Background: an optimization exercise with open tools, aiming at small area. Do not read the settings as production practice. Where RTL was checked, it was by simulation tests only, not by an equivalence proof against the original. The series may have gaps, and a smaller design here may also do less where the tests do not look. For runs 1 to 3, only the layout was checked, not whether the RTL still works.

**Run 1: a small window of the routed layout**

Region (68, 68) to (88, 88) um. Cells in grey, sequential cells in the stronger grey; small squares are vias.
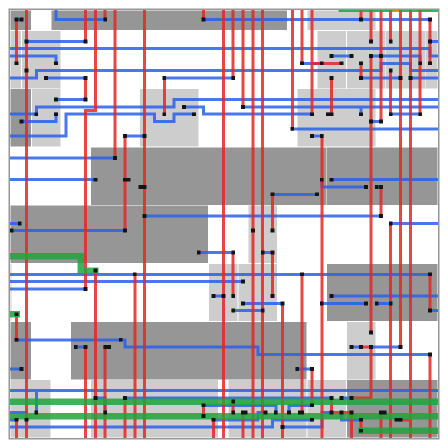
**Run 1: the metal 1 layer**

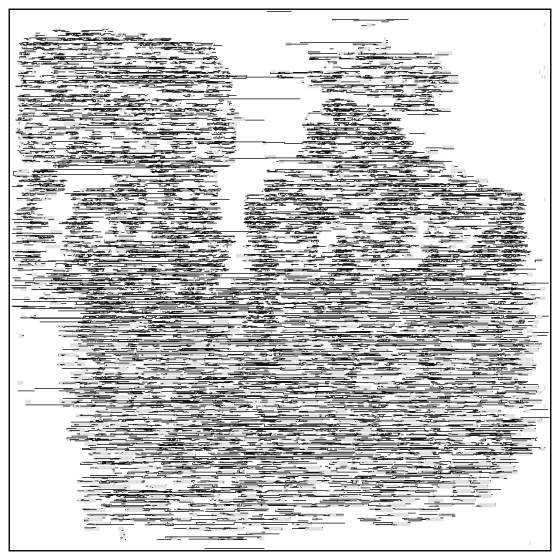
**Run 1: routed metal, one colour a layer**

Bar = 100 um. Only two layers are drawn.
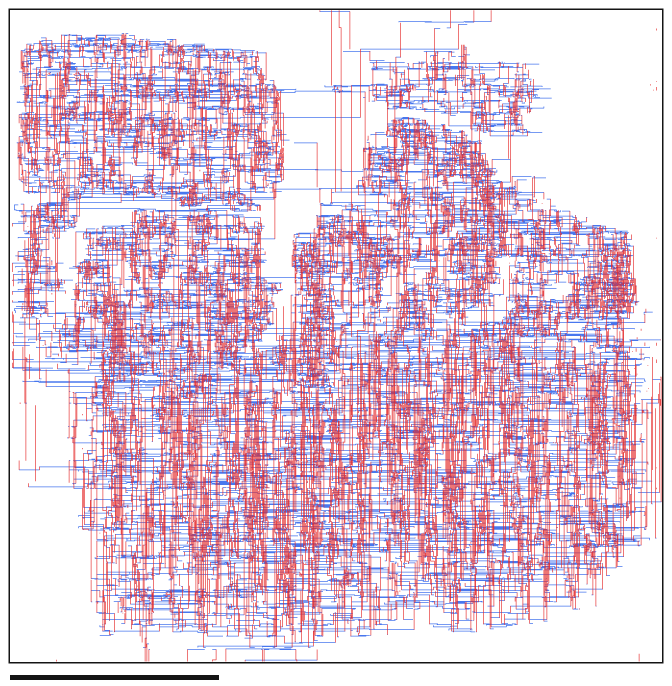
==> config.mk <==
export PLATFORM = sky130hd
export DESIGN_NAME = stopwatch00
export DESIGN_NICKNAME = stopwatch00
export VERILOG_FILES = /design/flow/design.v
export SDC_FILE = /design/flow/constraint.sdc
export NUM_CORES = 4
export LEC_CHECK = 0
export CAP_MARGIN = 20
export CORE_MARGIN = 2
export CORE_UTILIZATION = 40
export SLEW_MARGIN = 20
==> constraint.sdc <==
create_clock -name core_clock -period 30.0 [get_ports {clk}]
set_input_delay 6.0000 -clock core_clock [delete_from_list [all_inputs] [get_ports {clk}]]
set_output_delay 6.0000 -clock core_clock [all_outputs]
set_load 0.01 [all_outputs]
==> design.v <==
module stopwatch00(input btn,  
             input clk,			 
             input rst,			 
             input save,		 
             input outres,		 
             output reg led,	 
             output reg ledr,	 
             output reg ledg,	 
             output reg ledb,	 
             output reg [8:0] leds,   
             output reg [11:0]ledsindicates,	 
             output reg [7:0] cs,	 
             output reg [7:0] ds,	 
             output reg [7:0] s,		 
             output reg [7:0] ss,	 
             output reg [7:0] m,		 
             output reg [7:0] mm);	 
localparam TICK_MAX = 3;	 
reg btn_f; 		 
reg save_f; 		 
reg btn_is_stop;	 
integer i;			 
integer j;			 
integer ledind;	 
integer step;		 
reg [10:0] index;	 
reg [10:0] showindex;	 
reg [31:0] ticks;	 
reg [7:0] csecs;	 
reg [7:0] secs;	 
reg [7:0] mins;	 
wire [7:0] numbers [0:9];	 
wire [7:0] numbersdot [0:9];	 
reg [47:0] results [0:9];	 
reg [10:0] rd;	 
assign numbers[0] = 8'b11000000;
assign numbers[1] = 8'b11111001;
assign numbers[2] = 8'b10100100;
assign numbers[3] = 8'b10110000;
assign numbers[4] = 8'b10011001;
assign numbers[5] = 8'b10010010;
assign numbers[6] = 8'b10000010;
assign numbers[7] = 8'b11111000;
assign numbers[8] = 8'b10000000;
assign numbers[9] = 8'b10010000;
assign numbersdot[0] = 8'b01000000;
assign numbersdot[1] = 8'b01111001;
assign numbersdot[2] = 8'b00100100;
assign numbersdot[3] = 8'b00110000;
assign numbersdot[4] = 8'b00011001;
assign numbersdot[5] = 8'b00010010;
assign numbersdot[6] = 8'b00000010;
assign numbersdot[7] = 8'b01111000;
assign numbersdot[8] = 8'b00000000;
assign numbersdot[9] = 8'b00010000;
always@(posedge clk)
  if (rst)
  begin
  for (i = 0;i < 9;i = i + 1)
      leds[i] = 0;
  ledr = 0;
  ledg = 0;
  ledb = 0;
  btn_f = 0;
  save_f = 0;
  led = 1;
  btn_is_stop = 0;
  ledind = 0;
  step = 1;
  index = 0;
  showindex = 0;
  ticks = 0;
  csecs = 0;
  secs = 0;
  mins = 0;
  ledsindicates = 0;
  cs = numbers[0];
  ds = numbers[0];
  s = numbersdot[0] ;
  ss = numbers[0];
  m = numbersdot[0];
  mm = numbers[0];
  end
  else
  begin
    if (btn_is_stop == 0)
      begin
        if (outres == 0)
          begin
            ledg = 0;
            ledr = 1;
            ledb = 0;
          end
        else
          begin
            ledg = 0;
            ledr = 0;
            ledb = 1;
          end
      end
    if (btn_is_stop == 1)
      begin
    if (ticks == TICK_MAX)
       begin
       ledg = 1;
       ledr = 0;
       ledb = 0;
          ticks = 0;
          if (csecs == 99)
            begin
              csecs = 0;
              if (secs == 59)
                begin
                  secs = 0;
                  if (mins == 99)
                    mins = 0;
                  else
                    mins = mins + 1;
                end
              else
                secs = secs + 1;
            end
          else
            csecs = csecs + 1;
           if (csecs == 0 || csecs == 5)
                led = ~led;
			  if ((csecs % 9 == 0) && (csecs != 99))
					begin
						for (j = 0; j < 12; j = j + 1)
							ledsindicates[j] = 0;
					ledsindicates[ledind] = 1;
					ledind = ledind + step;
					if (ledind == -1 || ledind == 12)
						begin
							if (step == 1)
								step = -1;
							else
								step = 1;
							ledind = ledind + 2 * step;
						end
					end
        end
    else
      ticks = ticks + 1;
    cs = numbers[csecs % 10];
    ds = numbers[csecs / 10];
    s = numbersdot[secs % 10] ;
    ss = numbers[secs / 10];
    m = numbersdot[mins % 10];
    mm = numbers[mins / 10];
    end
    if (btn == 0 &&  btn_f == 0)
    begin
      btn_f = 1;
      if (btn_is_stop == 0)
        begin
          btn_is_stop = 1;
          showindex = 0;
        end
      else
        btn_is_stop = 0;
    end
    else if (btn == 1 && btn_f == 1)
      btn_f = 0;
    if (save == 0 && save_f == 0)
      begin
        save_f = 1;
        if (outres == 0)
          begin
            if (btn_is_stop == 0)
              begin
                for(i = 0;i < 12;i = i + 1)
                  ledsindicates[i] = 0;
                led = 1;
                csecs = 0;
                secs = 0;
					 mins = 0;
                index = 0;
                showindex = 0;
                cs = numbers[csecs % 10];
                ds = numbers[csecs / 10];
                s = numbersdot[secs % 10] ;
                ss = numbers[secs / 10];
                m = numbersdot[mins % 10];
                mm = numbers[mins / 10];
              end
            else if (index < 10)
              begin
                results[index[3:0]] = {mm, m, ss, s, ds, cs};
                index = index + 1;
              end
          end
        else
          begin
            if (btn_is_stop == 0 && index != 0)
              begin
                rd = showindex%index;
                {mm, m, ss, s, ds, cs} = results[rd[3:0]];
                showindex = showindex + 1;
              end
          end
      end
    else if (save == 1 && save_f == 1)
      save_f = 0;
  end
endmodule
==> run.sh <==
#!/bin/bash
# synth_recipe.tcl (not shown) runs the flow's synth.tcl, then flattens the netlist and writes it again
# the make line also repeats each setting of config.mk as NAME=value (left out here)
make -C /OpenROAD-flow-scripts/flow DESIGN_CONFIG=/design/flow/config.mk WORK_HOME=/design/flow/orfs CLKGATE_MAP_FILE= SYNTH_SCRIPT=/design/flow/synth_recipe.tcl finish
==> flow_summary.ini, run 1 <==
[finish]
nets = 4010
final_cell_area_um2 = 42600
drive_above_1_share = 0.08639
fillers = 8870
utilization = 0.4551
syn2layout_area_growth_pct = 12.26

[floorplanning]
initial_core_util = 0.4054
io_pins = 78
rows = 112
die_w_um = 312.0
dieHeight_um = 312.0
coreArea_um2 = 93610
die-area_um2 = 97350

[clocking]
cts_tree = done
insertion_delay_ps = 640
cts-root-buf = clkbuf_16
cts_max_level = 3
clk_pin_slew_ps = 60
max-clock-path-buffers = 3
cts-buffers-inserted = 74
cts.sinks = 658

[synth]
yosys_warnings = 2
syn_inst = 3814
synth_compound_area_frac = 0.2067
synth_xor_area_frac = 0.03953
synth_seq_cells = 658
synth_top_family_by_area = compound AO/OA/AOI/OAI gates
seq_area_frac_synth = 0.4737
syn_avg_cell_area_um2 = 9.950
synthFlopType = edfxtp_1
synth_mux_area_frac = 0.02654
synth_cell_types = 121
yosys.area_share.simple = 0.1664
synth-edff-count = 480
synth_async_sr_flop_share = 0
syn_area_um2 = 37950
synthAdderAreaFrac = 0.05480

[critical_path]
cp-end-kind = flip-flop
critical-path-slowest-cell = mux2_2
rr_endpoint = m[5]
reg2reg_slack_ps = 7540
r2r_cells = 94
critPathCapture = m[5]
rr_startpoint = index[10]
startpoint_type = input port
cp_max_fo = 30
cpPeakStageDelay_ps = 940
arrival_ps = 28400
cp.required_ps = 30560
crit_type = in2reg
timing.critical_path.mode_cell = o21a_1
crit_start = btn

[placement]
placed_area_um2 = 40080
gp_congestion = 0.8727
place.port_buffers = 68
place_hpwl_mm = 73.28

[route]
drc = 0
dr.pass1.iters = 6
drt_iter0_markers = 3757
antenna_left = 0
via_per_inst = 6.034

[global_routing]
grt_pass1_wl_mm = 173.2
antenna_found_initial = 3
grt_max_degree = 61
grt_pass1_vias = 28910
overflow = 0

[timing]
min_period_ps = 27840
worst_clock_skew_ps = 26.80
finalSetupTns_ps = 0
hold_viol = 0
worst_pin_slew_ps = 1124
period_share = 0.9280
timing.hold.ws_ps = 474.8
slew_headroom = 0.2405
rsz0062_at_grt = false
max_clock_freq_mhz = 35.92
slew_violations = 0
setup_viol = 0

[job]
drv_cap = 0

[status]
status = finished clean

[hold_path]
hold_class = reg2reg
## Picture notes: 'a small window of the routed layout'
- orange: met4
- red: met2
- green: met3
- blue: met1
- cells with their middle in the window: 18
- netlist names of flops here include: results (3)
- sequential cells in the window: 3
- most frequent: nand2_1 (5), a21oi_1 (3), edfxtp_1 (3)

## Picture notes: 'the metal 1 layer'
- wire length on this layer: 51.6 mm
- main direction: horizontal
- share of all routed wire: 45%
- nets with wire on the layer: 3814
total number of vias: 31110
DRT Wirelength: 113.8 mm
met1 Usage GRT: 0.3260

## Picture notes: 'routed metal, one colour a layer'
- blue: met1 (wire length 51.6 mm)
- red: met2 (wire length 51.6 mm)
wire per inst: 22.06 um
Total GRT Usage: 0.2254

run 1: placed cells by master, fill, tap and decap left out, drive strengths merged, types with 39 or more instances in the layout:
cell           count
edfxtp           480
nand2            378
nor2             312
a21oi            259
o21ai            206
dfxtp            178
ha               159
nor3             125
nand3            123
inv              112
xnor2            107
clkbuf           103
buf               75
o21a              68
mux2i             68
clkdlybuf4s50     67
a31oi             60
xor2              57
nor4              57
o31ai             48
a22oi             46
a221oi            42
a211oi            42
nand4             40
and3              39
run 1: critical path, delay by kind of cell:
family          cells  cell delay, ps
compound gates     58           11130
simple gates       11            2670
fa+ha+maj          12            3800
buf+inv            10            2170
mux                 5            2560
run 1: cells in the mapped netlist, drive strengths merged (33+ instances only):
cell type	number	area, um2
or3	38	242.7
buf	48	256.5
nand4	40	277.8
o211ai	38	290.3
a31oi	60	396.6
a21oi	259	1308
clkbuf	150	563.0
a22o	36	315.3
o21ai	206	1031
a21o	34	255.2
a22oi	46	345.3
inv	105	394.1
nor4	57	400.4
nor3	125	653.1
dfxtp	178	3563
a211oi	42	330.3
o21a	68	510.5
nand2	378	1419
o31ai	48	365.3
edfxtp	480	14410
and3	39	244.0
a221oi	42	374.1
nor2	312	1174
mux2i	68	680.7
xor2	57	506.7
ha	159	1989
nand3	123	615.6
and2	33	206.5
xnor2	107	970.9
run 1: stage by stage:
stage | setup WS, ps | instances
after global placement | 1634 | 5012
after detailed placement | 789.0 | 5012
after floorplan | 3837 | 3822
after global routing | 322.2 | 5155
final | 2160 | 5156
after CTS | 1381 | 5146
run 1: per-layer routing:
| layer | GRT usage | share of wire |
|---|---|---|
| met2 | 0.3609 | 0.45 |
| met1 | 0.3260 | 0.45 |
| met5 | 0 | 0 |
| met3 | 0.02887 | 0.074 |
| met4 | 0.04939 | 0.019 |
run 1: worst min path at each step:
stage / from / to / slack [ps] / cells past startpoint
finish: ledsindicates[10] / ledsindicates[10] / 470 / 2
global route: ledsindicates[11] / ledsindicates[11] / 510 / 2
CTS: ledsindicates[10] / ledsindicates[10] / 480 / 2
detailed placement: ledsindicates[9] / ledsindicates[9] / 470 / 2
global placement: ledsindicates[10] / ledsindicates[10] / 460 / 2
floorplan: showindex[8] / showindex[9] / 460 / 2
run 1: timing repair:
action,4_1_cts,5_1_grt
resized for setup,0,5
buffers inserted,0,8
hold buffers,0,0
setup endpoints to repair,0,36
run 1: cells by family after synthesis:
| family | count (synthesis) |
|---|---|
| and+or+nand+nor | 1290 |
| AOI/OAI and AO/OA | 1134 |
| DFF | 658 |
| buffers and inverters | 305 |
| adders and majority gates | 165 |
| xor gates and xnor gates | 165 |
| muxes | 96 |
| other | 1 |
run 1: registers in the layout, summed over array words and instances (netlist names), 8 cells and up:
signal         count
results          480
ledind            32
ticks             32
ledsindicates     12
index             11
showindex         11
cs                 8
csecs              8
ds                 8
m                  8
mins               8
mm                 8
s                  8
secs               8
ss                 8
run 1: final cells by class:
| type | instances | area [um2] | share of cell area |
|---|---|---|---|
| Antenna cell | 1 | 2.502 | 0.00005874 |
| Clock buffer | 102 | 2038 | 0.04785 |
| Clock inverter | 32 | 371.6 | 0.008723 |
| Inverter | 107 | 401.6 | 0.009428 |
| Multi-Input combinational cell | 2859 | 19000 | 0.4459 |
| Sequential cell | 658 | 17980 | 0.4221 |
| Tap cell | 1254 | 1569 | 0.03683 |
| Timing Repair Buffer | 143 | 1239 | 0.02908 |
**Run 1: signal metal coverage by tile**

Bar = 100 um. The die is cut into 31 by 31 equal tiles; black is low, pale yellow is high, scaled to the fullest tile. Values are wire area over tile area, all layers added.
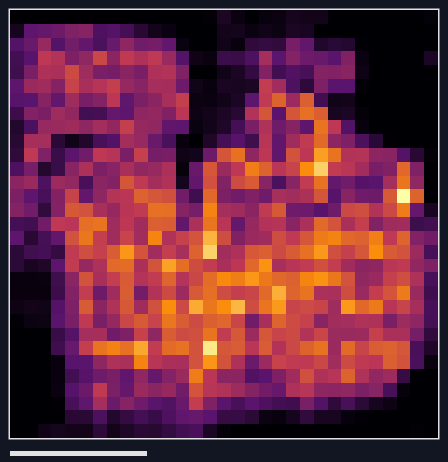

--- run 2 (diff from run 1) ---
==> design.v (replaced) <==
module stopwatch00(input btn,
             input clk,
             input rst,
             input save,
             input outres,
             output led,
             output reg ledr,
             output reg ledg,
             output reg ledb,
             output [8:0] leds,
             output [11:0] ledsindicates,
             output [7:0] cs,
             output [7:0] ds,
             output [7:0] s,
             output [7:0] ss,
             output [7:0] m,
             output [7:0] mm);
function [6:0] seg;	 
  input [3:0] d;
  case (d)
    4'd0: seg = 7'b1000000;
    4'd1: seg = 7'b1111001;
    4'd2: seg = 7'b0100100;
    4'd3: seg = 7'b0110000;
    4'd4: seg = 7'b0011001;
    4'd5: seg = 7'b0010010;
    4'd6: seg = 7'b0000010;
    4'd7: seg = 7'b1111000;
    4'd8: seg = 7'b0000000;
    default: seg = 7'b0010000;
  endcase
endfunction
reg btn_f, save_f, run;
reg [1:0] ticks;
reg [3:0] c0, c1, s0, m0, m1;	 
reg [2:0] s1;
reg [3:0] index;	 
reg [3:0] sel;		 
reg [10:0] showindex;	 
reg [3:0] ledind;	 
reg down;		 
reg ledon;		 
reg pend;		 
reg [22:0] results [0:9];
reg [22:0] disp;
always @*
  case (sel)
    4'd0: disp = results[0];
    4'd1: disp = results[1];
    4'd2: disp = results[2];
    4'd3: disp = results[3];
    4'd4: disp = results[4];
    4'd5: disp = results[5];
    4'd6: disp = results[6];
    4'd7: disp = results[7];
    4'd8: disp = results[8];
    4'd9: disp = results[9];
    default: disp = {m1, m0, s1, s0, c1, c0};
  endcase
assign cs = {1'b1, seg(disp[3:0])};
assign ds = {1'b1, seg(disp[7:4])};
assign s  = {1'b0, seg(disp[11:8])};
assign ss = {1'b1, seg({1'b0, disp[14:12]})};
assign m  = {1'b0, seg(disp[18:15])};
assign mm = {1'b1, seg(disp[22:19])};
assign led = c1 == 4'd0 && c0 < 4'd5;
assign leds = 9'd0;
assign ledsindicates = ledon ? (12'd1 << ledind) : 12'd0;
wire tick = run && ticks == 2'd3;
wire c0w = c0 == 4'd9;
wire c1w = c1 == 4'd9;
wire s0w = s0 == 4'd9;
wire s1w = s1 == 3'd5;
wire m0w = m0 == 4'd9;
wire m1w = m1 == 4'd9;
wire ledstep = tick && ((c0w && c1w) || c0 + c1 == 4'd8 || (c0w && c1 == 4'd8));
wire [3:0] nextind = down ? ledind - 4'd1 : ledind + 4'd1;
wire btn_press = !btn && !btn_f;
wire run_n = btn_press ? !run : run;
wire save_press = !save && !save_f;
wire clear = save_press && !outres && !run_n;
wire store = save_press && !outres && run_n && index < 4'd10;
wire show = save_press && outres && !run_n && index != 4'd0;
wire [3:0] sel_inc = (sel + 4'd1 == index) ? 4'd0 : sel + 4'd1;
wire [3:0] rd = (showindex == 11'd0) ? 4'd0 : sel_inc;
always @(posedge clk)
  if (rst) begin
    btn_f <= 1'b0;
    save_f <= 1'b0;
    run <= 1'b0;
    ticks <= 2'd0;
    c0 <= 4'd0;
    c1 <= 4'd0;
    s0 <= 4'd0;
    s1 <= 3'd0;
    m0 <= 4'd0;
    m1 <= 4'd0;
    index <= 4'd0;
    sel <= 4'd15;
    showindex <= 11'd0;
    ledind <= 4'd1;
    down <= 1'b1;
    ledon <= 1'b0;
    pend <= 1'b0;
    ledr <= 1'b0;
    ledg <= 1'b0;
    ledb <= 1'b0;
  end else begin
    if (!run) begin
      ledr <= !outres;
      ledg <= 1'b0;
      ledb <= outres;
    end else if (tick) begin
      ledr <= 1'b0;
      ledg <= 1'b1;
      ledb <= 1'b0;
    end
    if (run)
      ticks <= ticks + 2'd1;
    if (tick) begin
      c0 <= c0w ? 4'd0 : c0 + 4'd1;
      if (c0w) c1 <= c1w ? 4'd0 : c1 + 4'd1;
      if (c0w && c1w) s0 <= s0w ? 4'd0 : s0 + 4'd1;
      if (c0w && c1w && s0w) s1 <= s1w ? 3'd0 : s1 + 3'd1;
      if (c0w && c1w && s0w && s1w) m0 <= m0w ? 4'd0 : m0 + 4'd1;
      if (c0w && c1w && s0w && s1w && m0w) m1 <= m1w ? 4'd0 : m1 + 4'd1;
    end
    if (ledstep) begin
      ledon <= 1'b1;
      ledind <= nextind;
      if (nextind == 4'd11)
        down <= 1'b1;
      else if (nextind == 4'd0)
        down <= 1'b0;
    end
    if (btn_press)
      btn_f <= 1'b1;
    else if (btn && btn_f)
      btn_f <= 1'b0;
    if (save_press)
      save_f <= 1'b1;
    else if (save && save_f)
      save_f <= 1'b0;
    run <= run_n;
    if (run)
      sel <= 4'd15;
    if (btn_press && !run)
      showindex <= 11'd0;
    pend <= store;
    if (pend) begin
      results[index] <= disp;
      index <= index + 4'd1;
    end
    if (clear) begin
      c0 <= 4'd0;
      c1 <= 4'd0;
      s0 <= 4'd0;
      s1 <= 3'd0;
      m0 <= 4'd0;
      m1 <= 4'd0;
      index <= 4'd0;
      sel <= 4'd15;
      showindex <= 11'd0;
      ledon <= 1'b0;
    end
    if (show) begin
      sel <= rd;
      showindex <= showindex + 11'd1;
    end
  end
endmodule
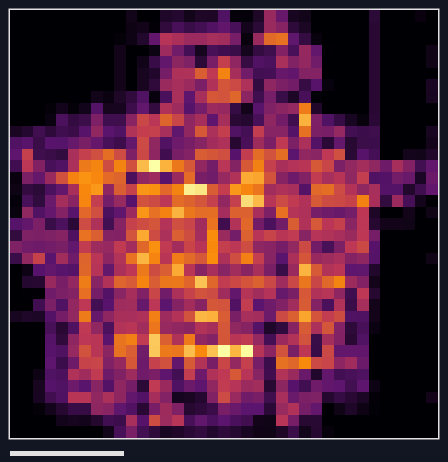
**Above:** run 2 (signal metal coverage by tile).
Bar = 50 um. The die is cut into 37 by 37 equal tiles; black is low, pale yellow is high, scaled to the fullest tile. Values are wire area over tile area, all layers added.
- fullest tile: 0.53
- tiles over half the peak: 19%
- mean over tiles: 0.15
- nearly empty tiles: 25%
total number of vias: 8851
wire per inst: 20.15 um
DRT Wirelength: 32.28 mm

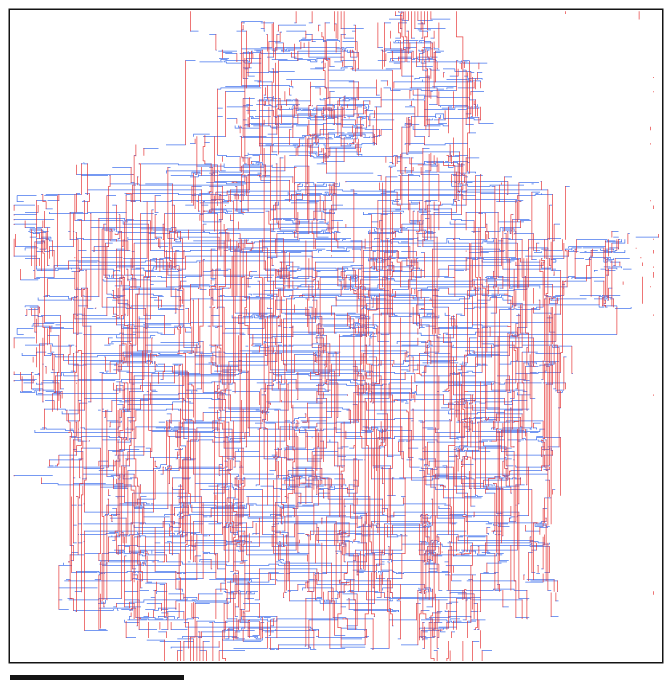
**Above:** run 2 (routed metal, one colour a layer).
Bar = 50 um. Only two layers are drawn.
- red: met2 (wire length 15400 um)
- blue: met1 (wire length 14500 um)
Total GRT Usage: 0.1830

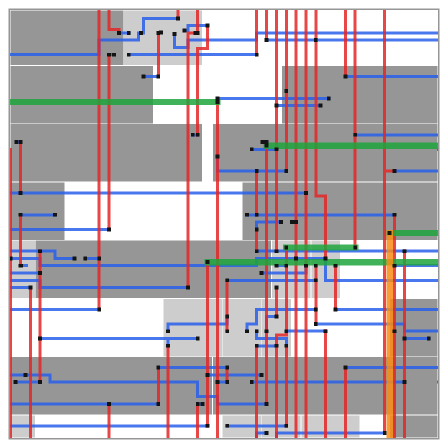
**Above:** run 2 (a small window of the routed layout).
Region (37, 37) to (57, 57) um. Cells in grey, sequential cells in the stronger grey; small squares are vias.
- green: met3
- orange: met4
- blue: met1
- red: met2
- most frequent: edfxtp_1 (8), a21oi_1 (2)
- netlist names of flops here include: results (8)
- cells with their middle in the window: 14
- sequential cells in the window: 8

==> flow_summary.ini, run 2 <==
[finish]
nets = 1188
fillers = 3011
drive_above_1_share = 0.09532
utilization = 0.4571
antenna_cells = 0
final_cell_mix = 230 x edfxtp_1, 89 x nor2_1, 65 x nand2_1, 62 x clkdlybuf4s50_1, 60 x a21oi_1
syn2layout_area_growth_pct = 13.45
final_cell_area_um2 = 15210
largest_register_ffs = 230
layout.cells.most_common = edfxtp_1

[status]
status = finished clean

[synth]
syn_inst = 1091
synth_cell_types = 78
synth_seq_cells = 287
yosys_warnings = 1
synthFlopType = edfxtp_1
syn_area_um2 = 13410
synth_async_sr_flop_share = 0
syn_avg_cell_area_um2 = 12.29
netlist_top_cells_count = 230 x edfxtp_1, 89 x nor2_1, 65 x nand2_1, 60 x a21oi_1, 57 x dfxtp_1
synth.largest_area_cell = edfxtp_1
synth-edff-count = 230
seq_area_frac_synth = 0.6002
synth_top_cell_area_share = 0.5151
synthTopCellsByArea = edfxtp_1 52%, dfxtp_1 8.5%, ha_1 4.7%, a22oi_1 2.7%, nor2_1 2.5%
post-synth-top-count-cell = edfxtp_1

[global_routing]
grt_max_degree = 70
overflow = 0
grt_pass1_vias = 8672
antenna_found_initial = 0
grt_pass1_wl_mm = 50.18

[critical_path]
startpoint_type = flip-flop
cp.required_ps = 24000
cp.buffers_inverters = 2
rr_startpoint = sel[0]
cp_max_fo = 34
cp-end-kind = primary output
r2r_cells = 7
arrival_ps = 4840
cpPeakStageDelay_ps = 770
rr_endpoint = results[3][6]
cp_top_family = compound AO/OA/AOI/OAI gates
cp_cell_sequence = ha_2 > buf_4 > nor4_2 > a21oi_4 > o221ai_1 > o32a_1 > or2_1 > a21oi_1 > clkdlybuf4s50_1
crit_type = reg2out
reg2reg_slack_ps = 26360
critical-path-slowest-cell = a21oi_4

[floorplanning]
io_pins = 78
initial_core_util = 0.4029
die-area_um2 = 35000
coreArea_um2 = 33280
dieHeight_um = 187.1
rows = 67
die_w_um = 187.1

[clocking]
max-clock-path-buffers = 3
cts_tree = done
cts_resized = 0
cts-root-buf = clkbuf_16
cts_max_level = 1
cts-buffers-inserted = 29
cts.sinks = 287
clk_pin_slew_ps = 70
post-cts-setup-buffers = 0
insertion_delay_ps = 560
ctsHoldBuffers = 0

[route]
antenna_left = 0
via_per_inst = 5.525
dr.pass1.iters = 5
drt_iter0_markers = 810
drc = 0

[hold_path]
hold_class = reg2reg
hold_path_end = s1[2]
hp-start = s1[2]
min_path_cells = 2

[placement]
place_hpwl_mm = 18.46
place.port_buffers = 62
pre_cts_ws_ps = 19750
gp_congestion = 0.7824
placed_area_um2 = 14270

[timing]
slew_headroom = 0.3535
max_clock_freq_mhz = 92.26
worst_clock_skew_ps = 11.36
worst_slack_ps = 19160
finalSetupTns_ps = 0
setup_viol = 0
min_period_ps = 10840
hold_viol = 0
worst_pin_slew_ps = 967.6
slew_violations = 0
rsz0062_at_grt = false
period_share = 0.3613

[job]
drv_cap = 0
-- run 2: worst max-delay path by stage --
stage	start	to	slack (ps)	depth (start not counted)
6_report	sel[0]	cs[5]	19160	9
5_1_grt	sel[0]	ss[5]	18870	12
4_1_cts	sel[0]	cs[5]	19150	10
3_5_place_dp	sel[0]	cs[5]	19750	10
3_3_place_gp	sel[0]	cs[5]	19850	10
2_1_floorplan	sel[0]	ds[3]	21090	10
-- run 2: cells by family after synthesis --
kind of cell / share of synthesized area
AOI/OAI and AO/OA: 0.1435
muxes: 0.02445
DFF: 0.6002
other: 0.0005601
adders and majority gates: 0.04964
xor gates and xnor gates: 0.01829
and+or+nand+nor: 0.1113
buffers and inverters: 0.05207
-- run 2: per-stage QoR --
| step | hold WS, ps | cells |
|---|---|---|
| 4_1_cts | 490.4 | 1602 |
| 6_report | 492.7 | 1602 |
| 3_5_place_dp | 481.7 | 1548 |
| 2_1_floorplan | 447.9 | 1104 |
| 3_3_place_gp | 476.5 | 1548 |
| 5_1_grt | 515.6 | 1602 |
-- run 2: layout make-up --
type / instances / area, um2 / area share
clock inverter: 24 / 214.0 / 0.01406
tap: 448 / 560.5 / 0.03685
multi-input combinational: 687 / 4726 / 0.3107
inverter: 45 / 168.9 / 0.01110
sequential: 287 / 8050 / 0.5292
clock buffer: 30 / 729.5 / 0.04795
timing repair buffer: 81 / 763.2 / 0.05017
-- run 2: worst register-to-register path: cells and delay by family, from the launching register on --
family	cells	cell delay [ps]
compound gates	3	1420
fa+ha+maj	1	440
buf+inv	2	820
flops	1	480
simple gates	1	160
-- run 2: per-layer routing --
layer | wire length (um) | global-route usage | up-vias
met5 | 0 | 0 | -
met4 | 617 | 0.04640 | 0
met3 | 1796 | 0.02101 | 40
met2 | 15380 | 0.3054 | 240
met1 | 14490 | 0.2551 | 4412
li1 | - | - | 4159
**Run 2: the metal 1 layer**

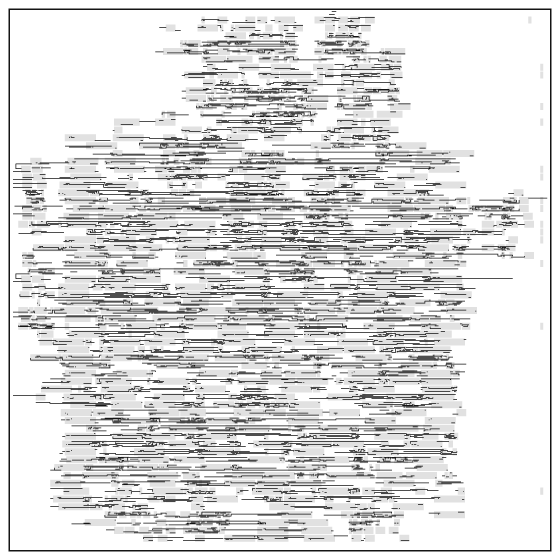

--- run 3 (diff from run 2) ---
--- a/config.mk
+++ b/config.mk
@@ -8,4 +8,6 @@
 export CAP_MARGIN = 20
 export CORE_MARGIN = 2
 export CORE_UTILIZATION = 40
+export CTS_BUF_LIST = sky130_fd_sc_hd__clkbuf_4
+export CTS_CLUSTER_SIZE = 30
 export SLEW_MARGIN = 20
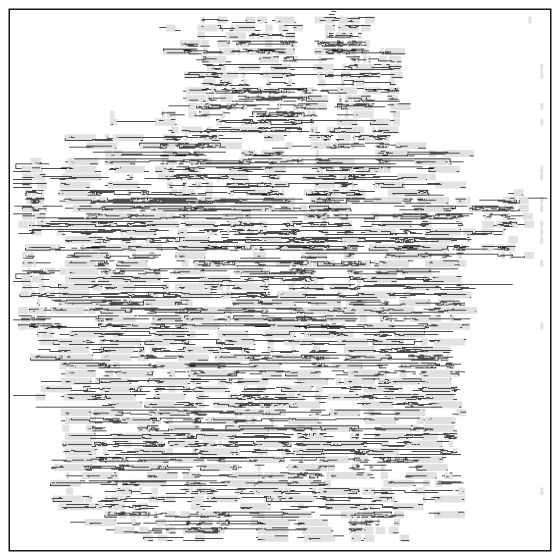
**Above:** run 3 (the metal 1 layer).
- nets with wire on the layer: 1132
- share of all routed wire: 45%
DRT Wirelength: 32.73 mm
total number of vias: 9079
met1 Usage GRT: 0.2490

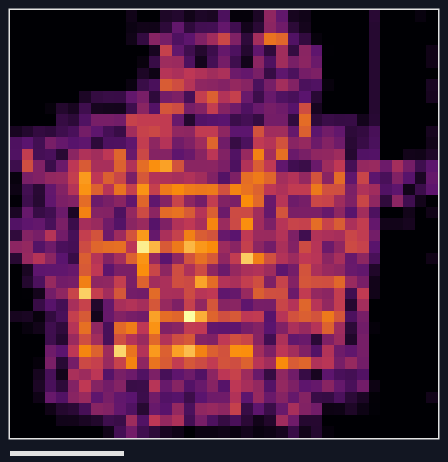
**Above:** run 3 (signal metal coverage by tile).
Bar = 50 um. The die is cut into 37 by 37 equal tiles; black is low, pale yellow is high, scaled to the fullest tile. Values are wire area over tile area, all layers added.
- tiles over half the peak: 18%
- nearly empty tiles: 25%
- densest ninth of the die: centre
- mean over tiles: 0.15
- fullest tile: 0.56
Total GRT Usage: 0.1875
wire per inst: 19.53 um

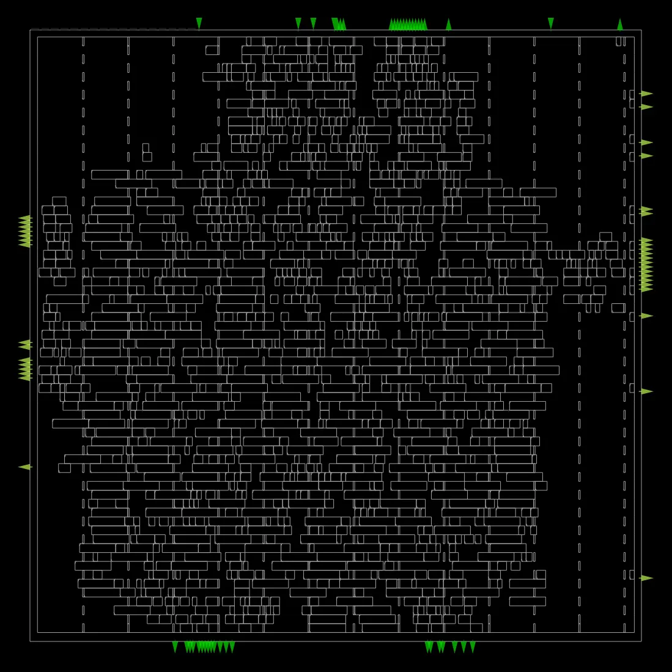
**Above:** run 3 (cell outlines without signal wires).
Seq/total area: 0.5305
Final Non-Filler Cells: 1676
fillers: 3055

==> flow_summary.ini, run 3 <==
[finish]
largest_register_ffs = 230
drive_above_1_share = 0.1385
final_cell_area_um2 = 15180
seq_area_um2 = 8050
syn2layout_area_growth_pct = 13.18
final_cell_mix = 230 x edfxtp_1, 93 x clkbuf_4, 89 x nor2_1, 65 x nand2_1, 62 x clkdlybuf4s50_1
utilization = 0.4560
layout.cells.most_common = edfxtp_1
nets = 1231
multiInputGateArea_um2 = 4726

[synth]
synth_cell_types = 78
synthAdderAreaFrac = 0.04964
post-synth-top-count-cell = edfxtp_1
synth-edff-count = 230
synth_compound_area_frac = 0.1435
synth_async_sr_flop_share = 0
syn_area_um2 = 13410
synth_top_cell_area_share = 0.5151
synthFlopType = edfxtp_1
synthTopCellsByArea = edfxtp_1 52%, dfxtp_1 8.5%, ha_1 4.7%, a22oi_1 2.7%, nor2_1 2.5%
synth_top_family_by_area = compound AO/OA/AOI/OAI gates
yosys_warnings = 1
syn_avg_cell_area_um2 = 12.29
synth.largest_area_cell = edfxtp_1
synth_mux_area_frac = 0.02445
synth_seq_cells = 287
yosys.area_share.simple = 0.1113
syn_inst = 1091
synth_xor_area_frac = 0.01829
netlist_top_cells_count = 230 x edfxtp_1, 89 x nor2_1, 65 x nand2_1, 60 x a21oi_1, 57 x dfxtp_1
seq_area_frac_synth = 0.6002

[status]
status = finished clean

[timing]
worst_pin_slew_ps = 979.9
slew_violations = 0
rsz0062_at_grt = false
worst_clock_skew_ps = 82.00
max_clock_freq_mhz = 91.66
finalSetupTns_ps = 0
slew_headroom = 0.3453
setup_viol = 0
period_share = 0.3637
hold_viol = 0
min_period_ps = 10910

[route]
drc = 0
antenna_left = 0
drt_iter0_markers = 956
via_per_inst = 5.417
dr.pass1.iters = 7

[critical_path]
cp_max_fo = 34
critical-path-slowest-cell = a21oi_4
startpoint_type = flip-flop
cp_cell_sequence = ha_2 > buf_4 > nor4_2 > a21oi_4 > o221ai_1 > o32a_1 > or2_1 > a21oi_1 > clkdlybuf4s50_1
crit_type = reg2out
arrival_ps = 4910
cpPeakStageDelay_ps = 780
cp-end-kind = primary output
cp.required_ps = 24000

[clocking]
cts.sinks = 287
cts_tree = done
max-clock-path-buffers = 3
clk_pin_slew_ps = 80
cts_resized = 0
cts-root-buf = clkbuf_4
cts-buffers-inserted = 72
post-cts-setup-buffers = 0
cts_max_level = 3
ctsHoldBuffers = 0
insertion_delay_ps = 710

[floorplanning]
die_w_um = 187.1
rows = 67
dieHeight_um = 187.1
coreArea_um2 = 33280
initial_core_util = 0.4029
io_pins = 78
die-area_um2 = 35000

[placement]
gp_congestion = 0.7824
place_hpwl_mm = 18.46
placed_area_um2 = 14270
place.port_buffers = 62

[job]
drv_cap = 0

[global_routing]
grt_max_degree = 70
grt_pass1_wl_mm = 50.83
overflow = 0
antenna_found_initial = 1
grt_pass1_vias = 9081

[hold_path]
hold_class = reg2reg
-- run 3: layout make-up --
type,instances,share of cell area
antenna,1,0.0001649
clock buffer,93,0.04601
clock inverter,34,0.01360
inverter,45,0.01113
multi-input combinational,687,0.3114
sequential,287,0.5305
tap,448,0.03694
timing repair buffer,81,0.05029
-- run 3: path summary, 6_finish.rpt --
path | startpoint | to | slack, ps | depth (start not counted)
worst max-delay path | sel[0] | cs[5] | 19090 | 9
worst min-delay path | s1[2] | s1[2] | 490 | 2
worst max register to register | sel[0] | results[7][6] | 26430 | 7
worst min register to register | s1[2] | s1[2] | 490 | 2
-- run 3: per-stage QoR --
| stage | hold slack, ps | cells | setup slack, ps |
|---|---|---|---|
| global route | 515.2 | 1676 | 18730 |
| global placement | 476.5 | 1548 | 19850 |
| finish | 487.9 | 1676 | 19090 |
| detailed placement | 481.7 | 1548 | 19750 |
| floorplan | 447.9 | 1104 | 21090 |
| CTS | 491.3 | 1675 | 19020 |
-- run 3: cells by family after synthesis --
| family | count (synthesis) |
|---|---|
| DFF | 287 |
| xor gates and xnor gates | 28 |
| and+or+nand+nor | 294 |
| adders and majority gates | 52 |
| AOI/OAI and AO/OA | 266 |
| other | 2 |
| buffers and inverters | 130 |
| muxes | 32 |
-- run 3: routing by layer --
| layer | wire length, um | part of all wire | GRT usage | vias to the layer above |
|---|---|---|---|---|
| met5 | 0 | 0 | 0 | - |
| met4 | 509 | 0.016 | 0.06410 | 0 |
| met3 | 1969 | 0.060 | 0.03696 | 38 |
| met2 | 15560 | 0.48 | 0.3078 | 284 |
| met1 | 14690 | 0.45 | 0.2490 | 4464 |
| li1 | - | - | - | 4293 |
-- run 3: worst max-delay path: cells and delay by family, from the launching register on --
kind / cells / cell delay, ps
AOI/OAI and AO/OA: 4 / 1830
buffers and inverters: 2 / 1050
DFF: 1 / 470
and+or+nand+nor: 2 / 460
adders and majority gates: 1 / 430
**Run 3: routed metal, one colour a layer**

Bar = 50 um. Only two layers are drawn.
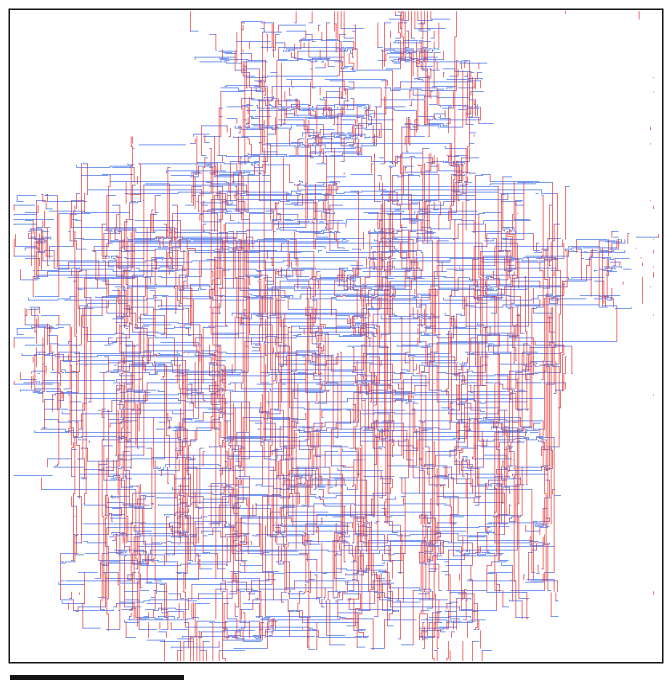

--- run 4 (changed files replaced; the others as in run 3) ---
==> design.v <==
module stopwatch00(input btn,
             input clk,
             input rst,
             input save,
             input outres,
             output led,
             output reg ledr,
             output reg ledg,
             output reg ledb,
             output [8:0] leds,
             output [11:0] ledsindicates,
             output [7:0] cs,
             output [7:0] ds,
             output [7:0] s,
             output [7:0] ss,
             output [7:0] m,
             output [7:0] mm);
function [6:0] seg;	 
  input [3:0] d;
  case (d)
    4'd0: seg = 7'b1000000;
    4'd1: seg = 7'b1111001;
    4'd2: seg = 7'b0100100;
    4'd3: seg = 7'b0110000;
    4'd4: seg = 7'b0011001;
    4'd5: seg = 7'b0010010;
    4'd6: seg = 7'b0000010;
    4'd7: seg = 7'b1111000;
    4'd8: seg = 7'b0000000;
    default: seg = 7'b0010000;
  endcase
endfunction
function [4:0] enc5;
  input [2:0] a;
  input [2:0] c;
  if (a[2] && c[2]) enc5 = 5'b10100;
  else if (a[2]) enc5 = {3'b110, c[1:0]};
  else if (c[2]) enc5 = {3'b100, a[1:0]};
  else enc5 = {1'b0, a[1:0], c[1:0]};
endfunction
function [5:0] dec5;	 
  input [4:0] j;
  if (!j[4]) dec5 = {1'b0, j[3:2], 1'b0, j[1:0]};
  else if (j[3]) dec5 = {3'b100, 1'b0, j[1:0]};
  else if (j[2]) dec5 = 6'b100100;
  else dec5 = {1'b0, j[1:0], 3'b100};
endfunction
function [3:0] enc3;
  input [1:0] a;
  input [2:0] c;
  enc3 = c[2] ? {2'b11, a} : {a, c[1:0]};
endfunction
function [4:0] dec3;	 
  input [3:0] j;
  dec3 = (j[3:2] == 2'b11) ? {j[1:0], 3'b100} : {j[3:2], 1'b0, j[1:0]};
endfunction
function [7:0] digits7;
  input [6:0] f;
  reg [5:0] ac;
  begin
    ac = dec5(f[6:2]);
    digits7 = {ac[5:3], f[1], ac[2:0], f[0]};
  end
endfunction
function [6:0] field7;
  input [3:0] t;
  input [3:0] u;
  field7 = {enc5(t[3:1], u[3:1]), t[0], u[0]};
endfunction
function [7:0] digits6;
  input [5:0] f;
  reg [4:0] ac;
  begin
    ac = dec3(f[5:2]);
    digits6 = {1'b0, ac[4:3], f[1], ac[2:0], f[0]};
  end
endfunction
function [5:0] field6;
  input [3:0] t;
  input [3:0] u;
  field6 = {enc3(t[2:1], u[3:1]), t[0], u[0]};
endfunction
reg btn_f, save_f, run;
reg [1:0] ticks;
reg [6:0] fc, fm;	 
reg [5:0] fs;		 
wire [7:0] cdig = digits7(fc);
wire [7:0] sdig = digits6(fs);
wire [7:0] mdig = digits7(fm);
wire [3:0] c0 = cdig[3:0], c1 = cdig[7:4], s0 = sdig[3:0], m0 = mdig[3:0], m1 = mdig[7:4];
wire [2:0] s1 = sdig[6:4];
reg [3:0] index;	 
reg [3:0] sel;		 
reg [10:0] showindex;	 
reg [3:0] ledind;	 
reg down;		 
reg ledon;		 
reg pend;		 
reg [19:0] results [0:9];
reg [19:0] disp;
always @*
  case (sel)
    4'd0: disp = results[0];
    4'd1: disp = results[1];
    4'd2: disp = results[2];
    4'd3: disp = results[3];
    4'd4: disp = results[4];
    4'd5: disp = results[5];
    4'd6: disp = results[6];
    4'd7: disp = results[7];
    4'd8: disp = results[8];
    4'd9: disp = results[9];
    default: disp = {fm, fs, fc};
  endcase
wire [7:0] dc = digits7(disp[6:0]);
wire [7:0] dsd = digits6(disp[12:7]);
wire [7:0] dm = digits7(disp[19:13]);
assign cs = {1'b1, seg(dc[3:0])};
assign ds = {1'b1, seg(dc[7:4])};
assign s  = {1'b0, seg(dsd[3:0])};
assign ss = {1'b1, seg(dsd[7:4])};
assign m  = {1'b0, seg(dm[3:0])};
assign mm = {1'b1, seg(dm[7:4])};
assign led = c1 == 4'd0 && c0 < 4'd5;
assign leds = 9'd0;
assign ledsindicates = ledon ? (12'd1 << ledind) : 12'd0;
wire tick = run && ticks == 2'd3;
wire c0w = c0 == 4'd9;
wire c1w = c1 == 4'd9;
wire s0w = s0 == 4'd9;
wire s1w = s1 == 3'd5;
wire m0w = m0 == 4'd9;
wire m1w = m1 == 4'd9;
wire ledstep = tick && ((c0w && c1w) || c0 + c1 == 4'd8 || (c0w && c1 == 4'd8));
wire [3:0] nextind = down ? ledind - 4'd1 : ledind + 4'd1;
wire btn_press = !btn && !btn_f;
wire run_n = btn_press ? !run : run;
wire save_press = !save && !save_f;
wire clear = save_press && !outres && !run_n;
wire store = save_press && !outres && run_n && index < 4'd10;
wire show = save_press && outres && !run_n && index != 4'd0;
wire [3:0] sel_inc = (sel + 4'd1 == index) ? 4'd0 : sel + 4'd1;
wire [3:0] rd = (showindex == 11'd0) ? 4'd0 : sel_inc;
always @(posedge clk)
  if (rst) begin
    btn_f <= 1'b0;
    save_f <= 1'b0;
    run <= 1'b0;
    ticks <= 2'd0;
    fc <= 7'd0;
    fs <= 6'd0;
    fm <= 7'd0;
    index <= 4'd0;
    sel <= 4'd15;
    showindex <= 11'd0;
    ledind <= 4'd1;
    down <= 1'b1;
    ledon <= 1'b0;
    pend <= 1'b0;
    ledr <= 1'b0;
    ledg <= 1'b0;
    ledb <= 1'b0;
  end else begin
    if (!run) begin
      ledr <= !outres;
      ledg <= 1'b0;
      ledb <= outres;
    end else if (tick) begin
      ledr <= 1'b0;
      ledg <= 1'b1;
      ledb <= 1'b0;
    end
    if (run)
      ticks <= ticks + 2'd1;
    if (tick) begin
      fc <= field7(c0w ? (c1w ? 4'd0 : c1 + 4'd1) : c1, c0w ? 4'd0 : c0 + 4'd1);
      if (c0w && c1w)
        fs <= field6(s0w ? (s1w ? 4'd0 : s1 + 4'd1) : s1, s0w ? 4'd0 : s0 + 4'd1);
      if (c0w && c1w && s0w && s1w)
        fm <= field7(m0w ? (m1w ? 4'd0 : m1 + 4'd1) : m1, m0w ? 4'd0 : m0 + 4'd1);
    end
    if (ledstep) begin
      ledon <= 1'b1;
      ledind <= nextind;
      if (nextind == 4'd11)
        down <= 1'b1;
      else if (nextind == 4'd0)
        down <= 1'b0;
    end
    if (btn_press)
      btn_f <= 1'b1;
    else if (btn && btn_f)
      btn_f <= 1'b0;
    if (save_press)
      save_f <= 1'b1;
    else if (save && save_f)
      save_f <= 1'b0;
    run <= run_n;
    if (run)
      sel <= 4'd15;
    if (btn_press && !run)
      showindex <= 11'd0;
    pend <= store;
    if (pend) begin
      results[index] <= disp;
      index <= index + 4'd1;
    end
    if (clear) begin
      fc <= 7'd0;
      fs <= 6'd0;
      fm <= 7'd0;
      index <= 4'd0;
      sel <= 4'd15;
      showindex <= 11'd0;
      ledon <= 1'b0;
    end
    if (show) begin
      sel <= rd;
      showindex <= showindex + 11'd1;
    end
  end
endmodule
==> config.mk <==
export PLATFORM = sky130hd
export DESIGN_NAME = stopwatch00
export DESIGN_NICKNAME = stopwatch00
export VERILOG_FILES = /design/flow/design.v
export SDC_FILE = /design/flow/constraint.sdc
export NUM_CORES = 4
export LEC_CHECK = 0
export CAP_MARGIN = 20
export CORE_MARGIN = 2
export CORE_UTILIZATION = 40
export SLEW_MARGIN = 20
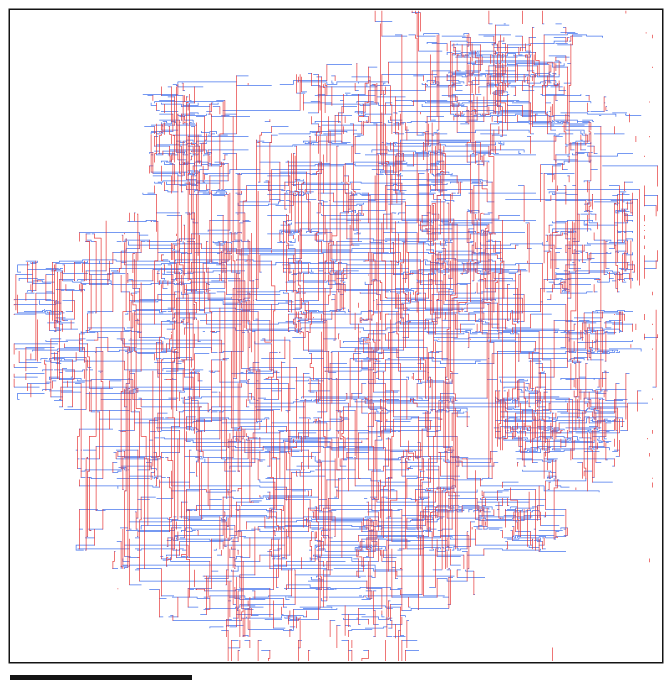
**Above:** run 4 (routed metal, one colour a layer).
Bar = 50 um. Only two layers are drawn.
- blue: met1 (wire length 13400 um)
- red: met2 (wire length 14000 um)
wire per inst: 19.91 um
DRT Wirelength: 30.15 mm
Total GRT Usage: 0.1814
total number of vias: 8429

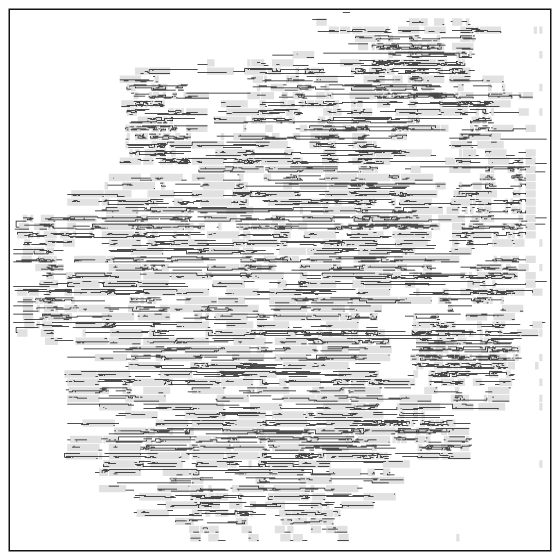
**Above:** run 4 (the metal 1 layer).
- nets with wire on the layer: 1052
- main direction: horizontal
- share of all routed wire: 44%
- longest straight run: 49.7 um
met1 Usage GRT: 0.2472

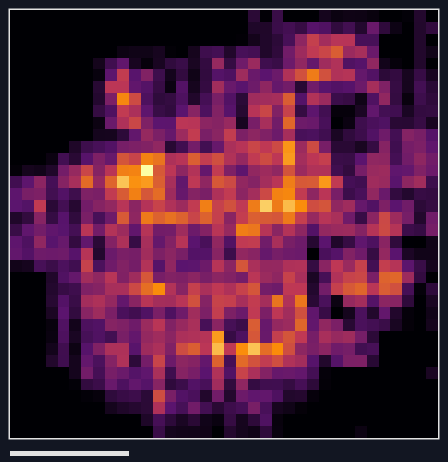
**Above:** run 4 (signal metal coverage by tile).
Bar = 50 um. The die is cut into 36 by 36 equal tiles; black is low, pale yellow is high, scaled to the fullest tile. Values are wire area over tile area, all layers added.
- densest ninth of the die: centre
- nearly empty tiles: 25%
- tiles over half the peak: 12%
- fullest tile: 0.63
- emptiest ninth of the die: upper left

==> flow_summary.ini, run 4 <==
[timing]
rsz0062_at_grt = false
min_period_ps = 11310
setup_viol = 0
worst_pin_slew_ps = 1091
max_clock_freq_mhz = 88.41
slew_violations = 0
finalSetupTns_ps = 0
worst_clock_skew_ps = 12.78
slew_headroom = 0.2673
period_share = 0.3770
hold_viol = 0

[route]
drt_iter0_markers = 633
drc = 0
dr.pass1.iters = 6
antenna_left = 0
via_per_inst = 5.567

[synth]
synth_seq_cells = 254
synth_cell_types = 83
synth_compound_area_frac = 0.1394
syn_inst = 1044
synthFlopType = edfxtp_1
seq_area_frac_synth = 0.5757
synthAdderAreaFrac = 0.05753
yosys.area_share.simple = 0.1364
syn_area_um2 = 12310
synth-edff-count = 200
synth_async_sr_flop_share = 0
post-synth-top-count-cell = edfxtp_1
synth_mux_area_frac = 0.03080
syn_avg_cell_area_um2 = 11.79
yosys_warnings = 1
synth_top_family_by_area = compound AO/OA/AOI/OAI gates
synthTopCellsByArea = edfxtp_1 49%, dfxtp_1 8.8%, ha_1 5.6%, a22oi_1 3.7%, nor2_1 2.9%
netlist_top_cells_count = 200 x edfxtp_1, 94 x nor2_1, 67 x nand2_1, 61 x a22oi_1, 55 x ha_1
synth_xor_area_frac = 0.01281
synth_top_cell_area_share = 0.4879
synth.largest_area_cell = edfxtp_1

[hold_path]
hold_class = reg2reg

[clocking]
ctsHoldBuffers = 0
cts_max_level = 1
cts.sinks = 254
cts-buffers-inserted = 27
cts_tree = done
cts_resized = 0
clk_pin_slew_ps = 60
cts-root-buf = clkbuf_16
max-clock-path-buffers = 3
insertion_delay_ps = 550
post-cts-setup-buffers = 0

[finish]
syn2layout_area_growth_pct = 14.22
drive_above_1_share = 0.08318
antenna_cells = 0
layout.cells.most_common = edfxtp_1
final_cell_mix = 200 x edfxtp_1, 94 x nor2_1, 67 x nand2_1, 62 x clkdlybuf4s50_1, 61 x a22oi_1
nets = 1160
largest_register_ffs = 200
instances_no_fill = 1514

[critical_path]
cp-end-kind = primary output
cpPeakStageDelay_ps = 680
arrival_ps = 5310
cp.required_ps = 24000
crit_type = reg2out
cp_cell_sequence = inv_1 > ha_1 > nor4_2 > a21o_1 > a21oi_1 > a32oi_2 > mux2i_1 > nor2b_1 > inv_1 > ha_1 > a221oi_1 > clkdlybuf4s50_1
critical-path-slowest-cell = a21o_1
cp_max_fo = 17
startpoint_type = flip-flop

[global_routing]
grt_pass1_wl_mm = 46.62
overflow = 0
antenna_found_initial = 0
grt_pass1_vias = 8029
grt_max_degree = 35

[floorplanning]
die-area_um2 = 32190
dieHeight_um = 179.4
io_pins = 78
coreArea_um2 = 30430
die_w_um = 179.4
initial_core_util = 0.4045
rows = 64

[status]
status = finished clean

[placement]
gp_congestion = 0.7860
place_hpwl_mm = 18.31
dp.cells = 1466
place.port_buffers = 62

[job]
drv_cap = 0
==> run 4: cell count changes after synthesis, sizes merged, moves of 7 or more <==
cell	before	now
a211oi	17	9
a21oi	65	50
a222oi	15	3
a22oi	48	61
and3	15	8
buf	67	41
clkbuf	18	31
edfxtp	230	200
nand4	4	14
o21ai	33	24
==> run 4: worst max-delay path, delay by kind of cell (launching register included) <==
family | cells | cell delay (ps)
buf+inv | 3 | 830
simple gates | 2 | 670
fa+ha+maj | 2 | 660
mux | 1 | 300
compound gates | 4 | 1840
flops | 1 | 440
==> run 4: layout make-up <==
cell class	count	area [um2]
fillers	2739	16370
flip-flops and latches	254	7087
multi-input cells	680	4696
repair buffers	85	793.3
clock buffers	38	737.0
well taps	396	495.5
inverters	51	191.4
clock inverters	10	60.06
==> run 4: logic make-up (layout without fill, tap and decap cells) <==
group | count (synthesis) | in the layout
simple gates | 321 | 321
mux | 36 | 36
compound gates | 234 | 234
xor+xnor | 18 | 18
flops | 254 | 254
fa+ha+maj | 56 | 56
buf+inv | 123 | 184
other cells | 2 | 15
==> run 4: worst paths after layout <==
path	to	start	depth (start not counted)	slack (ps)
setup / recovery	ds[4]	sel[0]	12	18690
hold / removal	ledon	ledon	2	480
setup reg to reg	results[5][16]	sel[0]	7	26540
hold reg to reg	ledon	ledon	2	480
==> run 4: stage by stage <==
stage / area (um2) / setup slack [ps] / hold slack, ps / util
finish: 14060 / 18690 / 484.7 / 0.4620
global route: 14060 / 18310 / 523.9 / 0.4620
CTS: 14060 / 18650 / 489.6 / 0.4620
detailed placement: 13260 / 19220 / 480.5 / 0.4359
global placement: 13260 / 19440 / 472.8 / 0.4359
floorplan: 12360 / 20950 / 447.9 / -
==> run 4: layer usage <==
layer  global-route usage  share of wire
met5                    0              0
met2               0.2990           0.46
met3              0.03059          0.066
met1               0.2472           0.44
met4              0.05171          0.026
**Run 4: a small window of the routed layout**

Region (35, 35) to (55, 55) um. Cells in grey, sequential cells in the stronger grey; small squares are vias.
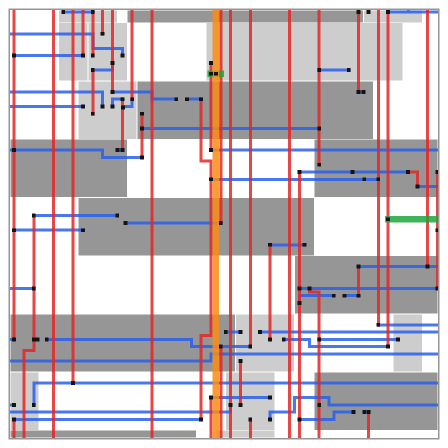

--- run 5 (diff from run 4) ---
==> flow/run.sh (new file) <==
#!/bin/bash
# The standard layout (bash standard.sh), with three settings passed to ORFS:
# ports buffered with the smallest buffer, and a clock tree of large clusters
# without dummy loads.
set -euo pipefail
export BUFFER_PORTS_ARGS="-buffer_cell sky130_fd_sc_hd__buf_1"
export CTS_ARGS="-sink_clustering_enable -repair_clock_nets -dont_use_dummy_load -buf_list sky130_fd_sc_hd__clkbuf_16 -sink_clustering_size 24 -sink_clustering_max_diameter 100"
bash standard.sh > standard.log 2>&1
==> standard.sh (new file) <==
#!/bin/bash
# synth_recipe.tcl (not shown) runs the flow's synth.tcl, then flattens the netlist and writes it again
# the make line also repeats each setting of config.mk as NAME=value (left out here)
make -C /OpenROAD-flow-scripts/flow DESIGN_CONFIG=/design/flow/config.mk WORK_HOME=/design/flow/orfs CLKGATE_MAP_FILE= SYNTH_SCRIPT=/design/flow/synth_recipe.tcl "${@:-finish}"
removed: run.sh
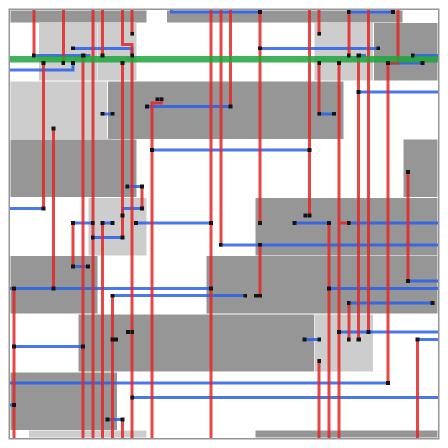
**Above:** run 5 (a small window of the routed layout).
Region (35, 35) to (55, 55) um. Cells in grey, sequential cells in the stronger grey; small squares are vias.
- red: met2
- green: met3
- blue: met1
- netlist names of flops here include: results (5)
- sequential cells in the window: 5
- most frequent: edfxtp_1 (5), a22oi_1 (4), nand3_1 (1)
- cells with their middle in the window: 10

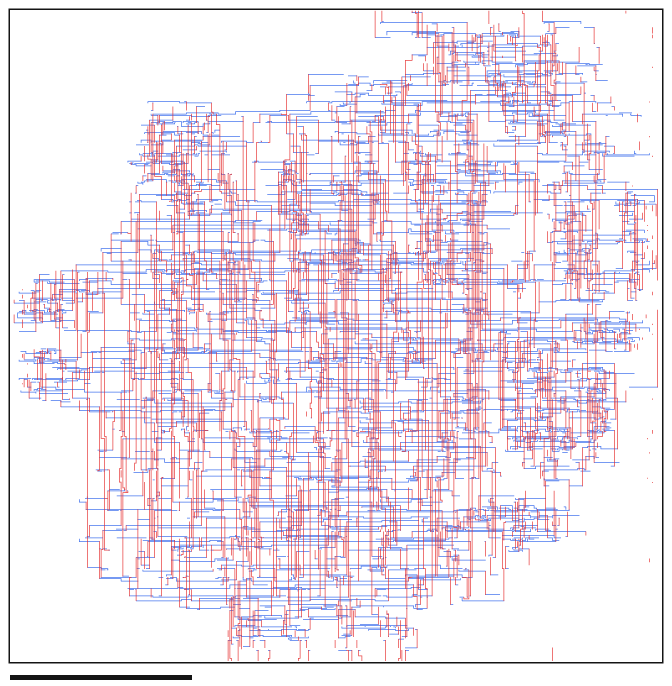
**Above:** run 5 (routed metal, one colour a layer).
Bar = 50 um. Only two layers are drawn.
- blue: met1 (wire length 13500 um)
- red: met2 (wire length 14000 um)
total number of vias: 8206
DRT Wirelength: 29.41 mm

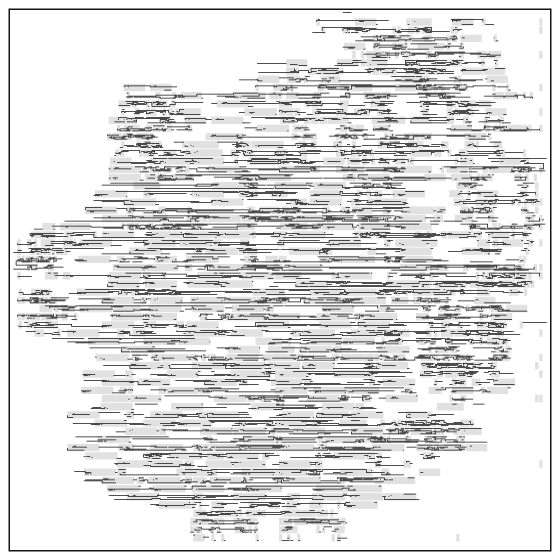
**Above:** run 5 (the metal 1 layer).
- wire length on this layer: 13500 um
- share of all routed wire: 46%
- nets with wire on the layer: 1023
- longest straight run: 45.5 um
met1 Usage GRT: 0.2491

==> flow_summary.ini, run 5 <==
[timing]
worst_clock_skew_ps = 37.41
slew_headroom = 0.3496
worst_slack_ps = 19260
period_share = 0.3581
max_clock_freq_mhz = 93.09
min_period_ps = 10740
timing.hold.ws_ps = 494.7
worst_pin_slew_ps = 968.1
rsz0062_at_grt = false
slew_violations = 0
hold_viol = 0
setup_viol = 0
finalSetupTns_ps = 0

[synth]
synth.largest_area_cell = edfxtp_1
netlist_top_cells_count = 200 x edfxtp_1, 94 x nor2_1, 67 x nand2_1, 61 x a22oi_1, 55 x ha_1
seq_area_frac_synth = 0.5757
synth_seq_cells = 254
syn_area_um2 = 12310
synth_async_sr_flop_share = 0
synth_cell_types = 83
post-synth-top-count-cell = edfxtp_1
syn_inst = 1044
synth-edff-count = 200
syn_avg_cell_area_um2 = 11.79
synth_top_cell_area_share = 0.4879
synthFlopType = edfxtp_1
synthTopCellsByArea = edfxtp_1 49%, dfxtp_1 8.8%, ha_1 5.6%, a22oi_1 3.7%, nor2_1 2.9%
yosys_warnings = 1

[global_routing]
grt_util_all_layers = 0.1784
grt_pass1_wl_mm = 45.97
grt_pass1_vias = 7903
grt_max_degree = 35
overflow = 0
antenna_found_initial = 0

[critical_path]
cp_top_family = compound AO/OA/AOI/OAI gates
r2r_cells = 7
cpPeakStageDelay_ps = 660
arrival_ps = 4740
cp_cell_sequence = inv_1 > ha_1 > nor4_2 > a21o_1 > a21oi_1 > a32oi_2 > mux2i_1 > nor2b_1 > inv_1 > ha_1 > a221oi_1 > buf_1
cp_max_fo = 17
critical-path-slowest-cell = a21o_1
cp.required_ps = 24000
crit_type = reg2out
startpoint_type = flip-flop
rr_startpoint = sel[0]
rr_endpoint = results[9][16]
cp-end-kind = primary output
reg2reg_slack_ps = 26550
cp.buffers_inverters = 3

[hold_path]
min_path_cells = 1
hold_path_end = showindex[10]
hp-start = showindex[10]
hold_class = reg2reg

[floorplanning]
dieHeight_um = 179.4
io_pins = 78
die_w_um = 179.4
initial_core_util = 0.4045
rows = 64
coreArea_um2 = 30430
die-area_um2 = 32190

[clocking]
clk_pin_slew_ps = 100
max-clock-path-buffers = 3
insertion_delay_ps = 500
cts_tree = done
cts.sinks = 254
post-cts-setup-buffers = 0
cts_resized = 0
ctsHoldBuffers = 0
cts-root-buf = clkbuf_16
cts_max_level = 1
cts-buffers-inserted = 14

[placement]
pre_cts_ws_ps = 19700
place.port_buffers = 62
place_hpwl_mm = 18.35
gp_congestion = 0.8195

[finish]
nets = 1145
final_cell_mix = 200 x edfxtp_1, 94 x nor2_1, 67 x nand2_1, 62 x buf_1, 61 x a22oi_1
largest_register_ffs = 200
layout.cells.most_common = edfxtp_1
syn2layout_area_growth_pct = 7.329
antenna_cells = 0
drive_above_1_share = 0.06747

[route]
dr.pass1.iters = 5
antenna_left = 0
drc = 0
drt_iter0_markers = 725
route.detailed.wl_per_inst_um = 19.90
via_per_inst = 5.552

[job]
drv_cap = 0

[status]
status = finished clean
## run 5: cell counts after synthesis
Identical to the previous run, type by type.
## run 5: area by class of cell
type,count,area (um2)
Fill cell,2839,17220
Sequential cell,254,7087
Timing Repair Buffer,83,390.4
Multi-Input combinational cell,680,4697
Tap cell,396,495.5
Clock buffer,14,350.3
Inverter,51,191.4
## run 5: cell families after synthesis
group	count (synthesis)	share of synthesized area
other	2	0.0006101
adder cells (fa/ha/maj)	56	0.05753
flip-flops	254	0.5757
XOR/XNOR	18	0.01281
AO/OA/AOI/OAI	234	0.1394
AND/OR/NAND/NOR	321	0.1364
multiplexers	36	0.03080
buffers and inverters	123	0.04676
## run 5: worst max-delay path by stage
stage | from | to | slack (ps) | depth (start not counted)
floorplan | sel[0] | mm[5] | 20950 | 13
global placement | sel[0] | ds[4] | 19850 | 12
CTS | sel[0] | ds[4] | 19210 | 12
finish | sel[0] | ds[4] | 19260 | 12
global route | sel[0] | ds[4] | 18870 | 12
detailed placement | sel[0] | ds[4] | 19700 | 12
## run 5: layer usage
metal	vias up	wire length [um]	share of wire	GRT usage
met5	-	0	0	0
met4	0	416	0.014	0.03707
met3	28	1527	0.052	0.02046
met2	215	13960	0.47	0.3007
met1	4046	13510	0.46	0.2491
li1	3917	-	-	-
## run 5: through the flow
stage          instance area, um2  utilization  std cells
2_1_floorplan               12360            -       1057
3_3_place_gp                12860       0.4227       1464
3_5_place_dp                12860       0.4227       1464
4_1_cts                     13210       0.4342       1478
5_1_grt                     13210       0.4342       1478
6_report                    13210       0.4342       1478

## Gallery

Cell outlines without signal wires.
Plate I
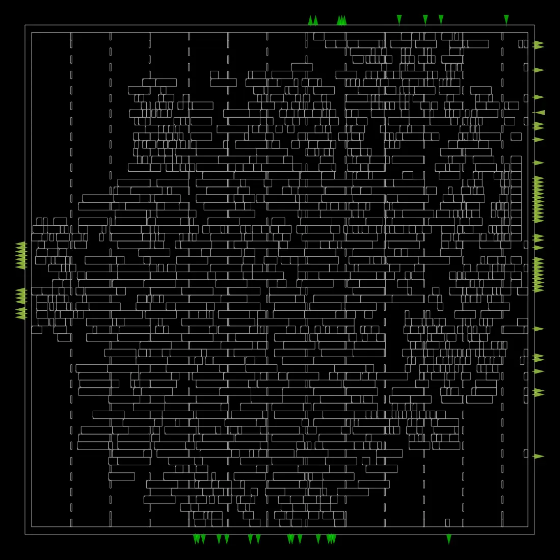
Plate II
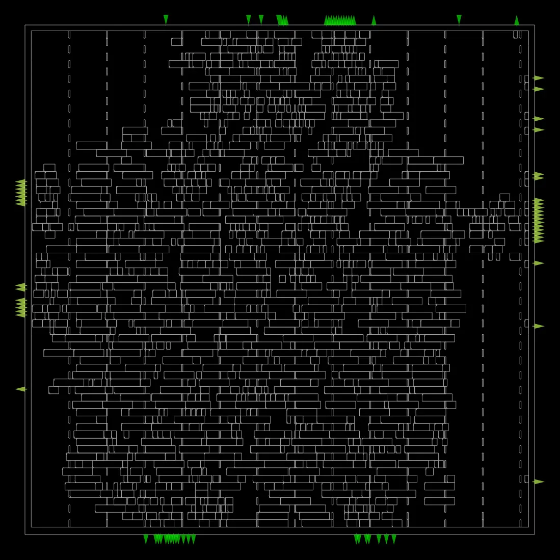
Plate III
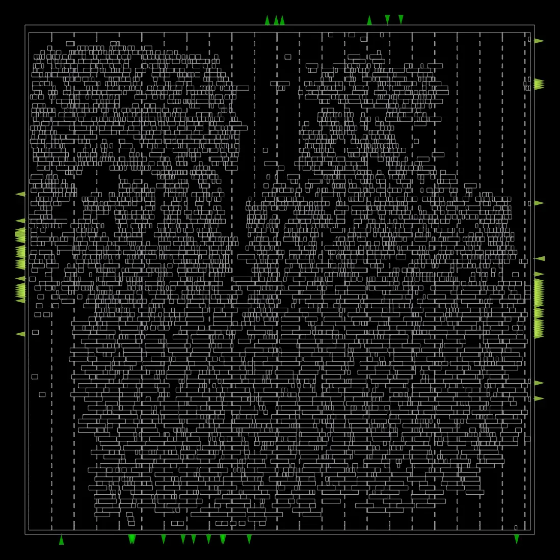
| from | picture |
|---|---|
| run 2 | Plate II |
| run 1 | Plate III |
| run 4 | Plate I |

re-timing with driven ports:
How much do the figures lean on ideal ports? The routed layouts below were timed once more, with nothing changed but the port constraints. Step 1 sets driving cells, clkbuf_16 on the clock port and buf_2 on the other inputs (assumed; they add their load-dependent delay and slew). Step 2 moves the port delays by t, midway between the first and last clock arrival at a register: inputs arrive t later, outputs are due t later. That takes back most of the time a late clock gives input paths. Slacks: ideal / step 1 / step 2; pairs: ideal / step 1.
run | shift t [ns] | slack for setup (ns) | worst setup path after step 2
run 1 | 0.697 | 2.160 / 2.203 / 1.507 | input to register
run 2 | 0.604 | 19.161 / 19.110 / 19.714 | register to output
run 3 | 0.718 | 19.090 / 19.044 / 19.762 | register to output
run 4 | 0.593 | 18.689 / 18.639 / 19.232 | register to output
run 5 | 0.530 | 19.258 / 19.206 / 19.736 | register to output
After both steps every run listed still meets setup and hold. The setup slack of run 1, which loses most, moves by +0.043 ns with the drivers and by -0.653 ns with both steps.
